This is an optimization exercise on Yosys and OpenROAD, whose aim is small area, a short achievable clock period and few clock cycles per item, not a production implementation.
At most, simulation tests tie the RTL to the original design; equivalence was not proved.
The series may have gaps, and a smaller design here may also do less where the tests do not look.
Function not checked in runs 2 and 3: the RTL went through the layout flow alone.

`flow/run.sh`:
```
#!/bin/bash
# synth_recipe.tcl (not shown) runs the flow's synth.tcl, then flattens the netlist and writes it again
# the make line also repeats each setting of config.mk as NAME=value (left out here)
make -C /OpenROAD-flow-scripts/flow DESIGN_CONFIG=/design/flow/config.mk WORK_HOME=/design/flow/orfs CLKGATE_MAP_FILE= SYNTH_SCRIPT=/design/flow/synth_recipe.tcl finish
```
`flow/config.mk`:
```
export PLATFORM = sky130hd
export DESIGN_NAME = conv_top
export DESIGN_NICKNAME = conv_top
export VERILOG_FILES = /design/flow/design.v
export SDC_FILE = /design/flow/constraint.sdc
export NUM_CORES = 4
export LEC_CHECK = 0
export CAP_MARGIN = 20
export CORE_MARGIN = 2
export CORE_UTILIZATION = 40
export SLEW_MARGIN = 20
```
`flow/constraint.sdc`:
```
create_clock -name core_clock -period 7.0 [get_ports {clk}]
set_input_delay 1.4000 -clock core_clock [delete_from_list [all_inputs] [get_ports {clk}]]
set_output_delay 1.4000 -clock core_clock [all_outputs]
set_load 0.01 [all_outputs]
```
`flow/design.v`:
```
module and_gate (a, b, out); 
	input a, b;
	output out;
	assign out = a && b;
endmodule
module full_adder_module (a, b, cin, sum, cout);
	input a, b, cin;
	output sum, cout;
	reg sum, cout;
	always@(a or b or cin)
	begin
		{cout, sum} <= a + b + cin;
	end
endmodule
module d_flip_flop_module (d, clk, rst, q, q_bar);
	input d;
	input clk;  
	input rst;
	output q, q_bar;
	reg q, q_bar;	
	always@(posedge clk)
	begin
		if(rst == 1'b1)
		begin
		   q <= 1'b0;
	       q_bar <= 1'b1;
		end
		else
		begin
			q <= d;
			q_bar <= !d;		
		end
	end
endmodule
module pe_module(a, b, clk, rst, out, out_a, out_b);
	input [7:0] a, b;
	input clk;
	input rst;
	output [7:0] out, out_a, out_b;
	wire [35:0] and_out;
	wire [35:0] fa_out;
	wire [35:0] cout;
	wire [23:0] q_bar;	
	and_gate and_module_1(.a(a[0]), .b(b[0]), .out(and_out[0]));
	and_gate and_module_2(.a(a[1]), .b(b[0]), .out(and_out[1]));
	and_gate and_module_3(.a(a[2]), .b(b[0]), .out(and_out[2]));
	and_gate and_module_4(.a(a[3]), .b(b[0]), .out(and_out[3]));
	and_gate and_module_5(.a(a[4]), .b(b[0]), .out(and_out[4]));
	and_gate and_module_6(.a(a[5]), .b(b[0]), .out(and_out[5]));
	and_gate and_module_7(.a(a[6]), .b(b[0]), .out(and_out[6]));
	and_gate and_module_8(.a(a[7]), .b(b[0]), .out(and_out[7]));
	and_gate and_module_9(.a(a[0]), .b(b[1]), .out(and_out[8]));
	and_gate and_module_10(.a(a[1]), .b(b[1]), .out(and_out[9]));
	and_gate and_module_11(.a(a[2]), .b(b[1]), .out(and_out[10]));
	and_gate and_module_12(.a(a[3]), .b(b[1]), .out(and_out[11]));
	and_gate and_module_13(.a(a[4]), .b(b[1]), .out(and_out[12]));
	and_gate and_module_14(.a(a[5]), .b(b[1]), .out(and_out[13]));
	and_gate and_module_15(.a(a[6]), .b(b[1]), .out(and_out[14]));
	and_gate and_module_16(.a(a[0]), .b(b[2]), .out(and_out[15]));
	and_gate and_module_17(.a(a[1]), .b(b[2]), .out(and_out[16]));
	and_gate and_module_18(.a(a[2]), .b(b[2]), .out(and_out[17]));
	and_gate and_module_19(.a(a[3]), .b(b[2]), .out(and_out[18]));
	and_gate and_module_20(.a(a[4]), .b(b[2]), .out(and_out[19]));
	and_gate and_module_21(.a(a[5]), .b(b[2]), .out(and_out[20]));
	and_gate and_module_22(.a(a[0]), .b(b[3]), .out(and_out[21]));
	and_gate and_module_23(.a(a[1]), .b(b[3]), .out(and_out[22]));
	and_gate and_module_24(.a(a[2]), .b(b[3]), .out(and_out[23]));
	and_gate and_module_25(.a(a[3]), .b(b[3]), .out(and_out[24]));
	and_gate and_module_26(.a(a[4]), .b(b[3]), .out(and_out[25]));
	and_gate and_module_27(.a(a[0]), .b(b[4]), .out(and_out[26]));
	and_gate and_module_28(.a(a[1]), .b(b[4]), .out(and_out[27]));
	and_gate and_module_29(.a(a[2]), .b(b[4]), .out(and_out[28]));
	and_gate and_module_30(.a(a[3]), .b(b[4]), .out(and_out[29]));
	and_gate and_module_31(.a(a[0]), .b(b[5]), .out(and_out[30]));
	and_gate and_module_32(.a(a[1]), .b(b[5]), .out(and_out[31]));
	and_gate and_module_33(.a(a[2]), .b(b[5]), .out(and_out[32]));
	and_gate and_module_34(.a(a[0]), .b(b[6]), .out(and_out[33]));
	and_gate and_module_35(.a(a[1]), .b(b[6]), .out(and_out[34]));
	and_gate and_module_36(.a(a[0]), .b(b[7]), .out(and_out[35]));
	full_adder_module fa1(.a(and_out[1]), .b(and_out[8]), .cin(1'b0), .sum(fa_out[0]), .cout(cout[0]));  
	full_adder_module fa2(.a(and_out[2]), .b(and_out[9]), .cin(cout[0]), .sum(fa_out[1]), .cout(cout[1]));
	full_adder_module fa3(.a(and_out[3]), .b(and_out[10]), .cin(cout[1]), .sum(fa_out[2]), .cout(cout[2]));
	full_adder_module fa4(.a(and_out[4]), .b(and_out[11]), .cin(cout[2]), .sum(fa_out[3]), .cout(cout[3]));
	full_adder_module fa5(.a(and_out[5]), .b(and_out[12]), .cin(cout[3]), .sum(fa_out[4]), .cout(cout[4]));
	full_adder_module fa6(.a(and_out[6]), .b(and_out[13]), .cin(cout[4]), .sum(fa_out[5]), .cout(cout[5]));
	full_adder_module fa7(.a(and_out[7]), .b(and_out[14]), .cin(cout[5]), .sum(fa_out[6]), .cout(cout[6]));
	full_adder_module fa8(.a(fa_out[1]), .b(and_out[15]), .cin(1'b0), .sum(fa_out[7]), .cout(cout[7]));  
	full_adder_module fa9(.a(fa_out[2]), .b(and_out[16]), .cin(cout[7]), .sum(fa_out[8]), .cout(cout[8]));
	full_adder_module fa10(.a(fa_out[3]), .b(and_out[17]), .cin(cout[8]), .sum(fa_out[9]), .cout(cout[9]));
	full_adder_module fa11(.a(fa_out[4]), .b(and_out[18]), .cin(cout[9]), .sum(fa_out[10]), .cout(cout[10]));
	full_adder_module fa12(.a(fa_out[5]), .b(and_out[19]), .cin(cout[10]), .sum(fa_out[11]), .cout(cout[11]));
	full_adder_module fa13(.a(fa_out[6]), .b(and_out[20]), .cin(cout[11]), .sum(fa_out[12]), .cout(cout[12]));
	full_adder_module fa14(.a(fa_out[8]), .b(and_out[21]), .cin(1'b0), .sum(fa_out[13]), .cout(cout[13]));  
	full_adder_module fa15(.a(fa_out[9]), .b(and_out[22]), .cin(cout[13]), .sum(fa_out[14]), .cout(cout[14]));
	full_adder_module fa16(.a(fa_out[10]), .b(and_out[23]), .cin(cout[14]), .sum(fa_out[15]), .cout(cout[15]));
	full_adder_module fa17(.a(fa_out[11]), .b(and_out[24]), .cin(cout[15]), .sum(fa_out[16]), .cout(cout[16]));
	full_adder_module fa18(.a(fa_out[12]), .b(and_out[25]), .cin(cout[16]), .sum(fa_out[17]), .cout(cout[17]));
	full_adder_module fa19(.a(fa_out[14]), .b(and_out[26]), .cin(1'b0), .sum(fa_out[18]), .cout(cout[18]));  
	full_adder_module fa20(.a(fa_out[15]), .b(and_out[27]), .cin(cout[18]), .sum(fa_out[19]), .cout(cout[19]));
	full_adder_module fa21(.a(fa_out[16]), .b(and_out[28]), .cin(cout[19]), .sum(fa_out[20]), .cout(cout[20]));
	full_adder_module fa22(.a(fa_out[17]), .b(and_out[29]), .cin(cout[20]), .sum(fa_out[21]), .cout(cout[21]));
	full_adder_module fa23(.a(fa_out[19]), .b(and_out[30]), .cin(1'b0), .sum(fa_out[22]), .cout(cout[22]));  
	full_adder_module fa24(.a(fa_out[20]), .b(and_out[31]), .cin(cout[22]), .sum(fa_out[23]), .cout(cout[23]));
	full_adder_module fa25(.a(fa_out[21]), .b(and_out[32]), .cin(cout[23]), .sum(fa_out[24]), .cout(cout[24]));
	full_adder_module fa26(.a(fa_out[23]), .b(and_out[33]), .cin(1'b0), .sum(fa_out[25]), .cout(cout[25]));  
	full_adder_module fa27(.a(fa_out[24]), .b(and_out[34]), .cin(cout[25]), .sum(fa_out[26]), .cout(cout[26]));
	full_adder_module fa28(.a(fa_out[26]), .b(and_out[35]), .cin(1'b0), .sum(fa_out[27]), .cout(cout[27]));  
	full_adder_module fa29(.a(and_out[0]), .b(out[0]), .cin(1'b0), .sum(fa_out[28]), .cout(cout[28]));
	full_adder_module fa30(.a(fa_out[0]), .b(out[1]), .cin(cout[28]), .sum(fa_out[29]), .cout(cout[29]));
	full_adder_module fa31(.a(fa_out[7]), .b(out[2]), .cin(cout[29]), .sum(fa_out[30]), .cout(cout[30]));
	full_adder_module fa32(.a(fa_out[13]), .b(out[3]), .cin(cout[30]), .sum(fa_out[31]), .cout(cout[31]));
	full_adder_module fa33(.a(fa_out[18]), .b(out[4]), .cin(cout[31]), .sum(fa_out[32]), .cout(cout[32]));
	full_adder_module fa34(.a(fa_out[22]), .b(out[5]), .cin(cout[32]), .sum(fa_out[33]), .cout(cout[33]));
	full_adder_module fa35(.a(fa_out[25]), .b(out[6]), .cin(cout[33]), .sum(fa_out[34]), .cout(cout[34]));
	full_adder_module fa36(.a(fa_out[27]), .b(out[7]), .cin(cout[34]), .sum(fa_out[35]), .cout(cout[35]));
	d_flip_flop_module out_1(.d(fa_out[28]), .clk(clk), .rst(rst), .q(out[0]), .q_bar(q_bar[0]));	
	d_flip_flop_module out_2(.d(fa_out[29]), .clk(clk), .rst(rst), .q(out[1]), .q_bar(q_bar[1]));
	d_flip_flop_module out_3(.d(fa_out[30]), .clk(clk), .rst(rst), .q(out[2]), .q_bar(q_bar[2]));
	d_flip_flop_module out_4(.d(fa_out[31]), .clk(clk), .rst(rst), .q(out[3]), .q_bar(q_bar[3]));
	d_flip_flop_module out_5(.d(fa_out[32]), .clk(clk), .rst(rst), .q(out[4]), .q_bar(q_bar[4]));
	d_flip_flop_module out_6(.d(fa_out[33]), .clk(clk), .rst(rst), .q(out[5]), .q_bar(q_bar[5]));
	d_flip_flop_module out_7(.d(fa_out[34]), .clk(clk), .rst(rst), .q(out[6]), .q_bar(q_bar[6]));
	d_flip_flop_module out_8(.d(fa_out[35]), .clk(clk), .rst(rst), .q(out[7]), .q_bar(q_bar[7]));
	d_flip_flop_module out_a_9(.d(a[0]), .clk(clk), .rst(rst), .q(out_a[0]), .q_bar(q_bar[8]));	
	d_flip_flop_module out_a_10(.d(a[1]), .clk(clk), .rst(rst), .q(out_a[1]), .q_bar(q_bar[9]));
	d_flip_flop_module out_a_11(.d(a[2]), .clk(clk), .rst(rst), .q(out_a[2]), .q_bar(q_bar[10]));
	d_flip_flop_module out_a_12(.d(a[3]), .clk(clk), .rst(rst), .q(out_a[3]), .q_bar(q_bar[11]));
	d_flip_flop_module out_a_13(.d(a[4]), .clk(clk), .rst(rst), .q(out_a[4]), .q_bar(q_bar[12]));
	d_flip_flop_module out_a_14(.d(a[5]), .clk(clk), .rst(rst), .q(out_a[5]), .q_bar(q_bar[13]));
	d_flip_flop_module out_a_15(.d(a[6]), .clk(clk), .rst(rst), .q(out_a[6]), .q_bar(q_bar[14]));
	d_flip_flop_module out_a_16(.d(a[7]), .clk(clk), .rst(rst), .q(out_a[7]), .q_bar(q_bar[15]));
	d_flip_flop_module out_b_17(.d(b[0]), .clk(clk), .rst(rst), .q(out_b[0]), .q_bar(q_bar[16]));	
	d_flip_flop_module out_b_18(.d(b[1]), .clk(clk), .rst(rst), .q(out_b[1]), .q_bar(q_bar[17]));
	d_flip_flop_module out_b_19(.d(b[2]), .clk(clk), .rst(rst), .q(out_b[2]), .q_bar(q_bar[18]));
	d_flip_flop_module out_b_20(.d(b[3]), .clk(clk), .rst(rst), .q(out_b[3]), .q_bar(q_bar[19]));
	d_flip_flop_module out_b_21(.d(b[4]), .clk(clk), .rst(rst), .q(out_b[4]), .q_bar(q_bar[20]));
	d_flip_flop_module out_b_22(.d(b[5]), .clk(clk), .rst(rst), .q(out_b[5]), .q_bar(q_bar[21]));
	d_flip_flop_module out_b_23(.d(b[6]), .clk(clk), .rst(rst), .q(out_b[6]), .q_bar(q_bar[22]));
	d_flip_flop_module out_b_24(.d(b[7]), .clk(clk), .rst(rst), .q(out_b[7]), .q_bar(q_bar[23]));
endmodule 
module memory_module(input clk, input rst, input load, input control, 
                     input [7:0] arr_in0, arr_in1, arr_in2, arr_in3,
                     arr_in4, arr_in5, arr_in6, arr_in7,
                     arr_in8, arr_in9, arr_in10, arr_in11,
                     arr_in12, arr_in13, arr_in14, arr_in15,
                     output reg [7:0] arr_out0, arr_out1, arr_out2, arr_out3,
                     arr_out4, arr_out5, arr_out6, arr_out7,
                     arr_out8, arr_out9, arr_out10, arr_out11,
                     arr_out12, arr_out13, arr_out14, arr_out15);
  integer i;  
  reg [7:0] storage[15:0];
  reg [7:0] matrix[15:0];
  reg [7:0] filter[8:0];
  always @(posedge clk)
  begin  
    {storage[0], storage[1], storage[2], storage[3],
    storage[4], storage[5], storage[6], storage[7], 
    storage[8], storage[9], storage[10], storage[11], 
    storage[12], storage[13], storage[14], storage[15]} =  {arr_in0, arr_in1, arr_in2, arr_in3,
                                                            arr_in4, arr_in5, arr_in6, arr_in7,
                                                            arr_in8, arr_in9, arr_in10, arr_in11,
                                                            arr_in12, arr_in13, arr_in14, arr_in15}; 
    case (rst)
    1'b0:
    begin
      if (load)
      begin
        if(!control)         
        begin
          for (i = 0; i < 9; i = i + 1)
          begin
            filter[i] = storage[i];
          end
          {arr_out0, arr_out1, arr_out2, arr_out3} = {filter[0], filter[1], filter[2], filter[3]};
          {arr_out4, arr_out5, arr_out6, arr_out7} = {filter[4], filter[5], filter[6], filter[7]};
          {arr_out8, arr_out9, arr_out10, arr_out11} = {filter[8], 8'd0, 8'd0, 8'd0};
          {arr_out12, arr_out13, arr_out14, arr_out15} = {8'd0, 8'd0, 8'd0, 8'd0};
        end
        else
        begin
          for (i = 0; i < 16; i = i + 1)
          begin
            matrix[i] = storage[i];
          end
          {arr_out0, arr_out1, arr_out2, arr_out3} = {matrix[0], matrix[1], matrix[2], matrix[3]};
          {arr_out4, arr_out5, arr_out6, arr_out7} = {matrix[4], matrix[5], matrix[6], matrix[7]};
          {arr_out8, arr_out9, arr_out10, arr_out11} = {matrix[8], matrix[9], matrix[10], matrix[11]};
          {arr_out12, arr_out13, arr_out14, arr_out15} = {matrix[12], matrix[13], matrix[14], matrix[15]};
        end
      end
    end
    1'b1: 
    begin
      for (i = 0; i < 16; i = i + 1) 
      begin
        if (i < 9)
        begin           
          filter[i] = 8'd0;
        end
        matrix[i] = 8'd0;
      end
      {arr_out0, arr_out1, arr_out2, arr_out3} = {8'd0, 8'd0, 8'd0, 8'd0};
      {arr_out4, arr_out5, arr_out6, arr_out7} = {8'd0, 8'd0, 8'd0, 8'd0};
      {arr_out8, arr_out9, arr_out10, arr_out11} = {8'd0, 8'd0, 8'd0, 8'd0};
      {arr_out12, arr_out13, arr_out14, arr_out15} = {8'd0, 8'd0, 8'd0, 8'd0};
    end
   endcase
  end
endmodule
module systolic_three_by_three_module(
  input [7:0] input11, input12, input13, input14, input21, input22, input23,
  input24, input31, input32, input33, input34, input41, input42, input43, input44,
  input [7:0] filter11, filter12, filter13, filter21, filter22, filter23, filter31, filter32, filter33,
  input clk, rst, 
  output reg [7:0] result11, result12, result21, result22
  );
  parameter ZERO = 8'd0;  
  parameter NEEDED_CYCLES = 4'd11;  
  wire [7:0] in1[0:11], in2[0:11], in3[0:11], fil1[0:11], fil2[0:11], fil3[0:11];  
  reg [7:0] row_a, row_b, row_c, col_a, col_b, col_c;  
  wire [7:0] res_pe1, res_pe2, res_pe3, res_pe4;  
  wire [7:0] temp_row11, temp_row12, temp_row21, temp_row22, temp_row31, temp_row32, temp_col11, temp_col12, temp_col13, temp_col21, temp_col22, temp_col23;  
  reg [4:0] cnt;  
  assign in1[0] = input11; assign in1[1] = input12; assign in1[2] = input13; assign in1[3] = input21;
  assign in1[4] = input22; assign in1[5] = input23; assign in1[6] = input31; assign in1[7] = input32;
  assign in1[8] = input33; assign in1[9] = ZERO; assign in1[10] = ZERO; assign in1[11] = ZERO;
  assign in2[0] = ZERO; assign in2[1] = input12; assign in2[2] = input13; assign in2[3] = input14;
  assign in2[4] = input22; assign in2[5] = input23; assign in2[6] = input24; assign in2[7] = input32;
  assign in2[8] = input33; assign in2[9] = input34; assign in2[10] = ZERO; assign in2[11] = ZERO;
  assign in3[0] = ZERO; assign in3[1] = filter33; assign in3[2] = filter32; assign in3[3] = filter31;
  assign in3[4] = filter23; assign in3[5] = filter22; assign in3[6] = filter21; assign in3[7] = filter13;
  assign in3[8] = filter12; assign in3[9] = filter11; assign in3[10] = ZERO; assign in3[11] = ZERO;
  assign fil1[0] = filter33; assign fil1[1] = filter32; assign fil1[2] = filter31; assign fil1[3] = filter23;
  assign fil1[4] = filter22; assign fil1[5] = filter21; assign fil1[6] = filter13; assign fil1[7] = filter12;
  assign fil1[8] = filter11; assign fil1[9] = ZERO; assign fil1[10] = ZERO; assign fil1[11] = ZERO;
  assign fil2[0] = input21; assign fil2[1] = input22; assign fil2[2] = input23; assign fil2[3] = input31;
  assign fil2[4] = input32; assign fil2[5] = input33; assign fil2[6] = input41; assign fil2[7] = input42;
  assign fil2[8] = input43; assign fil2[9] = ZERO; assign fil2[10] = ZERO; assign fil2[11] = ZERO;
  assign fil3[0] = ZERO; assign fil3[1] = input22; assign fil3[2] = input23; assign fil3[3] = input24;
  assign fil3[4] = input32; assign fil3[5] = input33; assign fil3[6] = input34; assign fil3[7] = input42;
  assign fil3[8] = input43; assign fil3[9] = input44; assign fil3[10] = ZERO; assign fil3[11] = ZERO;
  pe_module PE1(.a(row_a), .b(col_a), .clk(clk), .rst(rst), .out(res_pe1), .out_a(temp_row11), .out_b(temp_col11));
  pe_module PE2(.a(temp_row11), .b(col_b), .clk(clk), .rst(rst), .out(), .out_a(temp_row12), .out_b(temp_col12));
  pe_module PE3(.a(temp_row12), .b(col_c), .clk(clk), .rst(rst), .out(), .out_a(), .out_b(temp_col13));
  pe_module PE4(.a(row_b), .b(temp_col11), .clk(clk), .rst(rst), .out(res_pe2), .out_a(temp_row21), .out_b(temp_col21));
  pe_module PE5(.a(temp_row21), .b(temp_col12), .clk(clk), .rst(rst), .out(), .out_a(temp_row22), .out_b(temp_col22));
  pe_module PE6(.a(temp_row22), .b(temp_col13), .clk(clk), .rst(rst), .out(), .out_a(), .out_b(temp_col23));
  pe_module PE7(.a(row_c), .b(temp_col21), .clk(clk), .rst(rst), .out(), .out_a(temp_row31), .out_b());
  pe_module PE8(.a(temp_row31), .b(temp_col22), .clk(clk), .rst(rst), .out(res_pe3), .out_a(temp_row32), .out_b());
  pe_module PE9(.a(temp_row32), .b(temp_col23), .clk(clk), .rst(rst), .out(res_pe4), .out_a(), .out_b());
  always @(posedge clk)
  begin
    if(rst)
      begin
        cnt <= ZERO;
        row_a <= ZERO;
        row_b <= ZERO;
        row_c <= ZERO;
        col_a <= ZERO;
        col_b <= ZERO;
        col_c <= ZERO;
      end
    else
    begin
      if (cnt <= NEEDED_CYCLES)
        begin
        cnt <= cnt + 1;
        row_a <= in1[cnt];
        row_b <= in2[cnt];
        row_c <= in3[cnt]; 
        col_a <= fil1[cnt];
        col_b <= fil2[cnt];
        col_c <= fil3[cnt];
        end
      else
        begin
        row_a <= ZERO;
        row_b <= ZERO;
        row_c <= ZERO;
        col_a <= ZERO;
        col_b <= ZERO;
        col_c <= ZERO;
        end
     end
  end
  always @(rst or res_pe1 or res_pe2 or res_pe3 or res_pe4)
  begin
    if(rst)
      begin
        result11 <= ZERO;
        result12 <= ZERO;
        result21<= ZERO;
        result22<= ZERO;
      end
    else
      begin
        result11 <= res_pe1;
        result12 <= res_pe2;
        result21 <= res_pe3;
        result22 <= res_pe4;
      end
  end
endmodule
module controller_module(input clk, input rst, input start,
output ready, output enable_memory, output enable_compute);
  reg state;
  reg [3:0] cnt;
  parameter IDLE = 1'b0, S1 = 1'b1;
  parameter COMPUTE_CYCLES = 4'd13;
  wire accept = start & (state == IDLE);
  assign ready = (state == IDLE);
  assign enable_memory = accept;
  assign enable_compute = accept;
  always @ (posedge clk)
  begin
    if(rst)
    begin
      state <= IDLE;
      cnt <= 4'd0;
    end
    else
    begin
      case(state)
        IDLE:
        begin
          cnt <= 4'd0;
          if (start)
            state <= S1;
        end
        S1:
        begin
          cnt <= cnt + 4'd1;
          if (cnt == COMPUTE_CYCLES - 4'd1)
            state <= IDLE;
        end
      endcase
    end
  end
endmodule
module conv_top(clk, rst, start, image, filter, ready, result);
  input clk, rst, start;
  input [127:0] image;
  input [71:0] filter;
  output ready;
  output [31:0] result;
  wire enable_memory;
  wire enable_compute;
  wire [7:0] a_mem[0:15];
  wire [7:0] f_mem[0:8];
  controller_module controller(.clk(clk), .rst(rst), .start(start), .ready(ready),
  .enable_memory(enable_memory), .enable_compute(enable_compute));
  memory_module memory_matrix(.clk(clk), .rst(rst), .load(enable_memory), .control(1'b1),
  .arr_in0(image[7:0]), .arr_in1(image[15:8]), .arr_in2(image[23:16]), .arr_in3(image[31:24]),
  .arr_in4(image[39:32]), .arr_in5(image[47:40]), .arr_in6(image[55:48]), .arr_in7(image[63:56]),
  .arr_in8(image[71:64]), .arr_in9(image[79:72]), .arr_in10(image[87:80]), .arr_in11(image[95:88]),
  .arr_in12(image[103:96]), .arr_in13(image[111:104]), .arr_in14(image[119:112]), .arr_in15(image[127:120]),
  .arr_out0(a_mem[0]), .arr_out1(a_mem[1]), .arr_out2(a_mem[2]), .arr_out3(a_mem[3]),
  .arr_out4(a_mem[4]), .arr_out5(a_mem[5]), .arr_out6(a_mem[6]), .arr_out7(a_mem[7]),
  .arr_out8(a_mem[8]), .arr_out9(a_mem[9]), .arr_out10(a_mem[10]), .arr_out11(a_mem[11]),
  .arr_out12(a_mem[12]), .arr_out13(a_mem[13]), .arr_out14(a_mem[14]), .arr_out15(a_mem[15]));
  memory_module memory_filter(.clk(clk), .rst(rst), .load(enable_memory), .control(1'b0),
  .arr_in0(filter[7:0]), .arr_in1(filter[15:8]), .arr_in2(filter[23:16]),
  .arr_in3(filter[31:24]), .arr_in4(filter[39:32]), .arr_in5(filter[47:40]),
  .arr_in6(filter[55:48]), .arr_in7(filter[63:56]), .arr_in8(filter[71:64]),
  .arr_in9(8'd0), .arr_in10(8'd0), .arr_in11(8'd0),
  .arr_in12(8'd0), .arr_in13(8'd0), .arr_in14(8'd0), .arr_in15(8'd0),
  .arr_out0(f_mem[0]), .arr_out1(f_mem[1]), .arr_out2(f_mem[2]),
  .arr_out3(f_mem[3]), .arr_out4(f_mem[4]), .arr_out5(f_mem[5]),
  .arr_out6(f_mem[6]), .arr_out7(f_mem[7]), .arr_out8(f_mem[8]),
  .arr_out9(), .arr_out10(), .arr_out11(),
  .arr_out12(), .arr_out13(), .arr_out14(),
  .arr_out15());
  systolic_three_by_three_module Systolic_3by3(
  .input11(a_mem[0]), .input12(a_mem[1]), .input13(a_mem[2]), .input14(a_mem[3]),
  .input21(a_mem[4]), .input22(a_mem[5]), .input23(a_mem[6]), .input24(a_mem[7]),
  .input31(a_mem[8]), .input32(a_mem[9]), .input33(a_mem[10]), .input34(a_mem[11]),
  .input41(a_mem[12]), .input42(a_mem[13]), .input43(a_mem[14]), .input44(a_mem[15]),
  .filter11(f_mem[0]), .filter12(f_mem[1]), .filter13(f_mem[2]),
  .filter21(f_mem[3]), .filter22(f_mem[4]), .filter23(f_mem[5]),
  .filter31(f_mem[6]), .filter32(f_mem[7]), .filter33(f_mem[8]),
  .clk(clk), .rst(rst | enable_compute),
  .result11(result[7:0]), .result12(result[15:8]), .result21(result[23:16]), .result22(result[31:24]));
endmodule
```
==> reports/results.tsv, run 1 <==
stage	metric	value	unit
clock_tree	hold_buffers	0	
logic_synthesis	synth_compound_area_frac	0.103	
worst_setup_path	rr_worst_depth	22	
drt	m1WireLength	20.2	mm
worst_setup_path	cp-endpoint	Systolic_3by3.PE1.out_8.q$_SDFF_PP0_	
global_route	antenna_found_initial	0	
global_route	busiest_layer	met2	
logic_synthesis	synth_cell_types	54	
cells_and_area	final_cell_mix	234 x clkdlybuf4s50_1, 207 x nor2b_1, 200 x edfxtp_1	
sta	setup_violations	0	
placement	place_ws	295	ps
worst_setup_path	slowest_delay	590	ps
logic_synthesis	yosys-top-cells-count	208 x nor2b_1, 200 x edfxtp_1, 173 x and2_1	
logic_synthesis	synth_top_flop_cell	edfxtp_1	
placement	dp_hpwl	32.9	mm
logic_synthesis	synthTopCellsByArea	edfxtp_1 34%, dfxtp_1 17%, fa_1 9.5%, nor2b_1 7.4%, and2_1 6.1%	
placement	gp_congestion	0.870	
clock_tree	cts_tree	yes	
cells_and_area	clkbuf_count	55	
clock_tree	clk_path_buf_depth	3	
logic_synthesis	avgSynthCellArea	11.3	µm²
logic_synthesis	ys_ff_latch	346	
cells_and_area	design_area	21800	µm²
cells_and_area	inv_count	85	
worst_setup_path	r2r_slack	350	ps
logic_synthesis	synth_top_area_frac	0.341	
clock_tree	cts_resized	0	
logic_synthesis	yosysWarnings	9	
worst_setup_path	cp-start-kind	flop	
sta	max_freq	0.150	GHz
drt	wl_met2	21.2	mm
placement	dpl.cell_count	2309	
drt	wl_met3	2.49	mm
logic_synthesis	synth_top_area_cell	edfxtp_1	
cells_and_area	sh_seq_area	0.410	
cells_and_area	antenna_cells	0	
job	max_cap_violations	0	
global_route	grt_max_degree	146	
drt	dr.pass1.iters	8	
global_route	gr-usage-met1	0.273	
cells_and_area	seq_cell_count	346	
logic_synthesis	synth_cells	1566	
cells_and_area	fin_nets	2086	
floorplanning	ioPinCount	236	
sta	max_slew_margin	0.284	
sta	finalWorstSetupSlack	345	ps
cells_and_area	seqCellArea	8930	µm²
worst_setup_path	path_delay_family	adder cells	
floorplanning	die_w	214	µm
floorplanning	die_y	214	µm
floorplanning	start_util	0.408	
cells_and_area	multiInputGateArea	8020	µm²
clock_tree	post_cts_buffers	0	
sta	finalCritPeriodShare	0.951	
clock_tree	clkTransAtPathRegs	60	ps
drt	viasPerCell	5.09	
clock_tree	cts_max_level	2	
logic_synthesis	synth-simple-area-share	0.196	
global_route	grt_first_pass_wirelength	71.0	mm
worst_setup_path	crit_top_cell	fa_1	
worst_hold_path	hold_class	flop to flop	
sta	finalHoldViolations	0	
worst_setup_path	setup.worst_path.end_class	flop	
global_route	grt_overflow	0	
cells_and_area	largest_class	sequential cells	
floorplanning	core	43300	µm²
cells_and_area	post-route-util	0.503	
worst_setup_path	r2r_start	Systolic_3by3.col_a[0]$_SDFF_PP0_	
logic_synthesis	synthArstFlopShare	0	
worst_setup_path	cp.depth	22	
sta	tightest_slew	1050	ps
sta	drv_slew	0	
logic_synthesis	synth_top_family_by_area	simple AND/OR/NAND/NOR gates	
logic_synthesis	synthMuxAreaShare	0.00184	
global_route	grt_pass1_vias	12500	
cells_and_area	layout_commonest_cell	clkdlybuf4s50_1	
cells_and_area	nNonClkBuffers	253	
sta	tns	0	ps
placement	portBuffers	235	
logic_synthesis	synth_edf_count	200	
logic_synthesis	seq_area_frac_synth	0.506	
sta	hold_slack	419	ps
cells_and_area	drive_gt1_frac	0.0535	
drt	ant_nets	0	
floorplanning	die_area	45800	µm²
logic_synthesis	syn-num-nets	1887	
placement	place_area	20500	µm²
sta	skew	21.1	ps
worst_setup_path	path_cells	and2_1 > ha_1 > inv_1 > fa_1 > inv_1 > fa_1 > fa_1 > fa_1 > inv_1 > fa_1 > fa_1 > inv_1 > fa_1 > fa_1 > fa_1 > ha_1 > fa_1 > xor2_1 > xnor2_1 > xnor2_1 > xnor3_1 > nor2_1	
worst_setup_path	cp.arrival	7140	ps
clock_tree	numCtsBuffers	39	
logic_synthesis	synthAdderAreaFrac	0.119	
drt	drc_errors	0	
drt	routedWlPerCell	18.9	µm
logic_synthesis	synth.cell_area	17600	µm²
cells_and_area	multi_input_gates	1040	
logic_synthesis	synth.most_common_cell	nor2b_1	
floorplanning	taps	585	
worst_setup_path	r2r_end	Systolic_3by3.PE1.out_8.q$_SDFF_PP0_	
drt	drt_iter0_drc	1046	
floorplanning	row_count	76	
worst_setup_path	critPathKind	flop to flop	
global_route	gr-usage-met2	0.322	
worst_setup_path	crit_start	Systolic_3by3.col_a[0]$_SDFF_PP0_	
cells_and_area	layout.nonclk_buf_frac	0.115	
global_route	grt_use_met3	0.0264	
cells_and_area	layout.cells.non_filler	2381	
sta	fin_crit	6650	ps
cells_and_area	area_growth	23.5	%
run_status	outcome	no timing/DRC/antenna violations	
cells_and_area	nFillCells	3875	
worst_setup_path	cpMaxStageDelayCell	fa_1	
worst_hold_path	holdPathStages	1	
cells_and_area	clock_area_frac	0.0585	
global_route	grtUsageTotal	0.198	
worst_setup_path	cp_max_fo	9	
worst_hold_path	hp-start	Systolic_3by3.row_c[6]$_SDFF_PP0_	
cells_and_area	multi_input_area_share	0.368	
worst_setup_path	crit_required	7480	ps
clock_tree	clk_latency	550	ps
logic_synthesis	synth_xor_xnor_area_share	0.0319	
worst_hold_path	hold_end	Systolic_3by3.PE7.out_a_15.q$_SDFF_PP0_	
drt	top_layer	met4	
sta	rsz0062_at_grt	no	
worst_setup_path	path_buf_inv	4	
Testbench counts for the RTL of run 1, summed over its fixed seeds: cycles 14,336, items 1,024.
==> run_1/cts_layout.png <==
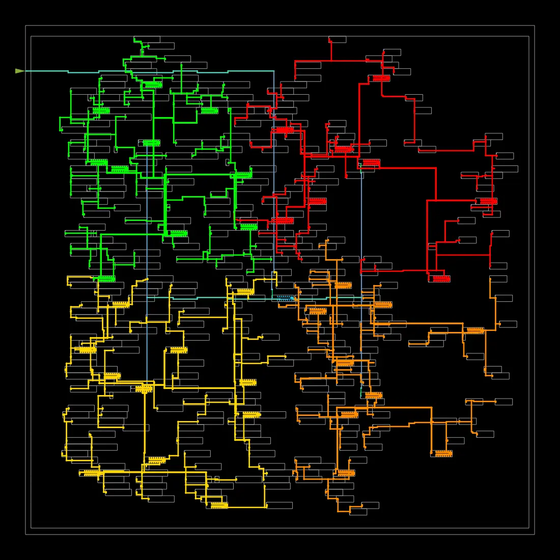
CTS Sinks: 346
root buffer cell: clkbuf_16

==> run_1/met2.png <==
Bar = 50 µm.
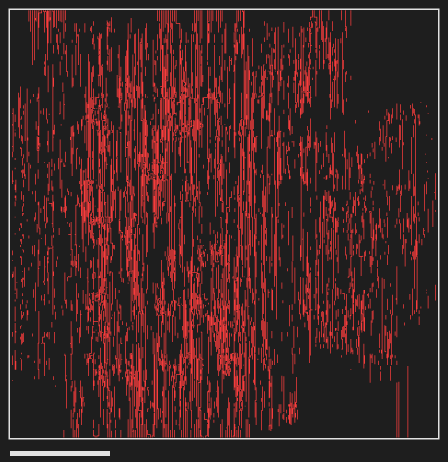
main direction: vertical
wire length on this layer: 21.2 mm
longest straight run: 84.3 µm
wirelength, routed: 45.1 mm
via count: 12100

==> run_1/met4.png <==
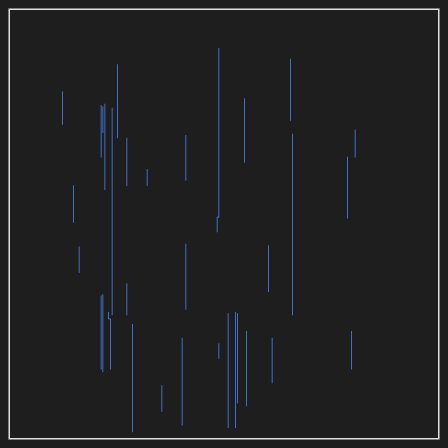
longest straight run: 103 µm
share of all routed wire: 2.5%
main direction: vertical
nets with wire on the layer: 18

==> run_1/met1.png <==
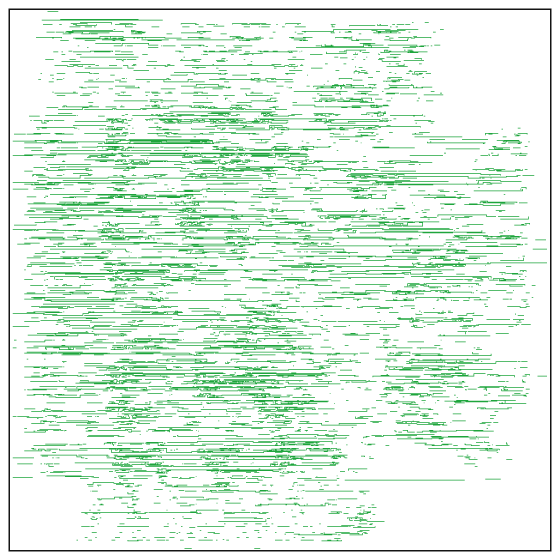

==> run 2: a larger rewrite; changed files in full <==
==> flow/design.v <==
module conv_top(clk, rst, start, image, filter, ready, result);
  input clk, rst, start;
  input [127:0] image;
  input [71:0] filter;
  output ready;
  output [31:0] result;
  reg [31:0] res_q;
  reg [7:0] acc [0:3];
  integer r, c, j, k;
  always @* begin
    for (r = 0; r < 2; r = r + 1)
      for (c = 0; c < 2; c = c + 1) begin
        acc[2*r+c] = 8'd0;
        for (j = 0; j < 3; j = j + 1)
          for (k = 0; k < 3; k = k + 1)
            acc[2*r+c] = acc[2*r+c] + image[8*((r+j)*4 + c + k) +: 8] * filter[8*((2-j)*3 + (2-k)) +: 8];
      end
  end
  always @(posedge clk)
    if (start && !rst)
      res_q <= {acc[3], acc[2], acc[1], acc[0]};
  assign ready = 1'b1;
  assign result = res_q;
endmodule
==> run_2/met1.png <==
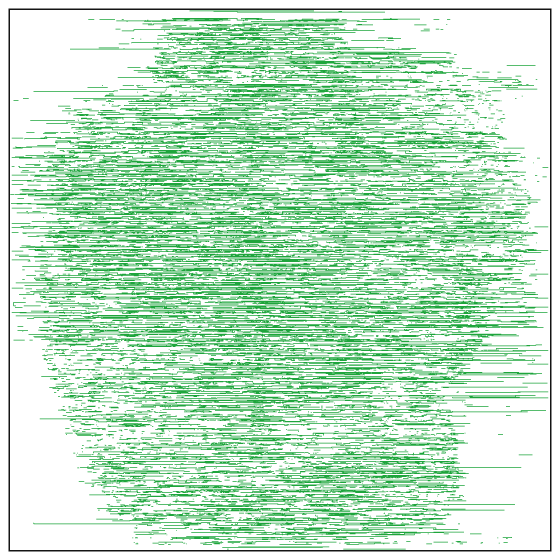
main direction: horizontal
longest straight run: 140 µm
nets with wire on the layer: 6068
wirelength, routed: 168 mm
via count: 32600
M1 GR Usage: 0.474

==> run_2/met3.png <==
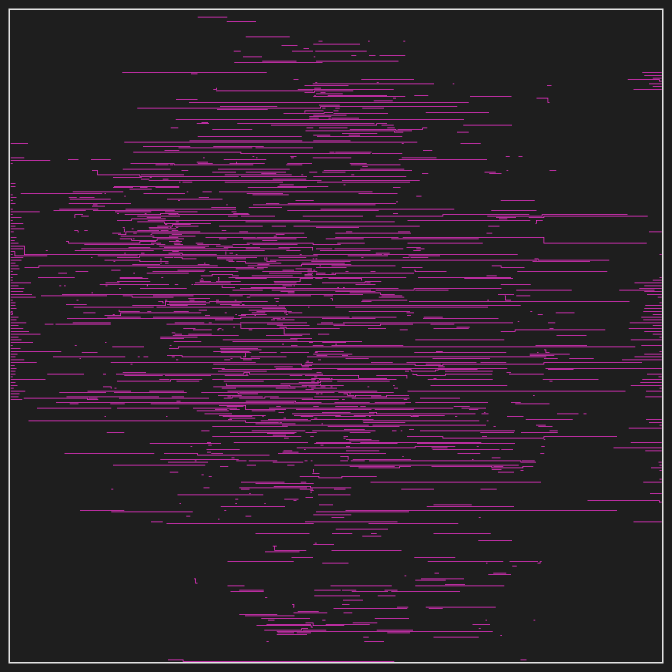
share of all routed wire: 11%
wire length on this layer: 19200 µm
M3 GR Usage: 0.0853

==> run_2/met4.png <==
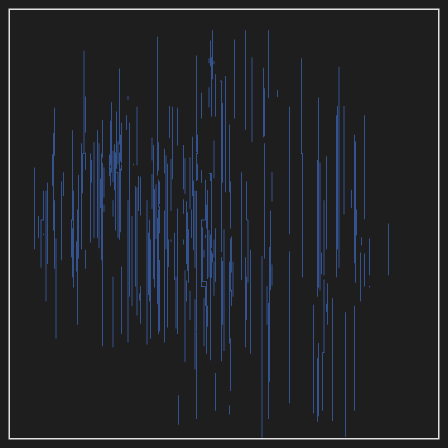
main direction: vertical
share of all routed wire: 6.3%
wire length on this layer: 10500 µm
nets with wire on the layer: 183

==> reports/results.tsv, run 2 <==
stage	metric	value	unit	change
sta	max_freq	0.118	GHz	was 0.150 GHz
logic_synthesis	synth_edf_count	32		was 200
worst_setup_path	slowest_delay	630	ps	was 590 ps
logic_synthesis	synth_top_family_by_area	adder cells		was simple AND/OR/NAND/NOR gates
cells_and_area	layout.nonclk_buf_frac	0.199		was 0.115
global_route	gr-usage-met2	0.515		was 0.322
floorplanning	die_area	97200	µm²	was 45800 µm²
cells_and_area	largest_class	multi-input combinational cells		was sequential cells
worst_setup_path	cp_max_fo	2		was 9
drt	ant_nets	0		unchanged
sta	finalWorstSetupSlack	-1450	ps	was 345 ps
logic_synthesis	synth_top_area_cell	fa_1		was edfxtp_1
cells_and_area	antenna_cells	3		was 0
cells_and_area	layout_commonest_cell	inv_1		was clkdlybuf4s50_1
sta	finalHoldViolations	0		unchanged
drt	wl_met2	69.8	mm	was 21.2 mm
floorplanning	ioPinCount	236		unchanged
worst_setup_path	crit_top_cell	fa_1		unchanged
worst_hold_path	hold_class	input pin to flop		was flop to flop
cells_and_area	design_area	50100	µm²	was 21800 µm²
clock_tree	clkTransAtPathRegs	80	ps	was 60 ps
worst_setup_path	critPathKind	input pin to flop		was flop to flop
global_route	busiest_layer	met2		unchanged
logic_synthesis	synth.cell_area	37900	µm²	was 17600 µm²
drt	top_layer	met5		was met4
logic_synthesis	synth_cells	4308		was 1566
logic_synthesis	synthArstFlopShare	0		unchanged
drt	drc_errors	0		unchanged
cells_and_area	multi_input_gates	3137		was 1040
clock_tree	clk_path_buf_depth	2		was 3
logic_synthesis	synth_top_flop_cell	edfxtp_1		unchanged
sta	setup_violations	16		was 0
cells_and_area	clock_area_frac	0.00272		was 0.0585
worst_hold_path	holdPathStages	6		was 1
cells_and_area	seqCellArea	961	µm²	was 8930 µm²
cells_and_area	area_growth	32.3	%	was 23.5%
drt	routedWlPerCell	26.4	µm	was 18.9 µm
floorplanning	row_count	112		was 76
floorplanning	start_util	0.405		was 0.408
worst_hold_path	hp-start	filter[8]		was Systolic_3by3.row_c[6]$_SDFF_PP0_
worst_setup_path	cp-endpoint	res_q[15]$_DFFE_PP_		was Systolic_3by3.PE1.out_8.q$_SDFF_PP0_
logic_synthesis	avgSynthCellArea	8.79	µm²	was 11.3 µm²
clock_tree	numCtsBuffers	5		was 39
logic_synthesis	synth_compound_area_frac	0.00264		was 0.103
global_route	antenna_found_initial	12		was 0
sta	max_slew_margin	0.426		was 0.284
worst_setup_path	setup.worst_path.end_class	flop		unchanged
worst_setup_path	path_cells	dlygate4sd2_1 > nand2_2 > fa_1 > inv_1 > fa_1 > inv_1 > fa_1 > fa_2 > fa_1 > fa_1 > fa_2 > fa_1 > fa_1 > fa_2 > xnor2_2 > xnor2_1 > xnor2_1 > xnor2_1 > xnor3_1 > xnor3_1 > xnor3_1		was and2_1 > ha_1 > inv_1 > fa_1 > inv_1 > fa_1 > fa_1 > fa_1 > inv_1 > fa_1 > fa_1 > inv_1 > fa_1 > fa_1 > fa_1 > ha_1 > fa_1 > xor2_1 > xnor2_1 > xnor2_1 > xnor3_1 > nor2_1
job	max_cap_violations	0		unchanged
worst_setup_path	cp.arrival	8530	ps	was 7140 ps
logic_synthesis	synth-simple-area-share	0.170		was 0.196
drt	dr.pass1.iters	6		was 8
sta	hold_slack	2020	ps	was 419 ps
clock_tree	cts_root_buf	clkbuf_16		unchanged
clock_tree	cts_max_level	2		unchanged
sta	finalCritPeriodShare	1.21		was 0.951
cells_and_area	final_cell_mix	856 x inv_1, 637 x nand2_1, 633 x fa_1		was 234 x clkdlybuf4s50_1, 207 x nor2b_1, 200 x edfxtp_1
drt	drt_iter0_drc	3246		was 1046
clock_tree	hold_buffers	0		unchanged
sta	rsz0062_at_grt	yes		was no
global_route	grt_overflow	0		unchanged
drt	viasPerCell	5.11		was 5.09
logic_synthesis	synthMuxAreaShare	0		was 0.00184
sta	drv_slew	0		unchanged
cells_and_area	multiInputGateArea	33900	µm²	was 8020 µm²
logic_synthesis	synthTopCellsByArea	fa_1 36%, ha_1 19%, xnor2_1 10%, and2_1 10%, inv_1 9.4%		was edfxtp_1 34%, dfxtp_1 17%, fa_1 9.5%, nor2b_1 7.4%, and2_1 6.1%
clock_tree	clkSinkCount	32		was 346
cells_and_area	drive_gt1_frac	0.224		was 0.0535
drt	m1WireLength	68.2	mm	was 20.2 mm
floorplanning	core	93600	µm²	was 43300 µm²
global_route	grt_first_pass_wirelength	240	mm	was 71.0 mm
logic_synthesis	syn-num-nets	5771		was 1887
cells_and_area	inv_count	946		was 85
logic_synthesis	synthAdderAreaFrac	0.552		was 0.119
floorplanning	taps	1254		was 585
clock_tree	cts_resized	604		was 0
global_route	grt_max_degree	33		was 146
cells_and_area	nFillCells	8794		was 3875
logic_synthesis	synth_top_area_frac	0.364		was 0.341
cells_and_area	nNonClkBuffers	987		was 253
run_status	outcome	failed layout checks		was no timing/DRC/antenna violations
logic_synthesis	synth.most_common_cell	inv_1		was nor2b_1
run_status	violations	setup timing		
placement	place_area	46300	µm²	was 20500 µm²
cells_and_area	multi_input_area_share	0.677		was 0.368
worst_setup_path	crit_required	7080	ps	was 7480 ps
logic_synthesis	yosysWarnings	2		was 9
worst_setup_path	path_delay_family	adder cells		unchanged
worst_setup_path	path_buf_inv	3		was 4
floorplanning	die_y	312	µm	was 214 µm
cells_and_area	layout.cells.non_filler	6367		was 2381
sta	tns	-13010	ps	was 0 ps
logic_synthesis	ys_ff_latch	32		was 346
drt	wl_met3	19.2	mm	was 2.49 mm
placement	portBuffers	234		was 235
worst_setup_path	cp.depth	21		was 22
logic_synthesis	synth_xor_xnor_area_share	0.135		was 0.0319
placement	place_ws	-2260	ps	was 295 ps
sta	tightest_slew	854	ps	was 1050 ps
logic_synthesis	seq_area_frac_synth	0.0254		was 0.506
==> run_2/met2.png <==
Bar = 100 µm.
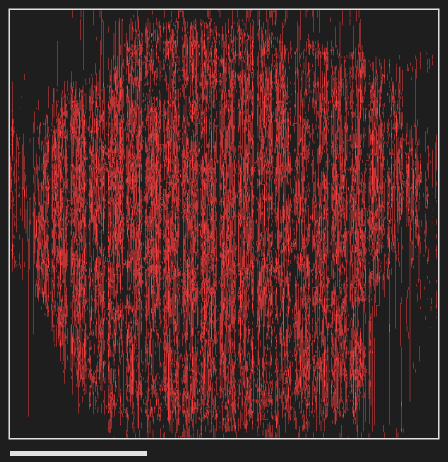

--- run 3: outline of the changes from run 2 ---
flow/design.v: 24 -> 3405 lines; modules unchanged: 0
  pp_sel3: new, 5 lines
  full_adder_module: new, 6 lines
  xor_cell: new, 5 lines
  conv_top: edited, 24 -> 3389 lines
==> module xor_cell as of run 3 <==
module xor_cell(a, b, y);
  input a, b;
  output y;
  assign y = a ^ b;
endmodule
==> module pp_sel3 as of run 3 <==
module pp_sel3(s1, a, s2, b, s3, c, y);
  input s1, a, s2, b, s3, c;
  output y;
  assign y = ~((s1 & a) | (s2 & b) | (s3 & c));
endmodule
==> module full_adder_module as of run 3 <==
module full_adder_module(a, b, cin, sum, cout);
  input a, b, cin;
  output sum, cout;
  assign sum = a ^ b ^ cin;
  assign cout = (a & b) | (a & cin) | (b & cin);
endmodule
--- a/flow/config.mk
+++ b/flow/config.mk
@@ -10,2 +10,3 @@
 export CORE_UTILIZATION = 40
 export SLEW_MARGIN = 20
+export SYNTH_HIERARCHICAL = 1
==> run_3/met2.png <==
Bar = 50 µm.
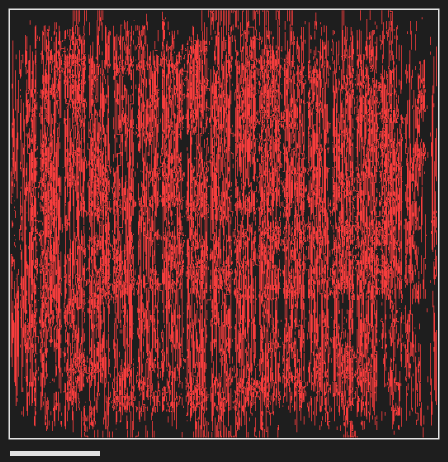
share of all routed wire: 41%
nets with wire on the layer: 3302
longest straight run: 92.6 µm
wire length on this layer: 56.0 mm
main direction: vertical
via count: 26500
grt met2 use: 0.682
wirelength, routed: 136 mm

==> run_3/met3.png <==
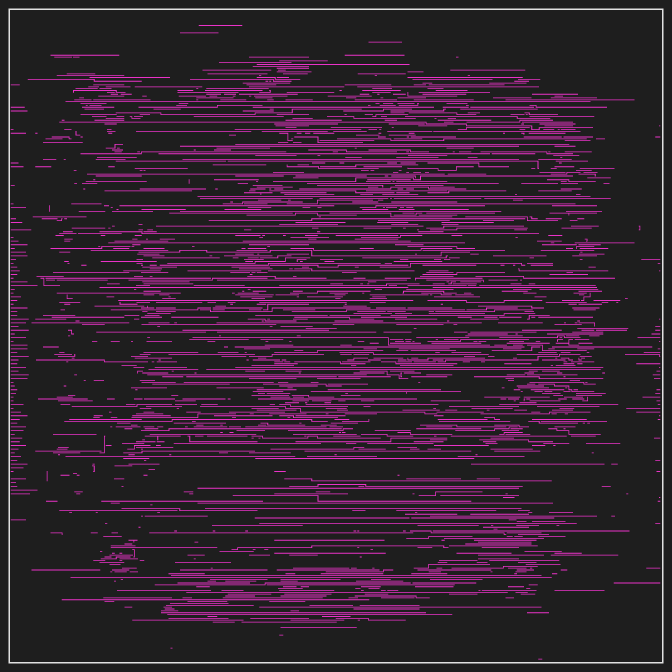
share of all routed wire: 16%
main direction: horizontal
M3 GR Usage: 0.166

==> run_3/cts_layout.png <==
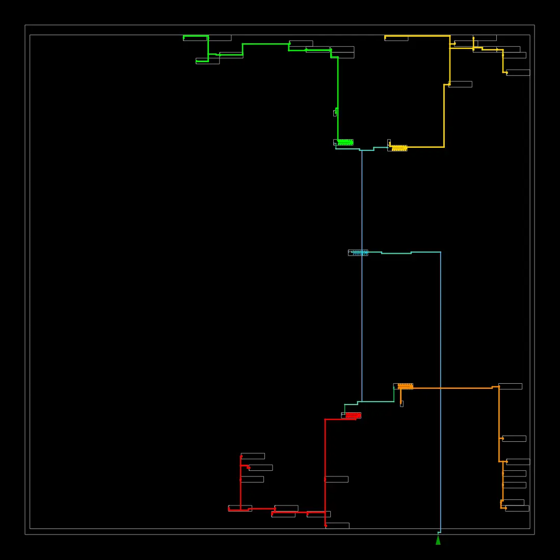
flip-flop and latch count: 32
CTS Sinks: 32
TritonCTS buffer count: 5
H-tree levels: 2

==> reports/results.tsv, run 3 <==
stage	metric	value	unit	change
cells_and_area	post-route-util	0.579		was 0.535
global_route	grt_max_degree	33		unchanged
clock_tree	cts_root_buf	clkbuf_16		unchanged
logic_synthesis	synth.cell_area	22000	µm²	was 37900 µm²
global_route	grt_pass1_vias	25900		was 34400
worst_hold_path	holdPathStages	3		was 6
cells_and_area	antenna_cells	2		was 3
worst_setup_path	cpMaxStageDelayCell	nor2b_1		was fa_2
worst_setup_path	crit_top_cell	fa_1		unchanged
job	max_cap_violations	0		unchanged
cells_and_area	clock_area_frac	0.00435		was 0.00272
cells_and_area	layout.cells.non_filler	3537		was 6367
sta	tns	-51.0	ps	was -13010 ps
drt	viasPerCell	7.49		was 5.11
worst_setup_path	crit_required	7060	ps	was 7080 ps
logic_synthesis	synthMuxAreaShare	0		unchanged
worst_hold_path	hp-start	start		was filter[8]
worst_hold_path	hold_class	input pin to flop		unchanged
worst_setup_path	path_cells	clkdlybuf4s50_1 > buf_12 > nor2b_1 > a222oi_1 > fa_1 > fa_1 > fa_1 > fa_1 > fa_1 > fa_2 > fa_2 > nor2_2 > xnor2_1		was dlygate4sd2_1 > nand2_2 > fa_1 > inv_1 > fa_1 > inv_1 > fa_1 > fa_2 > fa_1 > fa_1 > fa_2 > fa_1 > fa_1 > fa_2 > xnor2_2 > xnor2_1 > xnor2_1 > xnor2_1 > xnor3_1 > xnor3_1 > xnor3_1
cells_and_area	multiInputGateArea	21300	µm²	was 33900 µm²
floorplanning	ioPinCount	236		unchanged
cells_and_area	nFillCells	4790		was 8794
worst_setup_path	slowest_delay	840	ps	was 630 ps
cells_and_area	layout.nonclk_buf_frac	0.248		was 0.199
worst_setup_path	path_delay_family	adder cells		unchanged
sta	drv_slew	0		unchanged
global_route	grt_overflow	0		unchanged
sta	rsz0062_at_grt	yes		unchanged
placement	place_area	30400	µm²	was 46300 µm²
worst_hold_path	hold_end	res_q[13]$_DFFE_PP_		was res_q[16]$_DFFE_PP_
run_status	violations	setup timing		unchanged
worst_setup_path	setup.worst_path.end_class	flop		unchanged
drt	wl_met2	56.0	mm	was 69.8 mm
logic_synthesis	synth_top_area_frac	0.414		was 0.364
sta	finalWorstSetupSlack	-48.3	ps	was -1450 ps
placement	place_ws	-942	ps	was -2260 ps
cells_and_area	layout_commonest_cell	buf_4		was inv_1
cells_and_area	final_cell_mix	608 x buf_4, 576 x a222oi_1, 379 x fa_1		was 856 x inv_1, 637 x nand2_1, 633 x fa_1
placement	portBuffers	234		unchanged
logic_synthesis	synth-simple-area-share	0.0928		was 0.170
drt	ant_nets	0		unchanged
run_status	outcome	failed layout checks		unchanged
placement	dp_hpwl	108	mm	was 139 mm
logic_synthesis	synth_edf_count	32		unchanged
logic_synthesis	synth_compound_area_frac	0.280		was 0.00264
logic_synthesis	synth.most_common_cell	a222oi_1		was inv_1
floorplanning	die_y	239	µm	was 312 µm
sta	finalCritPeriodShare	1.01		was 1.21
cells_and_area	multi_input_area_share	0.679		was 0.677
cells_and_area	inv_count	76		was 946
logic_synthesis	synth_xor_xnor_area_share	0.121		was 0.135
logic_synthesis	ys_ff_latch	32		unchanged
global_route	gr-usage-met1	0.595		was 0.474
drt	m1WireLength	46.8	mm	was 68.2 mm
drt	top_layer	met4		was met5
cells_and_area	nNonClkBuffers	895		was 987
worst_setup_path	cp.arrival	7100	ps	was 8530 ps
logic_synthesis	avgSynthCellArea	11.3	µm²	was 8.79 µm²
sta	setup_violations	2		was 16
cells_and_area	seqCellArea	961	µm²	unchanged
placement	gp_congestion	1.12		was 1.04
==> run_3/met4.png <==
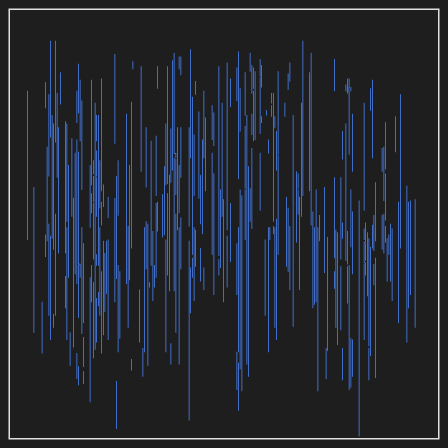

--- run 4: outline of the changes from run 3 ---
flow/design.v: 3405 -> 3608 lines; modules unchanged: 3
  ao21_cell: new, 5 lines
  conv_top: edited, 3389 -> 3587 lines
==> module ao21_cell as of run 4 <==
module ao21_cell(a, b, c, y);
  input a, b, c;
  output y;
  assign y = a | (b & c);
endmodule
==> flow/flow/run.sh (new file) <==
#!/bin/bash
# Own flow: the standard layout (standard.sh), except that the port
# buffers use sky130_fd_sc_hd__buf_2 instead of the resizer's default delay
# buffer. Every input and output port still gets its own buffer.
set -euo pipefail
export BUFFER_PORTS_ARGS="-buffer_cell sky130_fd_sc_hd__buf_2"
bash standard.sh > standard.log 2>&1
==> flow/standard.sh (new file) <==
#!/bin/bash
# synth_recipe.tcl (not shown) runs the flow's synth.tcl, then flattens the netlist and writes it again
# the make line also repeats each setting of config.mk as NAME=value (left out here)
make -C /OpenROAD-flow-scripts/flow DESIGN_CONFIG=/design/flow/config.mk WORK_HOME=/design/flow/orfs CLKGATE_MAP_FILE= SYNTH_SCRIPT=/design/flow/synth_recipe.tcl "${@:-finish}"
--- a/flow/config.mk
+++ b/flow/config.mk
@@ -7,6 +7,10 @@
 export LEC_CHECK = 0
 export CAP_MARGIN = 20
+export CELL_PAD_IN_SITES_GLOBAL_PLACEMENT = 1
 export CORE_MARGIN = 2
-export CORE_UTILIZATION = 40
+export CORE_UTILIZATION = 35
+export GPL_TIMING_DRIVEN = 0
+export PLACE_DENSITY = 0.5
+export SETUP_SLACK_MARGIN = 2.5
 export SLEW_MARGIN = 20
 export SYNTH_HIERARCHICAL = 1
removed: flow/run.sh
==> run_4/met4.png <==
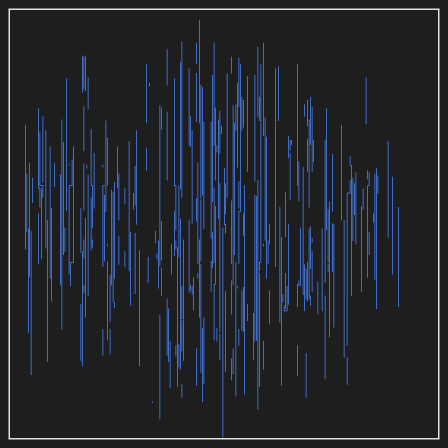
wire length on this layer: 10600 µm
longest straight run: 132 µm
nets with wire on the layer: 212
share of all routed wire: 6.7%
via count: 26100
wirelength, routed: 158 mm

==> run_4/cts_layout.png <==
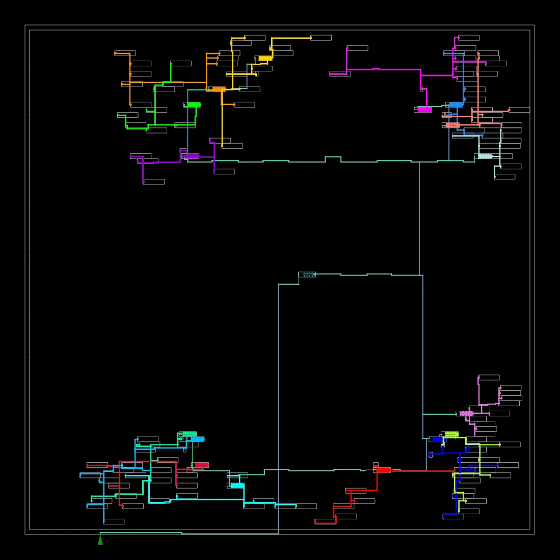
CTS Sinks: 120
H-tree levels: 4

==> reports/results.tsv, run 4 <==
stage	metric	value	unit	change
global_route	busiest_layer	met2		unchanged
logic_synthesis	synthArstFlopShare	0		unchanged
worst_setup_path	cp_max_fo	3		was 12
global_route	gr-usage-met2	0.602		was 0.682
logic_synthesis	ys_ff_latch	120		was 32
cells_and_area	drive_gt1_frac	0.303		was 0.302
drt	drt_iter0_drc	8041		was 8181
worst_setup_path	critPathKind	input pin to flop		unchanged
cells_and_area	clock_area_frac	0.0177		was 0.00435
global_route	grt_overflow	0		unchanged
cells_and_area	layout.nonclk_buf_frac	0.146		was 0.248
worst_setup_path	path_delay_family	XOR/XNOR gates		was adder cells
cells_and_area	multiInputGateArea	22700	µm²	was 21300 µm²
clock_tree	hold_buffers	0		unchanged
sta	finalCritPeriodShare	0.728		was 1.01
worst_hold_path	hp-start	rst		was start
worst_setup_path	cpMaxStageDelayCell	a222oi_1		was nor2b_1
global_route	grt_first_pass_wirelength	208	mm	was 187 mm
global_route	grt_pass1_vias	25500		was 25900
logic_synthesis	synth_edf_count	120		was 32
sta	finalWorstSetupSlack	1910	ps	was -48.3 ps
logic_synthesis	synth_cell_types	16		was 27
worst_setup_path	cp-start-kind	input pin		unchanged
cells_and_area	largest_class	multi-input combinational cells		unchanged
worst_hold_path	hold_class	input pin to flop		unchanged
cells_and_area	seq_cell_count	120		was 32
worst_setup_path	setup.worst_path.end_class	flop		unchanged
run_status	outcome	no timing/DRC/antenna violations		was failed layout checks
logic_synthesis	yosysWarnings	7		unchanged
sta	max_freq	0.196	GHz	was 0.142 GHz
drt	dr.pass1.iters	22		was 17
drt	wl_met3	25.5	mm	was 22.0 mm
sta	tns	0	ps	was -51.0 ps
clock_tree	numCtsBuffers	17		was 5
logic_synthesis	synthMuxAreaShare	0		unchanged
cells_and_area	post-route-util	0.473		was 0.579
worst_setup_path	path_buf_inv	2		unchanged
sta	tightest_slew	1290	ps	was 1070 ps
cells_and_area	nNonClkBuffers	472		was 895
logic_synthesis	synth_top_family_by_area	adder cells		unchanged
worst_setup_path	crit_top_cell	xor2_1		was fa_1
sta	drv_slew	0		unchanged
worst_hold_path	hold_end	st_q[61]$_DFFE_PP_		was res_q[13]$_DFFE_PP_
floorplanning	die_w	269	µm	was 239 µm
cells_and_area	nFillCells	6428		was 4790
drt	drc_errors	0		unchanged
placement	dp_hpwl	108	mm	about the same
cells_and_area	fin_nets	3161		was 3553
placement	place_area	28400	µm²	was 30400 µm²
floorplanning	ioPinCount	236		unchanged
cells_and_area	antenna_cells	3		was 2
clock_tree	clkTransAtPathRegs	70	ps	was 60 ps
logic_synthesis	synth_top_area_cell	fa_1		unchanged
worst_setup_path	crit_start	filter[64]		was image[42]
sta	rsz0062_at_grt	yes		unchanged
logic_synthesis	synth_xor_xnor_area_share	0.137		was 0.121
floorplanning	die_area	72500	µm²	was 56900 µm²
logic_synthesis	avgSynthCellArea	11.9	µm²	was 11.3 µm²
logic_synthesis	synth_cells	2073		was 1955
cells_and_area	inv_count	24		was 76
cells_and_area	sh_seq_area	0.109		was 0.0306
logic_synthesis	synth_top_area_frac	0.348		was 0.414
floorplanning	row_count	97		was 85
job	max_cap_violations	0		unchanged
worst_setup_path	cp-endpoint	st_q[29]$_DFFE_PP_		was res_q[23]$_DFFE_PP_
placement	portBuffers	234		unchanged
worst_setup_path	cp.depth	15		was 13
logic_synthesis	synth.cell_area	24600	µm²	was 22000 µm²
drt	top_layer	met5		was met4
floorplanning	die_y	269	µm	was 239 µm
cells_and_area	layout_commonest_cell	a222oi_1		was buf_4
clock_tree	clk_path_buf_depth	2		unchanged
cells_and_area	layout.cells.non_filler	3474		was 3537
global_route	grt_use_met3	0.176		was 0.166
global_route	grtUsageTotal	0.416		was 0.467
drt	routedWlPerCell	45.5	µm	was 38.3 µm
logic_synthesis	synth_compound_area_frac	0.253		was 0.280
clock_tree	post_cts_buffers	78		was 20
cells_and_area	clkbuf_count	17		was 7
sta	hold_slack	1320	ps	was 2150 ps
drt	wl_met2	65.6	mm	was 56.0 mm
placement	dpl.cell_count	3282		was 3506
worst_setup_path	path_cells	buf_16 > buf_8 > and2_4 > a21o_4 > a21o_4 > a21o_4 > xor2_4 > a222oi_1 > xor2_1 > xor2_1 > xor2_1 > xor2_1 > xor2_2 > xor2_1 > xor2_1		was clkdlybuf4s50_1 > buf_12 > nor2b_1 > a222oi_1 > fa_1 > fa_1 > fa_1 > fa_1 > fa_1 > fa_2 > fa_2 > nor2_2 > xnor2_1
cells_and_area	multi_input_area_share	0.688		was 0.679
cells_and_area	design_area	33000	µm²	was 31400 µm²
cells_and_area	multi_input_gates	1883		was 1828
drt	m1WireLength	56.2	mm	was 46.8 mm
placement	gp_congestion	0.972		was 1.12
sta	fin_crit	5090	ps	was 7050 ps
global_route	grt_max_degree	33		unchanged
worst_hold_path	holdPathStages	2		was 3
logic_synthesis	synth.most_common_cell	a222oi_1		unchanged
global_route	antenna_found_initial	10		was 5
logic_synthesis	synthTopCellsByArea	fa_1 35%, a222oi_1 23%, edfxtp_1 15%, xor2_1 13%, and2_1 3.5%		was fa_1 41%, a222oi_1 26%, xor2_1 11%, edfxtp_1 4.4%, nor2b_1 3.9%
sta	max_slew_margin	0.143		was 0.285
clock_tree	cts_tree	yes		unchanged
logic_synthesis	synthAdderAreaFrac	0.354		was 0.446
logic_synthesis	synth_top_flop_cell	edfxtp_1		unchanged
floorplanning	core	69800	µm²	was 54100 µm²
placement	place_ws	500	ps	was -942 ps
logic_synthesis	seq_area_frac_synth	0.146		was 0.0437
drt	viasPerCell	7.51		was 7.49
cells_and_area	seqCellArea	3600	µm²	was 961 µm²
logic_synthesis	yosys-top-cells-count	576 x a222oi_1, 428 x fa_1, 373 x xor2_1		was 576 x a222oi_1, 455 x fa_1, 270 x xor2_1
worst_setup_path	cp.arrival	5420	ps	was 7100 ps
cells_and_area	area_growth	34.0	%	was 42.5%
worst_setup_path	slowest_delay	670	ps	was 840 ps
floorplanning	start_util	0.353		was 0.407
drt	ant_nets	0		unchanged
floorplanning	taps	940		was 696
worst_setup_path	crit_required	7330	ps	was 7060 ps
Testbench counts for the RTL of run 4, summed over its fixed seeds: cycles 1,024, items 1,024.
==> run_4/met1.png <==
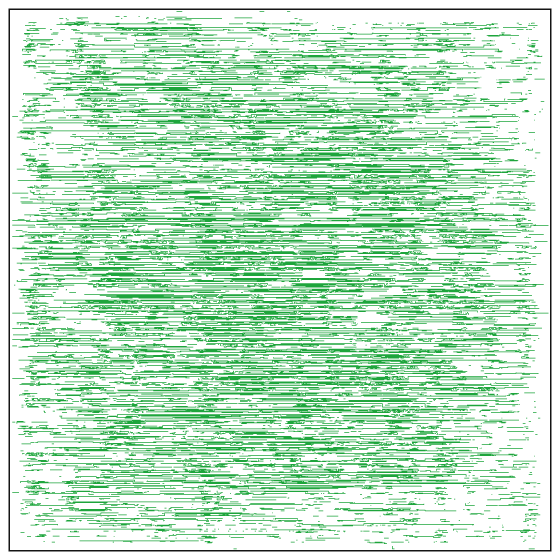
longest straight run: 161 µm
nets with wire on the layer: 2889
wire length on this layer: 56.2 mm
M1 GR Usage: 0.530

==> run_4/met2.png <==
Bar = 100 µm.
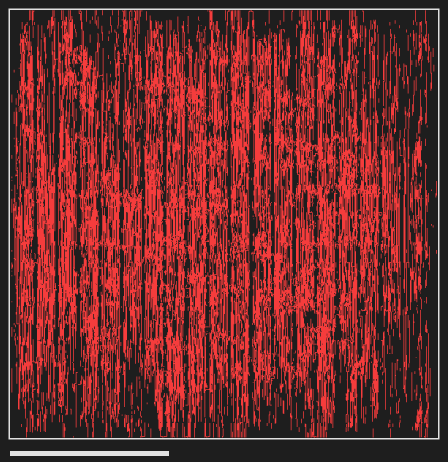

==> inputs of run 5 (changes only) <==
--- a/flow/config.mk
+++ b/flow/config.mk
@@ -11,5 +11,5 @@
 export CORE_UTILIZATION = 35
-export GPL_TIMING_DRIVEN = 0
+export GPL_TIMING_DRIVEN = 1
 export PLACE_DENSITY = 0.5
-export SETUP_SLACK_MARGIN = 2.5
+export SETUP_SLACK_MARGIN = 2.0
 export SLEW_MARGIN = 20
==> run_5/met2.png <==
Bar = 100 µm.
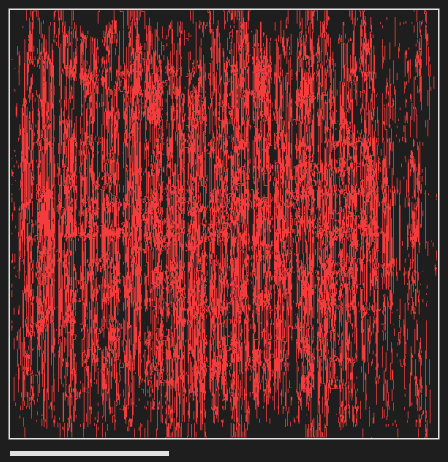
main direction: vertical
share of all routed wire: 42%
wire length on this layer: 63.4 mm
grt met2 use: 0.589
via count: 25300
wirelength, routed: 150 mm

==> run_5/met4.png <==
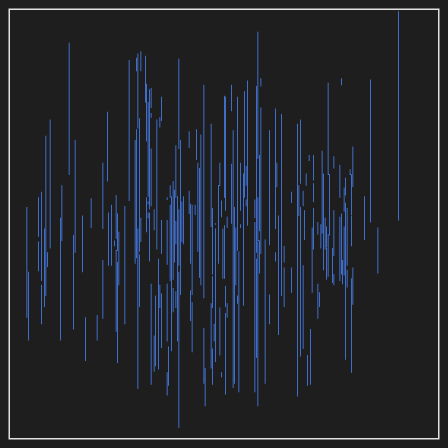
wire length on this layer: 8490 µm
longest straight run: 171 µm
main direction: vertical

==> reports/results.tsv, run 5 <==
stage	metric	value	unit	change
run_status	outcome	no timing/DRC/antenna violations		unchanged
clock_tree	hold_buffers	0		unchanged
worst_hold_path	holdPathStages	3		was 2
cells_and_area	largest_class	multi-input combinational cells		unchanged
logic_synthesis	synth_top_area_frac	0.348		unchanged
logic_synthesis	synth_cell_types	16		unchanged
drt	viasPerCell	7.49		was 7.51
worst_setup_path	cp.depth	10		was 15
worst_setup_path	cp.arrival	5350	ps	was 5420 ps
cells_and_area	drive_gt1_frac	0.191		was 0.303
drt	drc_errors	0		unchanged
cells_and_area	multi_input_area_share	0.729		was 0.688
cells_and_area	clkbuf_count	17		unchanged
cells_and_area	sh_seq_area	0.125		was 0.109
worst_setup_path	cp-start-kind	input pin		unchanged
sta	max_slew_margin	0.219		was 0.143
global_route	antenna_found_initial	11		was 10
clock_tree	cts_root_buf	clkbuf_16		unchanged
cells_and_area	layout_commonest_cell	a222oi_1		unchanged
worst_setup_path	setup.worst_path.end_class	flop		unchanged
worst_setup_path	path_delay_family	adder cells		was XOR/XNOR gates
logic_synthesis	seq_area_frac_synth	0.146		unchanged
global_route	grt_max_degree	121		was 33
clock_tree	cts_tree	yes		unchanged
logic_synthesis	synth_top_family_by_area	adder cells		unchanged
global_route	grt_pass1_vias	24700		was 25500
logic_synthesis	synthArstFlopShare	0		unchanged
sta	hold_slack	1520	ps	was 1320 ps
global_route	grt_use_met3	0.147		was 0.176
floorplanning	row_count	97		unchanged
placement	place_ws	1250	ps	was 500 ps
logic_synthesis	ys_ff_latch	120		unchanged
worst_setup_path	critPathKind	input pin to flop		unchanged
worst_setup_path	cpMaxStageDelayCell	fa_1		was a222oi_1
cells_and_area	seqCellArea	3600	µm²	unchanged
sta	tightest_slew	1170	ps	was 1290 ps
cells_and_area	multiInputGateArea	21000	µm²	was 22700 µm²
floorplanning	die_y	269	µm	unchanged
cells_and_area	area_growth	17.0	%	was 34.0%
worst_hold_path	hp-start	rst		unchanged
sta	finalCritPeriodShare	0.734		was 0.728
placement	place_area	27900	µm²	was 28400 µm²
cells_and_area	fin_nets	3064		was 3161
logic_synthesis	synth_top_area_cell	fa_1		unchanged
cells_and_area	antenna_cells	3		unchanged
logic_synthesis	synthMuxAreaShare	0		unchanged
placement	dp_hpwl	113	mm	was 108 mm
cells_and_area	clock_area_frac	0.0209		was 0.0177
global_route	grt_overflow	0		unchanged
clock_tree	clkSinkCount	120		unchanged
global_route	grtUsageTotal	0.402		was 0.416
placement	gp_congestion	0.990		was 0.972
logic_synthesis	synth.cell_area	24600	µm²	unchanged
logic_synthesis	yosysWarnings	7		unchanged
floorplanning	start_util	0.353		unchanged
logic_synthesis	synth_cells	2073		unchanged
cells_and_area	nNonClkBuffers	376		was 472
placement	portBuffers	234		unchanged
worst_setup_path	path_cells	buf_2 > and2_2 > a21o_1 > a21o_1 > a21o_1 > xor2_2 > a222oi_1 > fa_1 > fa_1 > fa_1		was buf_16 > buf_8 > and2_4 > a21o_4 > a21o_4 > a21o_4 > xor2_4 > a222oi_1 > xor2_1 > xor2_1 > xor2_1 > xor2_1 > xor2_2 > xor2_1 > xor2_1
worst_hold_path	hold_class	input pin to flop		unchanged
sta	tns	0	ps	unchanged
drt	drt_iter0_drc	7578		was 8041
worst_hold_path	hold_end	st_q[63]$_DFFE_PP_		was st_q[61]$_DFFE_PP_
drt	dr.pass1.iters	17		was 22
floorplanning	core	69800	µm²	unchanged
logic_synthesis	synthTopCellsByArea	fa_1 35%, a222oi_1 23%, edfxtp_1 15%, xor2_1 13%, and2_1 3.5%		unchanged
floorplanning	taps	940		unchanged
floorplanning	ioPinCount	236		unchanged
logic_synthesis	synth_compound_area_frac	0.253		unchanged
drt	routedWlPerCell	44.5	µm	was 45.5 µm
cells_and_area	inv_count	24		unchanged
logic_synthesis	synth_xor_xnor_area_share	0.137		unchanged
worst_setup_path	crit_required	7210	ps	was 7330 ps
drt	m1WireLength	55.8	mm	was 56.2 mm
sta	finalHoldViolations	0		unchanged
clock_tree	clk_path_buf_depth	2		unchanged
cells_and_area	layout.nonclk_buf_frac	0.0805		was 0.146
clock_tree	post_cts_buffers	0		was 78
sta	max_freq	0.195	GHz	was 0.196 GHz
logic_synthesis	synth_edf_count	120		unchanged
drt	wl_met3	22.5	mm	was 25.5 mm
placement	dpl.cell_count	3337		was 3282
drt	top_layer	met5		unchanged
sta	finalWorstSetupSlack	1860	ps	was 1910 ps
clock_tree	cts_resized	13		was 398
sta	rsz0062_at_grt	yes		unchanged
logic_synthesis	avgSynthCellArea	11.9	µm²	unchanged
global_route	gr-usage-met1	0.528		was 0.530
logic_synthesis	synth-simple-area-share	0.0929		unchanged
logic_synthesis	synth_top_flop_cell	edfxtp_1		unchanged
sta	setup_violations	0		unchanged
drt	wl_met2	63.4	mm	was 65.6 mm
floorplanning	die_area	72500	µm²	unchanged
worst_setup_path	crit_start	filter[41]		was filter[64]
floorplanning	die_w	269	µm	unchanged
clock_tree	clkTransAtPathRegs	70	ps	about the same
drt	ant_nets	0		unchanged
==> run_5/cts_layout.png <==
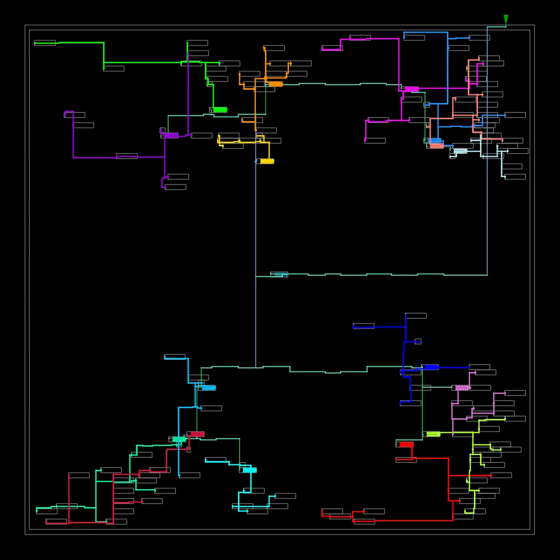
flip-flop and latch count: 120
TritonCTS buffer count: 17

==> run_5/met1.png <==
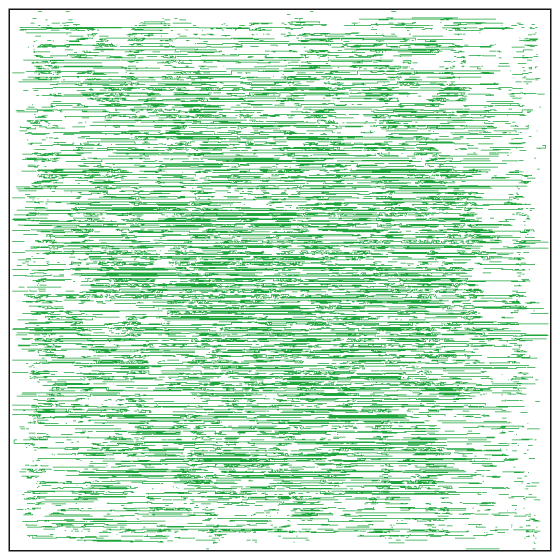

==> inputs of run 6 (changes only) <==
--- a/flow/config.mk
+++ b/flow/config.mk
@@ -13,3 +13,3 @@
 export PLACE_DENSITY = 0.5
-export SETUP_SLACK_MARGIN = 2.0
+export SETUP_SLACK_MARGIN = 2.25
 export SLEW_MARGIN = 20
==> run_6/met1.png <==
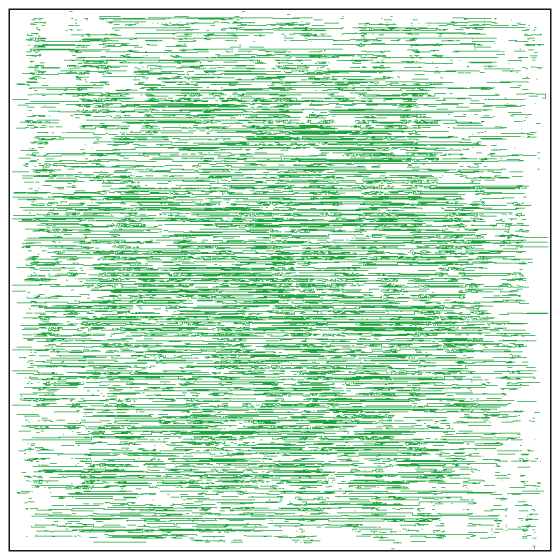
share of all routed wire: 37%
wire length on this layer: 55.4 mm
wirelength, routed: 149 mm
M1 GR Usage: 0.516
via count: 25000

==> run_6/met3.png <==
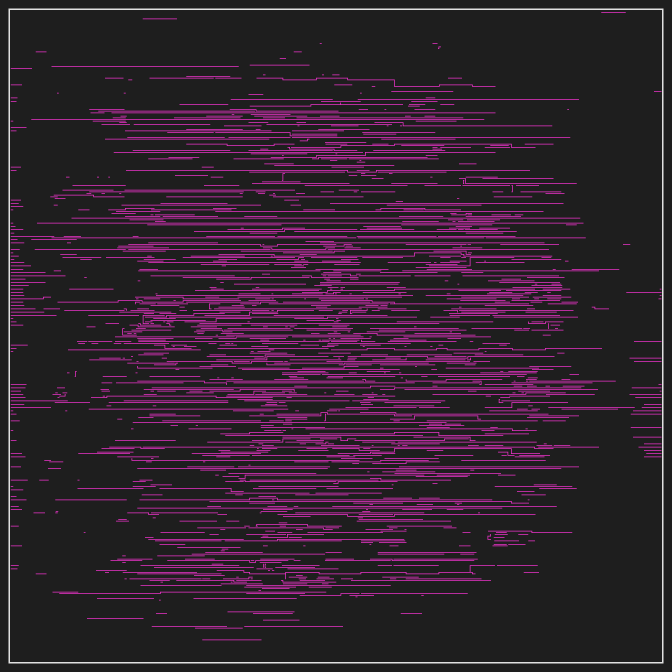
longest straight run: 225 µm
nets with wire on the layer: 683
share of all routed wire: 15%
M3 GR Usage: 0.151

==> run_6/met4.png <==
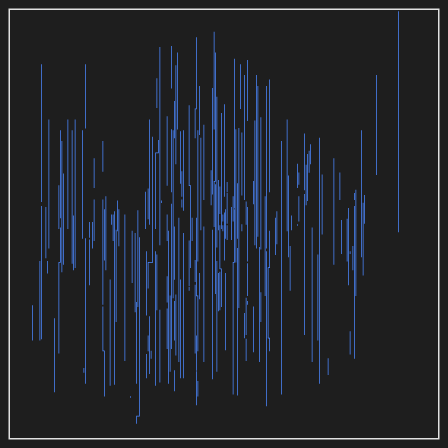
main direction: vertical
share of all routed wire: 6.2%

==> reports/results.tsv, run 6 <==
stage	metric	value	unit	change
logic_synthesis	synth_top_area_cell	fa_1		unchanged
floorplanning	die_area	72500	µm²	unchanged
logic_synthesis	synth_cells	2073		unchanged
worst_setup_path	path_buf_inv	3		was 1
worst_setup_path	path_delay_family	adder cells		unchanged
drt	m1WireLength	55.4	mm	was 55.8 mm
cells_and_area	layout.nonclk_buf_frac	0.0892		was 0.0805
sta	setup_violations	0		unchanged
clock_tree	cts_resized	75		was 13
logic_synthesis	synth_cell_types	16		unchanged
sta	max_slew_margin	0.169		was 0.219
global_route	grt_first_pass_wirelength	202	mm	was 203 mm
logic_synthesis	synth_edf_count	120		unchanged
cells_and_area	antenna_cells	1		was 3
worst_setup_path	slowest_delay	780	ps	was 730 ps
placement	gp_congestion	1.01		was 0.990
worst_hold_path	hold_class	input pin to flop		unchanged
sta	finalWorstSetupSlack	2140	ps	was 1860 ps
placement	dp_hpwl	111	mm	was 113 mm
logic_synthesis	synth_compound_area_frac	0.253		unchanged
cells_and_area	inv_count	24		unchanged
worst_setup_path	cpMaxStageDelayCell	a222oi_1		was fa_1
clock_tree	hold_buffers	0		unchanged
logic_synthesis	synthAdderAreaFrac	0.354		unchanged
worst_setup_path	cp-endpoint	st_q[119]$_DFFE_PP_		was st_q[115]$_DFFE_PP_
floorplanning	ioPinCount	236		unchanged
worst_hold_path	hold_end	st_q[61]$_DFFE_PP_		was st_q[63]$_DFFE_PP_
floorplanning	die_y	269	µm	unchanged
logic_synthesis	synth.most_common_cell	a222oi_1		unchanged
global_route	grt_overflow	0		unchanged
sta	finalHoldViolations	0		unchanged
worst_hold_path	holdPathStages	2		was 3
cells_and_area	drive_gt1_frac	0.220		was 0.191
floorplanning	row_count	97		unchanged
global_route	busiest_layer	met2		unchanged
placement	place_area	27900	µm²	unchanged
worst_setup_path	cp-start-kind	input pin		unchanged
drt	drt_iter0_drc	6670		was 7578
floorplanning	start_util	0.353		unchanged
drt	viasPerCell	7.39		was 7.49
placement	place_ws	1060	ps	was 1250 ps
logic_synthesis	synth_xor_xnor_area_share	0.137		unchanged
cells_and_area	layout.cells.non_filler	3387		was 3377
cells_and_area	design_area	29500	µm²	was 28800 µm²
cells_and_area	layout_commonest_cell	a222oi_1		unchanged
run_status	outcome	no timing/DRC/antenna violations		unchanged
drt	wl_met2	62.6	mm	was 63.4 mm
cells_and_area	multi_input_gates	1882		unchanged
job	max_cap_violations	0		unchanged
sta	rsz0062_at_grt	yes		unchanged
clock_tree	cts_root_buf	clkbuf_16		unchanged
logic_synthesis	synth_top_area_frac	0.348		unchanged
cells_and_area	fin_nets	3076		was 3064
worst_setup_path	crit_top_cell	fa_1		
logic_synthesis	avgSynthCellArea	11.9	µm²	unchanged
worst_setup_path	cp.arrival	5090	ps	was 5350 ps
drt	wl_met3	21.6	mm	was 22.5 mm
cells_and_area	clock_area_frac	0.0212		was 0.0209
worst_setup_path	cp_max_fo	7		was 12
logic_synthesis	seq_area_frac_synth	0.146		unchanged
global_route	grt_pass1_vias	24800		was 24700
cells_and_area	sh_seq_area	0.122		was 0.125
sta	tns	0	ps	unchanged
cells_and_area	seqCellArea	3600	µm²	unchanged
floorplanning	die_w	269	µm	unchanged
sta	hold_slack	1270	ps	was 1520 ps
drt	routedWlPerCell	44.0	µm	was 44.5 µm
worst_setup_path	cp.depth	12		was 10
drt	dr.pass1.iters	22		was 17
cells_and_area	area_growth	20.0	%	was 17.0%
worst_setup_path	setup.worst_path.end_class	flop		unchanged
==> run_6/cts_layout.png <==
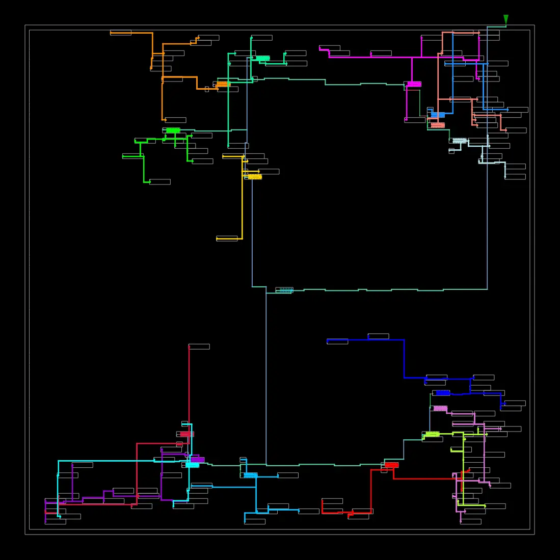

==> inputs of run 7 (changes only) <==
==> flow/run.sh (new file) <==
#!/bin/bash
# synth_recipe.tcl (not shown) runs the flow's synth.tcl, then flattens the netlist and writes it again
# the make line also repeats each setting of config.mk as NAME=value (left out here)
make -C /OpenROAD-flow-scripts/flow DESIGN_CONFIG=/design/flow/config.mk WORK_HOME=/design/flow/orfs CLKGATE_MAP_FILE= SYNTH_SCRIPT=/design/flow/synth_recipe.tcl finish
--- a/flow/config.mk
+++ b/flow/config.mk
@@ -11,5 +11,5 @@
 export CORE_UTILIZATION = 35
-export GPL_TIMING_DRIVEN = 1
+export GPL_TIMING_DRIVEN = 0
 export PLACE_DENSITY = 0.5
-export SETUP_SLACK_MARGIN = 2.25
+export SETUP_SLACK_MARGIN = 2.0
 export SLEW_MARGIN = 20
removed: flow/flow/run.sh
removed: flow/standard.sh
==> run_7/cts_layout.png <==
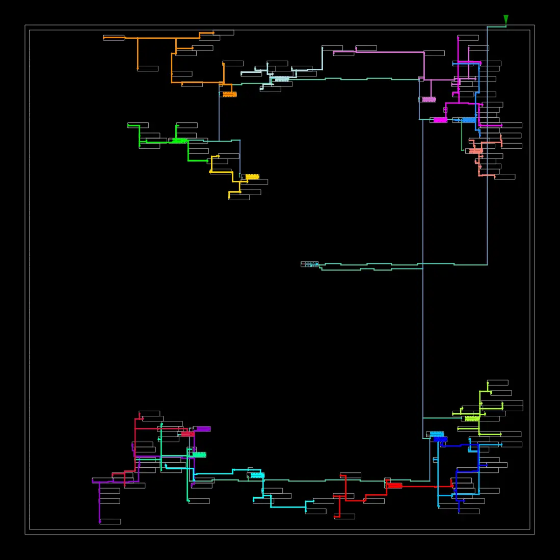

==> run_7/met3.png <==
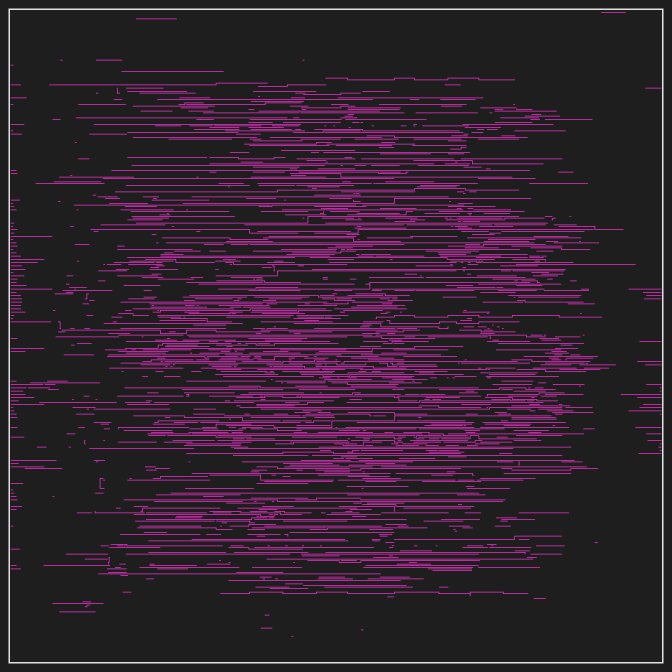
nets with wire on the layer: 674
wire length on this layer: 23.2 mm
share of all routed wire: 16%
M3 GR Usage: 0.165
via count: 25100

==> run_7/met4.png <==
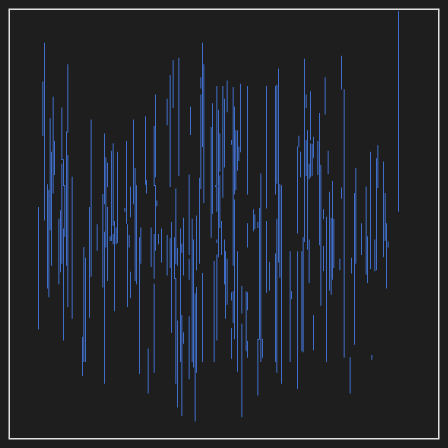
nets with wire on the layer: 170
share of all routed wire: 6.1%
wire length on this layer: 9050 µm
main direction: vertical
longest straight run: 169 µm
wirelength, routed: 148 mm

==> reports/results.tsv, run 7 <==
stage	metric	value	unit	change
run_status	outcome	no timing/DRC/antenna violations		unchanged
worst_hold_path	hp-start	start		was rst
clock_tree	hold_buffers	0		unchanged
sta	fin_crit	5170	ps	was 4860 ps
sta	finalWorstSetupSlack	1830	ps	was 2140 ps
sta	max_slew_margin	0.0944		was 0.169
logic_synthesis	synth.cell_area	24600	µm²	unchanged
sta	hold_slack	1690	ps	was 1270 ps
drt	top_layer	met5		unchanged
clock_tree	clkSinkCount	120		unchanged
logic_synthesis	synthArstFlopShare	0		unchanged
worst_setup_path	cp-start-kind	input pin		unchanged
sta	max_freq	0.194	GHz	was 0.206 GHz
logic_synthesis	synth_top_area_cell	fa_1		unchanged
cells_and_area	layout.nonclk_buf_frac	0.131		was 0.0892
cells_and_area	layout_commonest_cell	a222oi_1		unchanged
logic_synthesis	seq_area_frac_synth	0.146		unchanged
sta	setup_violations	0		unchanged
cells_and_area	reg.largest.list	st_q x120		unchanged
worst_setup_path	path_cells	clkdlybuf4s50_1 > nor2b_1 > a222oi_1 > fa_2 > fa_1 > xor2_2 > xor2_1 > xor2_1 > xor2_1		was buf_16 > xor2_4 > a21o_1 > a21o_1 > xor2_1 > buf_4 > buf_4 > a222oi_1 > fa_1 > fa_1 > fa_1 > xor2_1
logic_synthesis	synthAdderAreaFrac	0.354		unchanged
global_route	grt_pass1_vias	25100		was 24800
floorplanning	start_util	0.353		unchanged
cells_and_area	post-route-util	0.457		was 0.423
drt	m1WireLength	54.2	mm	was 55.4 mm
cells_and_area	clkbuf_count	17		unchanged
worst_setup_path	cp-endpoint	st_q[89]$_DFFE_PP_		was st_q[119]$_DFFE_PP_
global_route	antenna_found_initial	4		was 3
logic_synthesis	synth_top_flop_cell	edfxtp_1		unchanged
cells_and_area	multi_input_area_share	0.697		was 0.725
worst_setup_path	critPathKind	input pin to flop		unchanged
logic_synthesis	avgSynthCellArea	11.9	µm²	unchanged
logic_synthesis	synth_top_area_frac	0.348		unchanged
logic_synthesis	synth_compound_area_frac	0.253		unchanged
sta	finalCritPeriodShare	0.738		was 0.695
floorplanning	die_y	269	µm	unchanged
global_route	busiest_layer	met2		unchanged
job	max_cap_violations	0		unchanged
cells_and_area	seq_cell_count	120		unchanged
drt	ant_nets	0		unchanged
cells_and_area	nFillCells	6488		was 6789
drt	viasPerCell	7.45		was 7.39
clock_tree	post_cts_buffers	9		was 6
clock_tree	cts_resized	206		was 75
drt	drt_iter0_drc	7640		was 6670
placement	dpl.cell_count	3298		was 3336
sta	rsz0062_at_grt	yes		unchanged
cells_and_area	largest_class	multi-input combinational cells		unchanged
worst_setup_path	cp.arrival	5400	ps	was 5090 ps
worst_setup_path	path_buf_inv	1		was 3
logic_synthesis	synth_cells	2073		unchanged
worst_setup_path	crit_top_cell	xor2_1		was fa_1
worst_setup_path	crit_required	7230	ps	was 7220 ps
global_route	gr-usage-met1	0.510		was 0.516
placement	portBuffers	234		unchanged
cells_and_area	drive_gt1_frac	0.172		was 0.220
logic_synthesis	syn-num-nets	2716		unchanged
cells_and_area	multi_input_gates	1883		was 1882
global_route	grtUsageTotal	0.397		was 0.399
global_route	grt_first_pass_wirelength	199	mm	was 202 mm
cells_and_area	sh_seq_area	0.113		was 0.122
logic_synthesis	synthTopCellsByArea	fa_1 35%, a222oi_1 23%, edfxtp_1 15%, xor2_1 13%, and2_1 3.5%		unchanged
worst_setup_path	slowest_delay	960	ps	was 780 ps
cells_and_area	seqCellArea	3600	µm²	unchanged
floorplanning	core	69800	µm²	unchanged
clock_tree	clkTransAtPathRegs	60	ps	was 70 ps
placement	dp_hpwl	109	mm	was 111 mm
logic_synthesis	synth_edf_count	120		unchanged
logic_synthesis	synthMuxAreaShare	0		unchanged
logic_synthesis	synth-simple-area-share	0.0929		unchanged
global_route	grt_overflow	0		unchanged
cells_and_area	clock_area_frac	0.0189		was 0.0212
logic_synthesis	synth_xor_xnor_area_share	0.137		unchanged
sta	tns	0	ps	unchanged
global_route	gr-usage-met2	0.570		was 0.589
floorplanning	taps	940		unchanged
sta	tightest_slew	1360	ps	was 1240 ps
cells_and_area	area_growth	29.5	%	was 20.0%
logic_synthesis	synth_top_family_by_area	adder cells		unchanged
placement	place_area	29700	µm²	was 27900 µm²
clock_tree	numCtsBuffers	17		unchanged
drt	drc_errors	0		unchanged
cells_and_area	antenna_cells	3		was 1
floorplanning	ioPinCount	236		unchanged
worst_setup_path	cp_max_fo	10		was 7
clock_tree	cts_root_buf	clkbuf_16		unchanged
worst_hold_path	holdPathStages	2		unchanged
sta	finalHoldViolations	0		unchanged
cells_and_area	inv_count	24		unchanged
clock_tree	cts_tree	yes		unchanged
cells_and_area	multiInputGateArea	22200	µm²	was 21400 µm²
worst_setup_path	cp.depth	9		was 12
placement	gp_congestion	1.01		about the same
drt	wl_met2	61.5	mm	was 62.6 mm
clock_tree	clk_path_buf_depth	2		unchanged
logic_synthesis	synth.most_common_cell	a222oi_1		unchanged
drt	wl_met3	23.2	mm	was 21.6 mm
placement	place_ws	255	ps	was 1060 ps
worst_setup_path	cpMaxStageDelayCell	nor2b_1		was a222oi_1
cells_and_area	fin_nets	3060		was 3076
worst_setup_path	crit_start	image[34]		was filter[66]
cells_and_area	final_cell_mix	576 x a222oi_1, 413 x fa_1, 267 x xor2_1		was 576 x a222oi_1, 401 x fa_1, 311 x xor2_1
floorplanning	die_area	72500	µm²	unchanged
worst_setup_path	setup.worst_path.end_class	flop		unchanged
worst_setup_path	path_delay_family	simple AND/OR/NAND/NOR gates		was adder cells
cells_and_area	design_area	31900	µm²	was 29500 µm²
cells_and_area	nNonClkBuffers	371		was 388
worst_hold_path	hold_class	input pin to flop		unchanged
floorplanning	row_count	97		unchanged
clock_tree	cts_max_level	4		unchanged
worst_hold_path	hold_end	st_q[62]$_DFFE_PP_		was st_q[61]$_DFFE_PP_
floorplanning	die_w	269	µm	unchanged
drt	dr.pass1.iters	15		was 22
==> run_7/met2.png <==
Bar = 100 µm.
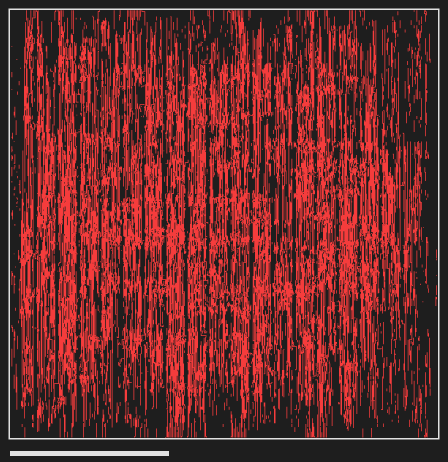

## Run 8: large edit since run 7, in outline
flow/design.v: 3608 -> 3608 lines; modules unchanged: 4
  conv_top: edited, 3587 -> 3587 lines
==> flow/flow/run.sh (new file) <==
#!/bin/bash
# Own flow: the standard layout (standard.sh), except that the port
# buffers use sky130_fd_sc_hd__buf_2 instead of the resizer's default delay
# buffer. Every input and output port still gets its own buffer.
set -euo pipefail
export BUFFER_PORTS_ARGS="-buffer_cell sky130_fd_sc_hd__buf_2"
bash standard.sh > standard.log 2>&1
==> flow/standard.sh (new file) <==
#!/bin/bash
# synth_recipe.tcl (not shown) runs the flow's synth.tcl, then flattens the netlist and writes it again
# the make line also repeats each setting of config.mk as NAME=value (left out here)
make -C /OpenROAD-flow-scripts/flow DESIGN_CONFIG=/design/flow/config.mk WORK_HOME=/design/flow/orfs CLKGATE_MAP_FILE= SYNTH_SCRIPT=/design/flow/synth_recipe.tcl "${@:-finish}"
--- a/flow/config.mk
+++ b/flow/config.mk
@@ -10,5 +10,5 @@
 export CORE_MARGIN = 2
 export CORE_UTILIZATION = 35
-export GPL_TIMING_DRIVEN = 0
+export GPL_TIMING_DRIVEN = 1
 export PLACE_DENSITY = 0.5
 export SETUP_SLACK_MARGIN = 2.0
removed: flow/run.sh
==> run_8/met2.png <==
Bar = 100 µm.
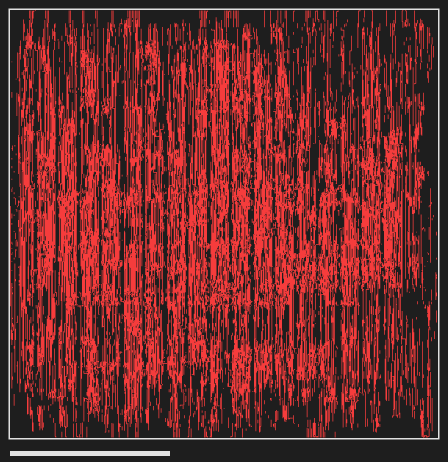
main direction: vertical
wire length on this layer: 62.6 mm
longest straight run: 143 µm
nets with wire on the layer: 2787
via count: 25400
grt met2 use: 0.596
wirelength, routed: 151 mm

==> run_8/cts_layout.png <==
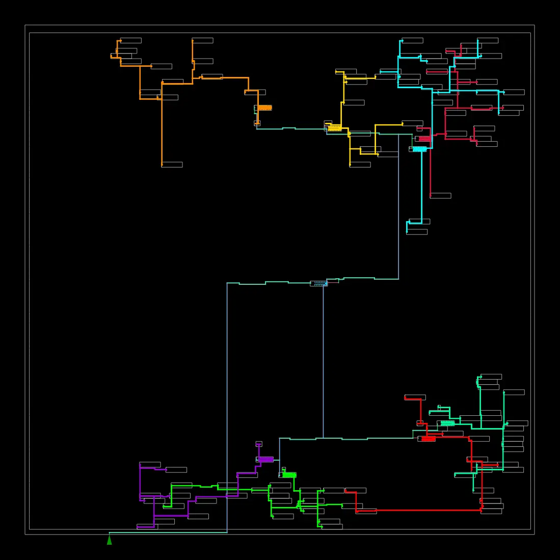
CTS Sinks: 112
H-tree levels: 3
flip-flop and latch count: 112

==> reports/results.tsv, run 8 <==
stage	metric	value	unit	change
placement	dp_hpwl	113	mm	was 109 mm
cells_and_area	clkbuf_count	9		was 17
sta	max_freq	0.195	GHz	was 0.194 GHz
clock_tree	cts_root_buf	clkbuf_16		unchanged
drt	ant_nets	0		unchanged
drt	top_layer	met5		unchanged
drt	wl_met2	62.6	mm	was 61.5 mm
floorplanning	die_w	268	µm	was 269 µm
cells_and_area	largest_class	multi-input combinational cells		unchanged
drt	routedWlPerCell	45.1	µm	was 43.9 µm
drt	viasPerCell	7.59		was 7.45
placement	dpl.cell_count	3324		was 3298
logic_synthesis	synthArstFlopShare	0		unchanged
cells_and_area	final_cell_mix	576 x a222oi_1, 423 x fa_1, 355 x xor2_1		was 576 x a222oi_1, 413 x fa_1, 267 x xor2_1
worst_hold_path	hp-start	rst		was start
drt	dr.pass1.iters	17		was 15
drt	m1WireLength	56.0	mm	was 54.2 mm
clock_tree	cts_resized	25		was 206
global_route	grt_max_degree	57		was 29
logic_synthesis	synthAdderAreaFrac	0.358		was 0.354
logic_synthesis	seq_area_frac_synth	0.138		was 0.146
placement	gp_congestion	1.02		was 1.01
logic_synthesis	synth_edf_count	112		was 120
logic_synthesis	yosysWarnings	7		unchanged
global_route	grt_use_met3	0.143		was 0.165
cells_and_area	antenna_cells	1		was 3
run_status	outcome	no timing/DRC/antenna violations		unchanged
sta	finalCritPeriodShare	0.734		was 0.738
worst_hold_path	holdPathStages	2		unchanged
worst_setup_path	cp_max_fo	20		was 10
cells_and_area	layout.cells.non_filler	3344		was 3373
cells_and_area	clock_area_frac	0.00991		was 0.0189
logic_synthesis	synth_top_family_by_area	adder cells		unchanged
global_route	busiest_layer	met2		unchanged
drt	wl_met3	22.2	mm	was 23.2 mm
logic_synthesis	synth_top_area_cell	fa_1		unchanged
cells_and_area	area_growth	15.4	%	was 29.5%
worst_setup_path	cpMaxStageDelayCell	xor2_1		was nor2b_1
sta	rsz0062_at_grt	yes		unchanged
clock_tree	clk_path_buf_depth	2		unchanged
drt	drt_iter0_drc	7658		was 7640
worst_setup_path	cp-endpoint	st_q[50]$_DFFE_PP_		was st_q[89]$_DFFE_PP_
clock_tree	cts_tree	yes		unchanged
logic_synthesis	synth_cells	2065		was 2073
global_route	grt_first_pass_wirelength	200	mm	was 199 mm
cells_and_area	layout_commonest_cell	a222oi_1		unchanged
worst_setup_path	cp.arrival	5350	ps	was 5400 ps
worst_setup_path	setup.worst_path.end_class	flop		unchanged
floorplanning	die_area	71800	µm²	was 72500 µm²
logic_synthesis	synth_top_flop_cell	edfxtp_1		unchanged
global_route	grtUsageTotal	0.409		was 0.397
sta	finalHoldViolations	0		unchanged
worst_setup_path	critPathKind	input pin to flop		unchanged
cells_and_area	sh_seq_area	0.120		was 0.113
clock_tree	clkTransAtPathRegs	90	ps	was 60 ps
cells_and_area	nFillCells	6765		was 6488
logic_synthesis	synth_top_area_frac	0.351		was 0.348
worst_setup_path	crit_required	7210	ps	was 7230 ps
logic_synthesis	synthMuxAreaShare	0		unchanged
cells_and_area	multi_input_gates	1882		was 1883
clock_tree	numCtsBuffers	9		was 17
sta	setup_violations	0		unchanged
floorplanning	core	68800	µm²	was 69800 µm²
sta	tightest_slew	1350	ps	was 1360 ps
logic_synthesis	syn-num-nets	2708		was 2716
global_route	antenna_found_initial	8		was 4
Testbench counts for the RTL of run 8, summed over its fixed seeds: cycles 1,024, items 1,024.
==> run_8/met1.png <==
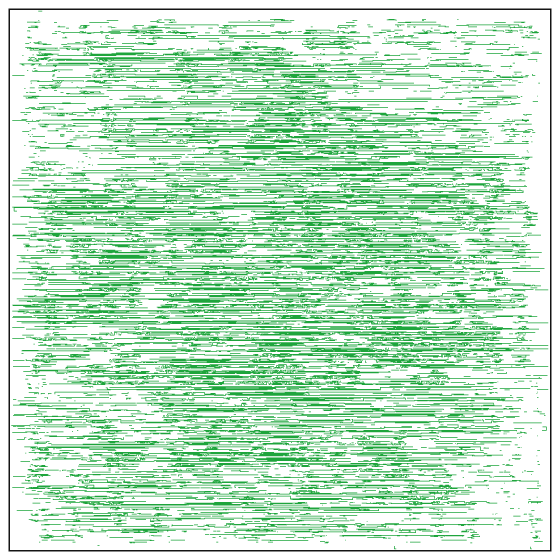
wire length on this layer: 56.0 mm
nets with wire on the layer: 2791
M1 GR Usage: 0.536

==> run_8/met3.png <==
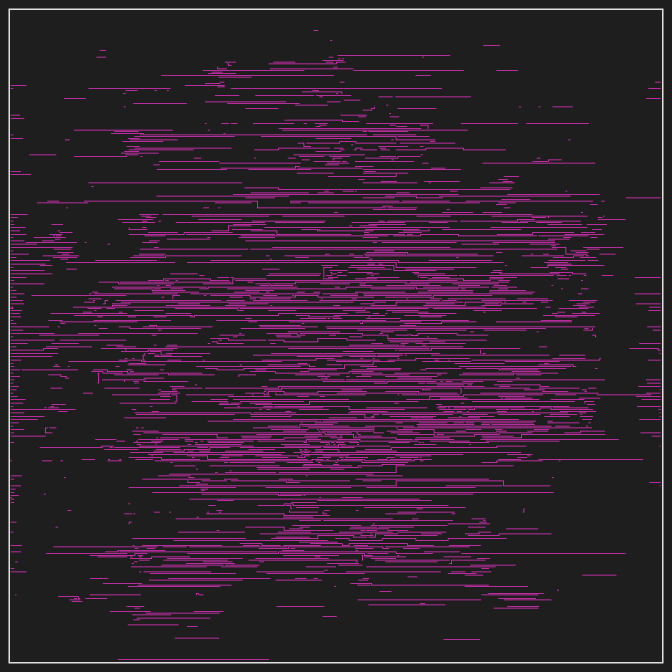

==> inputs of run 9 (changes only) <==
--- a/flow/config.mk
+++ b/flow/config.mk
@@ -13,3 +13,3 @@
 export PLACE_DENSITY = 0.5
-export SETUP_SLACK_MARGIN = 2.0
+export SETUP_SLACK_MARGIN = 2.25
 export SLEW_MARGIN = 20
==> run_9/met3.png <==
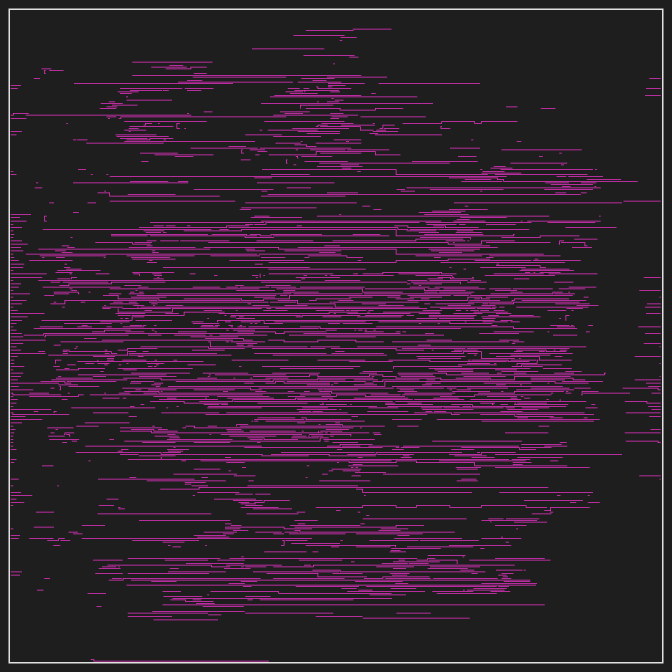
share of all routed wire: 15%
nets with wire on the layer: 766
main direction: horizontal
wire length on this layer: 22.8 mm
longest straight run: 168 µm
M3 GR Usage: 0.140
via count: 25400

==> run_9/met4.png <==
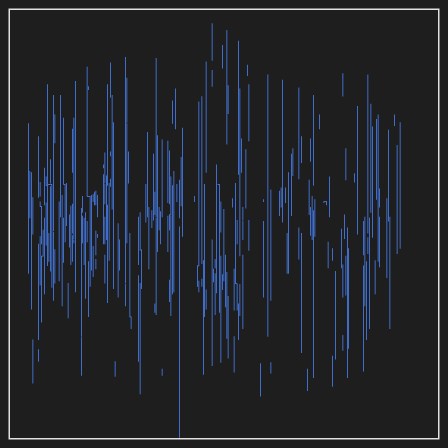
longest straight run: 164 µm
share of all routed wire: 5.8%
wirelength, routed: 152 mm

==> run_9/met1.png <==
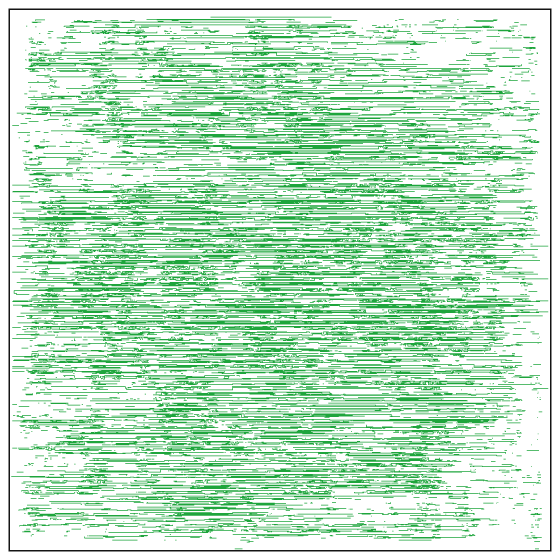
share of all routed wire: 38%
nets with wire on the layer: 2815
main direction: horizontal
longest straight run: 110 µm
M1 GR Usage: 0.546

==> reports/results.tsv, run 9 <==
stage	metric	value	unit	change
run_status	outcome	no timing/DRC/antenna violations		unchanged
worst_setup_path	setup.worst_path.end_class	flop		unchanged
drt	drc_errors	0		unchanged
worst_setup_path	critPathKind	input pin to flop		unchanged
logic_synthesis	yosysWarnings	7		unchanged
cells_and_area	sh_seq_area	0.114		was 0.120
logic_synthesis	synthMuxAreaShare	0		unchanged
logic_synthesis	yosys-top-cells-count	576 x a222oi_1, 428 x fa_1, 373 x xor2_1		unchanged
drt	ant_nets	0		unchanged
cells_and_area	layout.cells.non_filler	3384		was 3344
worst_hold_path	holdPathStages	3		was 2
worst_setup_path	crit_top_cell	fa_1		was xor2_1
drt	top_layer	met5		unchanged
cells_and_area	final_cell_mix	576 x a222oi_1, 375 x fa_1, 327 x xor2_1		was 576 x a222oi_1, 423 x fa_1, 355 x xor2_1
logic_synthesis	synth_top_area_cell	fa_1		unchanged
global_route	gr-usage-met2	0.597		was 0.596
worst_setup_path	cp-endpoint	st_q[87]$_DFFE_PP_		was st_q[50]$_DFFE_PP_
logic_synthesis	synth_xor_xnor_area_share	0.138		unchanged
sta	tightest_slew	1170	ps	was 1350 ps
worst_hold_path	hold_end	st_q[57]$_DFFE_PP_		was st_q[68]$_DFFE_PP_
placement	portBuffers	234		unchanged
worst_setup_path	cp.depth	7		was 12
drt	drt_iter0_drc	8093		was 7658
sta	rsz0062_at_grt	yes		unchanged
global_route	grtUsageTotal	0.406		was 0.409
placement	dpl.cell_count	3321		was 3324
floorplanning	die_area	71800	µm²	unchanged
clock_tree	post_cts_buffers	7		was 0
clock_tree	cts_resized	126		was 25
logic_synthesis	syn-num-nets	2708		unchanged
logic_synthesis	ys_ff_latch	112		unchanged
cells_and_area	seqCellArea	3360	µm²	unchanged
sta	max_slew_margin	0.216		was 0.0986
logic_synthesis	synth_edf_count	112		unchanged
cells_and_area	largest_register_ffs	112		unchanged
logic_synthesis	synthAdderAreaFrac	0.358		unchanged
worst_setup_path	cp.arrival	5010	ps	was 5350 ps
cells_and_area	post-route-util	0.431		was 0.409
worst_setup_path	cpMaxStageDelayCell	and2_1		was xor2_1
floorplanning	ioPinCount	236		unchanged
floorplanning	taps	931		unchanged
sta	hold_slack	1720	ps	was 1370 ps
cells_and_area	layout.nonclk_buf_frac	0.113		was 0.0856
worst_setup_path	path_cells	buf_2 > and2_1 > a222oi_1 > fa_1 > fa_1 > fa_1 > fa_1		was clkbuf_4 > xor2_1 > and2_1 > a21o_1 > a21o_1 > xor2_1 > a222oi_1 > xor2_1 > xor2_1 > xor2_1 > xor2_1 > xor2_1
sta	fin_crit	4860	ps	was 5140 ps
placement	place_area	27600	µm²	about the same
logic_synthesis	synthArstFlopShare	0		unchanged
placement	dp_hpwl	113	mm	about the same
worst_setup_path	cp-start-kind	input pin		unchanged
worst_setup_path	crit_required	7140	ps	was 7210 ps
drt	viasPerCell	7.50		was 7.59
placement	place_ws	1130	ps	was 1170 ps
cells_and_area	reg.largest.list	st_q x112		unchanged
cells_and_area	inv_count	24		unchanged
cells_and_area	drive_gt1_frac	0.234		was 0.180
clock_tree	cts_max_level	3		unchanged
clock_tree	cts_tree	yes		unchanged
global_route	grt_max_degree	63		was 57
logic_synthesis	synth_top_flop_cell	edfxtp_1		unchanged
cells_and_area	multi_input_gates	1882		unchanged
cells_and_area	antenna_cells	0		was 1
floorplanning	row_count	96		unchanged
global_route	antenna_found_initial	3		was 8
worst_setup_path	crit_start	image[40]		was filter[20]
logic_synthesis	synth_compound_area_frac	0.256		unchanged
sta	finalHoldViolations	0		unchanged
logic_synthesis	synth_top_area_frac	0.351		unchanged
drt	wl_met2	62.8	mm	was 62.6 mm
cells_and_area	layout_commonest_cell	a222oi_1		unchanged
worst_setup_path	cp_max_fo	19		was 20
drt	wl_met3	22.8	mm	was 22.2 mm
sta	drv_slew	0		unchanged
drt	dr.pass1.iters	17		unchanged
global_route	grt_overflow	0		unchanged
clock_tree	numCtsBuffers	9		unchanged
logic_synthesis	seq_area_frac_synth	0.138		unchanged
floorplanning	core	68800	µm²	unchanged
worst_setup_path	path_delay_family	adder cells		was XOR/XNOR gates
placement	gp_congestion	0.999		was 1.02
cells_and_area	area_growth	21.5	%	was 15.4%
cells_and_area	design_area	29600	µm²	was 28100 µm²
floorplanning	start_util	0.354		unchanged
clock_tree	cts_root_buf	clkbuf_16		unchanged
cells_and_area	largest_class	multi-input combinational cells		unchanged
clock_tree	clk_path_buf_depth	2		unchanged
sta	finalCritPeriodShare	0.695		was 0.734
worst_hold_path	hp-start	rst		unchanged
cells_and_area	clock_area_frac	0.0103		was 0.00991
clock_tree	clkTransAtPathRegs	90	ps	about the same
clock_tree	hold_buffers	0		unchanged
clock_tree	clkSinkCount	112		unchanged
logic_synthesis	synth_cells	2065		unchanged
drt	m1WireLength	57.5	mm	was 56.0 mm
floorplanning	die_y	268	µm	unchanged
sta	tns	0	ps	unchanged
cells_and_area	nNonClkBuffers	419		was 378
floorplanning	die_w	268	µm	unchanged
cells_and_area	seq_cell_count	112		unchanged
cells_and_area	nFillCells	6679		was 6765
logic_synthesis	synth.most_common_cell	a222oi_1		unchanged
sta	setup_violations	0		unchanged
job	max_cap_violations	0		unchanged
worst_setup_path	path_buf_inv	1		unchanged
logic_synthesis	synth_top_family_by_area	adder cells		unchanged
cells_and_area	clkbuf_count	9		unchanged
global_route	busiest_layer	met2		unchanged
cells_and_area	multiInputGateArea	21400	µm²	was 20800 µm²
cells_and_area	fin_nets	3091		was 3050
sta	finalWorstSetupSlack	2140	ps	was 1860 ps
worst_setup_path	slowest_delay	930	ps	was 590 ps
sta	max_freq	0.206	GHz	was 0.195 GHz
cells_and_area	multi_input_area_share	0.721		was 0.740
logic_synthesis	avgSynthCellArea	11.8	µm²	unchanged
worst_hold_path	hold_class	input pin to flop		unchanged
global_route	grt_first_pass_wirelength	198	mm	was 200 mm
logic_synthesis	synthTopCellsByArea	fa_1 35%, a222oi_1 24%, edfxtp_1 14%, xor2_1 13%, and2_1 3.5%		unchanged
cells_and_area	top_register	st_q		unchanged
logic_synthesis	synth_cell_types	16		unchanged
logic_synthesis	synth.cell_area	24400	µm²	unchanged
logic_synthesis	synth-simple-area-share	0.0939		unchanged
global_route	grt_pass1_vias	24400		was 24700
drt	routedWlPerCell	44.9	µm	was 45.1 µm
==> run_9/cts_layout.png <==
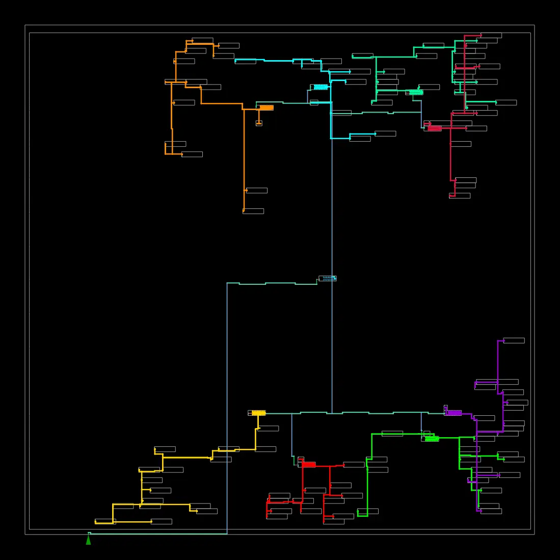

==> inputs of run 10 (changes only) <==
--- a/flow/config.mk
+++ b/flow/config.mk
@@ -13,3 +13,3 @@
 export PLACE_DENSITY = 0.5
-export SETUP_SLACK_MARGIN = 2.25
+export SETUP_SLACK_MARGIN = 2.5
 export SLEW_MARGIN = 20
==> run_10/cts_layout.png <==
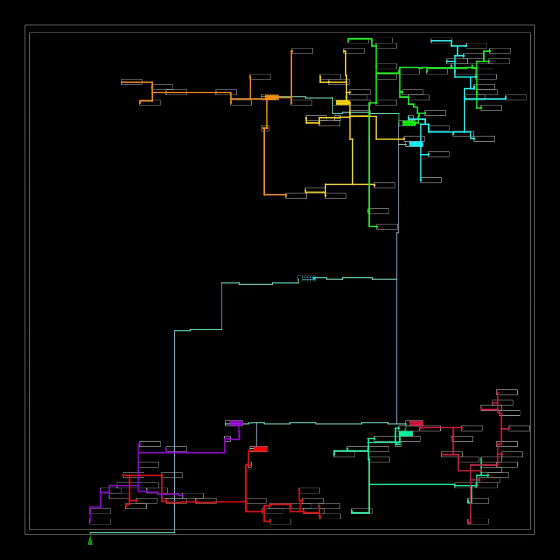
TritonCTS buffer count: 9

==> run_10/met2.png <==
Bar = 100 µm.
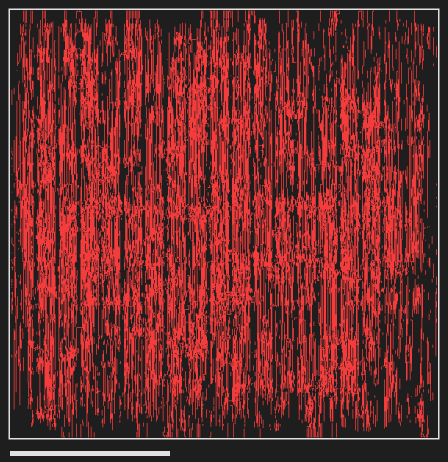
share of all routed wire: 41%
nets with wire on the layer: 2904
main direction: vertical
wire length on this layer: 64.4 mm
via count: 25900
grt met2 use: 0.625
wirelength, routed: 158 mm

==> reports/results.tsv, run 10 <==
stage	metric	value	unit	change
sta	hold_slack	1350	ps	was 1720 ps
cells_and_area	final_cell_mix	576 x a222oi_1, 286 x xor2_1, 230 x fa_1		was 576 x a222oi_1, 375 x fa_1, 327 x xor2_1
global_route	grt_max_degree	62		was 63
run_status	outcome	no timing/DRC/antenna violations		unchanged
cells_and_area	drive_gt1_frac	0.341		was 0.234
logic_synthesis	synthAdderAreaFrac	0.358		unchanged
cells_and_area	clkbuf_count	9		unchanged
worst_setup_path	setup.worst_path.end_class	flop		unchanged
cells_and_area	seqCellArea	3360	µm²	unchanged
cells_and_area	clock_area_frac	0.00966		was 0.0103
drt	drt_iter0_drc	7579		was 8093
cells_and_area	multiInputGateArea	22500	µm²	was 21400 µm²
worst_hold_path	hold_end	st_q[61]$_DFFE_PP_		was st_q[57]$_DFFE_PP_
placement	place_area	28000	µm²	was 27600 µm²
worst_setup_path	critPathKind	input pin to flop		unchanged
sta	max_slew_margin	0.186		was 0.216
floorplanning	taps	931		unchanged
worst_setup_path	path_buf_inv	1		unchanged
cells_and_area	largest_register_ffs	112		unchanged
logic_synthesis	synth_cell_types	16		unchanged
worst_setup_path	slowest_delay	830	ps	was 930 ps
logic_synthesis	avgSynthCellArea	11.8	µm²	unchanged
floorplanning	start_util	0.354		unchanged
floorplanning	row_count	96		unchanged
logic_synthesis	synth.most_common_cell	a222oi_1		unchanged
cells_and_area	multi_input_gates	1882		unchanged
drt	wl_met2	64.4	mm	was 62.8 mm
worst_setup_path	path_cells	buf_8 > and2_4 > a21o_4 > a21o_1 > a21o_1 > xor2_4 > a222oi_1 > fa_2 > fa_2 > fa_2		was buf_2 > and2_1 > a222oi_1 > fa_1 > fa_1 > fa_1 > fa_1
global_route	grt_first_pass_wirelength	210	mm	was 198 mm
worst_setup_path	cp-start-kind	input pin		unchanged
drt	wl_met3	24.4	mm	was 22.8 mm
cells_and_area	design_area	31600	µm²	was 29600 µm²
sta	drv_slew	0		unchanged
worst_hold_path	hp-start	rst		unchanged
placement	portBuffers	234		unchanged
floorplanning	die_w	268	µm	unchanged
worst_hold_path	holdPathStages	2		was 3
global_route	antenna_found_initial	8		was 3
cells_and_area	area_growth	29.6	%	was 21.5%
worst_setup_path	crit_required	7150	ps	was 7140 ps
clock_tree	clk_path_buf_depth	2		unchanged
placement	place_ws	1200	ps	was 1130 ps
sta	setup_violations	0		unchanged
floorplanning	core	68800	µm²	unchanged
global_route	grt_use_met3	0.173		was 0.140
logic_synthesis	synth_top_family_by_area	adder cells		unchanged
clock_tree	clkTransAtPathRegs	90	ps	about the same
worst_setup_path	cpMaxStageDelayCell	a222oi_1		was and2_1
floorplanning	die_area	71800	µm²	unchanged
logic_synthesis	yosysWarnings	7		unchanged
logic_synthesis	ys_ff_latch	112		unchanged
drt	dr.pass1.iters	20		was 17
clock_tree	clkSinkCount	112		unchanged
cells_and_area	multi_input_area_share	0.711		was 0.721
clock_tree	cts_max_level	3		unchanged
placement	dp_hpwl	116	mm	was 113 mm
cells_and_area	sh_seq_area	0.106		was 0.114
sta	finalCritPeriodShare	0.697		was 0.695
logic_synthesis	synth_top_area_cell	fa_1		unchanged
sta	tns	0	ps	unchanged
cells_and_area	layout.nonclk_buf_frac	0.133		was 0.113
cells_and_area	antenna_cells	2		was 0
cells_and_area	largest_class	multi-input combinational cells		unchanged
cells_and_area	reg.largest.list	st_q x112		unchanged
worst_setup_path	cp.arrival	5040	ps	was 5010 ps
cells_and_area	layout_commonest_cell	a222oi_1		unchanged
worst_setup_path	cp.depth	10		was 7
worst_hold_path	hold_class	input pin to flop		unchanged
global_route	grt_overflow	0		unchanged
cells_and_area	top_register	st_q		unchanged
cells_and_area	nFillCells	6449		was 6679
logic_synthesis	synth-simple-area-share	0.0939		unchanged
logic_synthesis	synthMuxAreaShare	0		unchanged
global_route	busiest_layer	met2		unchanged
logic_synthesis	yosys-top-cells-count	576 x a222oi_1, 428 x fa_1, 373 x xor2_1		unchanged
clock_tree	cts_tree	yes		unchanged
logic_synthesis	synth_compound_area_frac	0.256		unchanged
worst_setup_path	cp_max_fo	4		was 19
sta	rsz0062_at_grt	yes		unchanged
worst_setup_path	path_delay_family	adder cells		unchanged
drt	m1WireLength	58.0	mm	was 57.5 mm
job	max_cap_violations	0		unchanged
clock_tree	cts_root_buf	clkbuf_16		unchanged
logic_synthesis	synthArstFlopShare	0		unchanged
sta	finalHoldViolations	0		unchanged
cells_and_area	nNonClkBuffers	477		was 419
global_route	grt_pass1_vias	25600		was 24400
logic_synthesis	synth_top_flop_cell	edfxtp_1		unchanged
worst_setup_path	crit_top_cell	fa_2		was fa_1
clock_tree	hold_buffers	0		unchanged
floorplanning	die_y	268	µm	unchanged
logic_synthesis	synth_cells	2065		unchanged
cells_and_area	seq_cell_count	112		unchanged
floorplanning	ioPinCount	236		unchanged
cells_and_area	inv_count	24		unchanged
sta	tightest_slew	1220	ps	was 1170 ps
worst_setup_path	cp-endpoint	st_q[20]$_DFFE_PP_		was st_q[87]$_DFFE_PP_
drt	ant_nets	0		unchanged
drt	drc_errors	0		unchanged
global_route	grtUsageTotal	0.431		was 0.406
logic_synthesis	synth.cell_area	24400	µm²	unchanged
worst_setup_path	crit_start	filter[56]		was image[40]
cells_and_area	fin_nets	3149		was 3091
logic_synthesis	synth_xor_xnor_area_share	0.138		unchanged
drt	routedWlPerCell	46.0	µm	was 44.9 µm
sta	finalWorstSetupSlack	2120	ps	was 2140 ps
sta	fin_crit	4880	ps	was 4860 ps
logic_synthesis	synth_top_area_frac	0.351		unchanged
placement	dpl.cell_count	3321		unchanged
==> run_10/met1.png <==
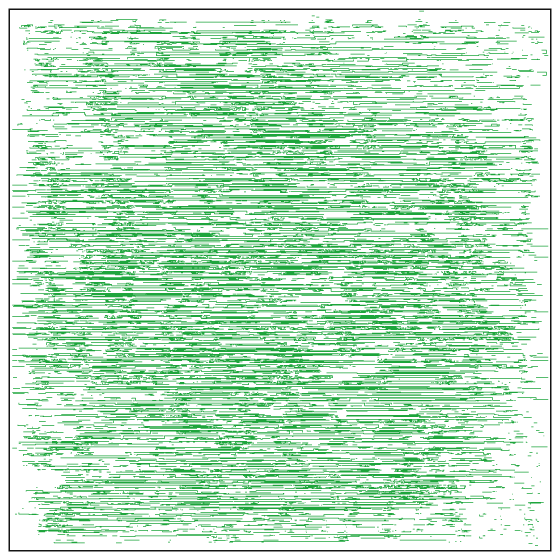
wire length on this layer: 58.0 mm
nets with wire on the layer: 2895
main direction: horizontal
share of all routed wire: 37%
M1 GR Usage: 0.558

## afterwards: timing with drivers on the ports
In the flow no input, the clock included, has a driving cell. The finished layouts below were timed again as built, in two steps. Step 1 assumes that a clkbuf_16 drives the clock port and a buf_2 every other input. Step 2, shift: input delay + t, output delay - t, t = (earliest + latest rising clock arrival at the registers) / 2. This alone moves slack from input paths to output paths. Slacks: ideal ports / drivers / drivers and shift; pairs: ideal ports / drivers.
run	t (ns)	setup WS [ns]	worst register clock-pin slew, ns	cell pins on the clock port's net
run 1	0.599	0.345 / 0.345 / 0.345	0.06 / 0.06	1
run 2	0.384	-1.452 / -1.488 / -1.872	0.08 / 0.08	1
run 3	0.364	-0.048 / -0.061 / -0.425	0.06 / 0.06	1
run 4	0.556	1.906 / 1.800 / 1.244	0.07 / 0.07	1
run 5	0.548	1.859 / 1.895 / 1.347	0.07 / 0.07	1
run 6	0.548	2.137 / 2.061 / 1.513	0.07 / 0.07	1
run 7	0.556	1.834 / 1.865 / 1.308	0.07 / 0.07	1
run 8	0.466	1.859 / 1.895 / 1.430	0.09 / 0.09	1
run 9	0.467	2.136 / 2.110 / 1.643	0.10 / 0.10	1
run 10	0.467	2.120 / 2.106 / 1.640	0.09 / 0.09	1
The setup slack of run 4, which loses most, moves by -0.106 ns with the drivers and by -0.662 ns with both steps.
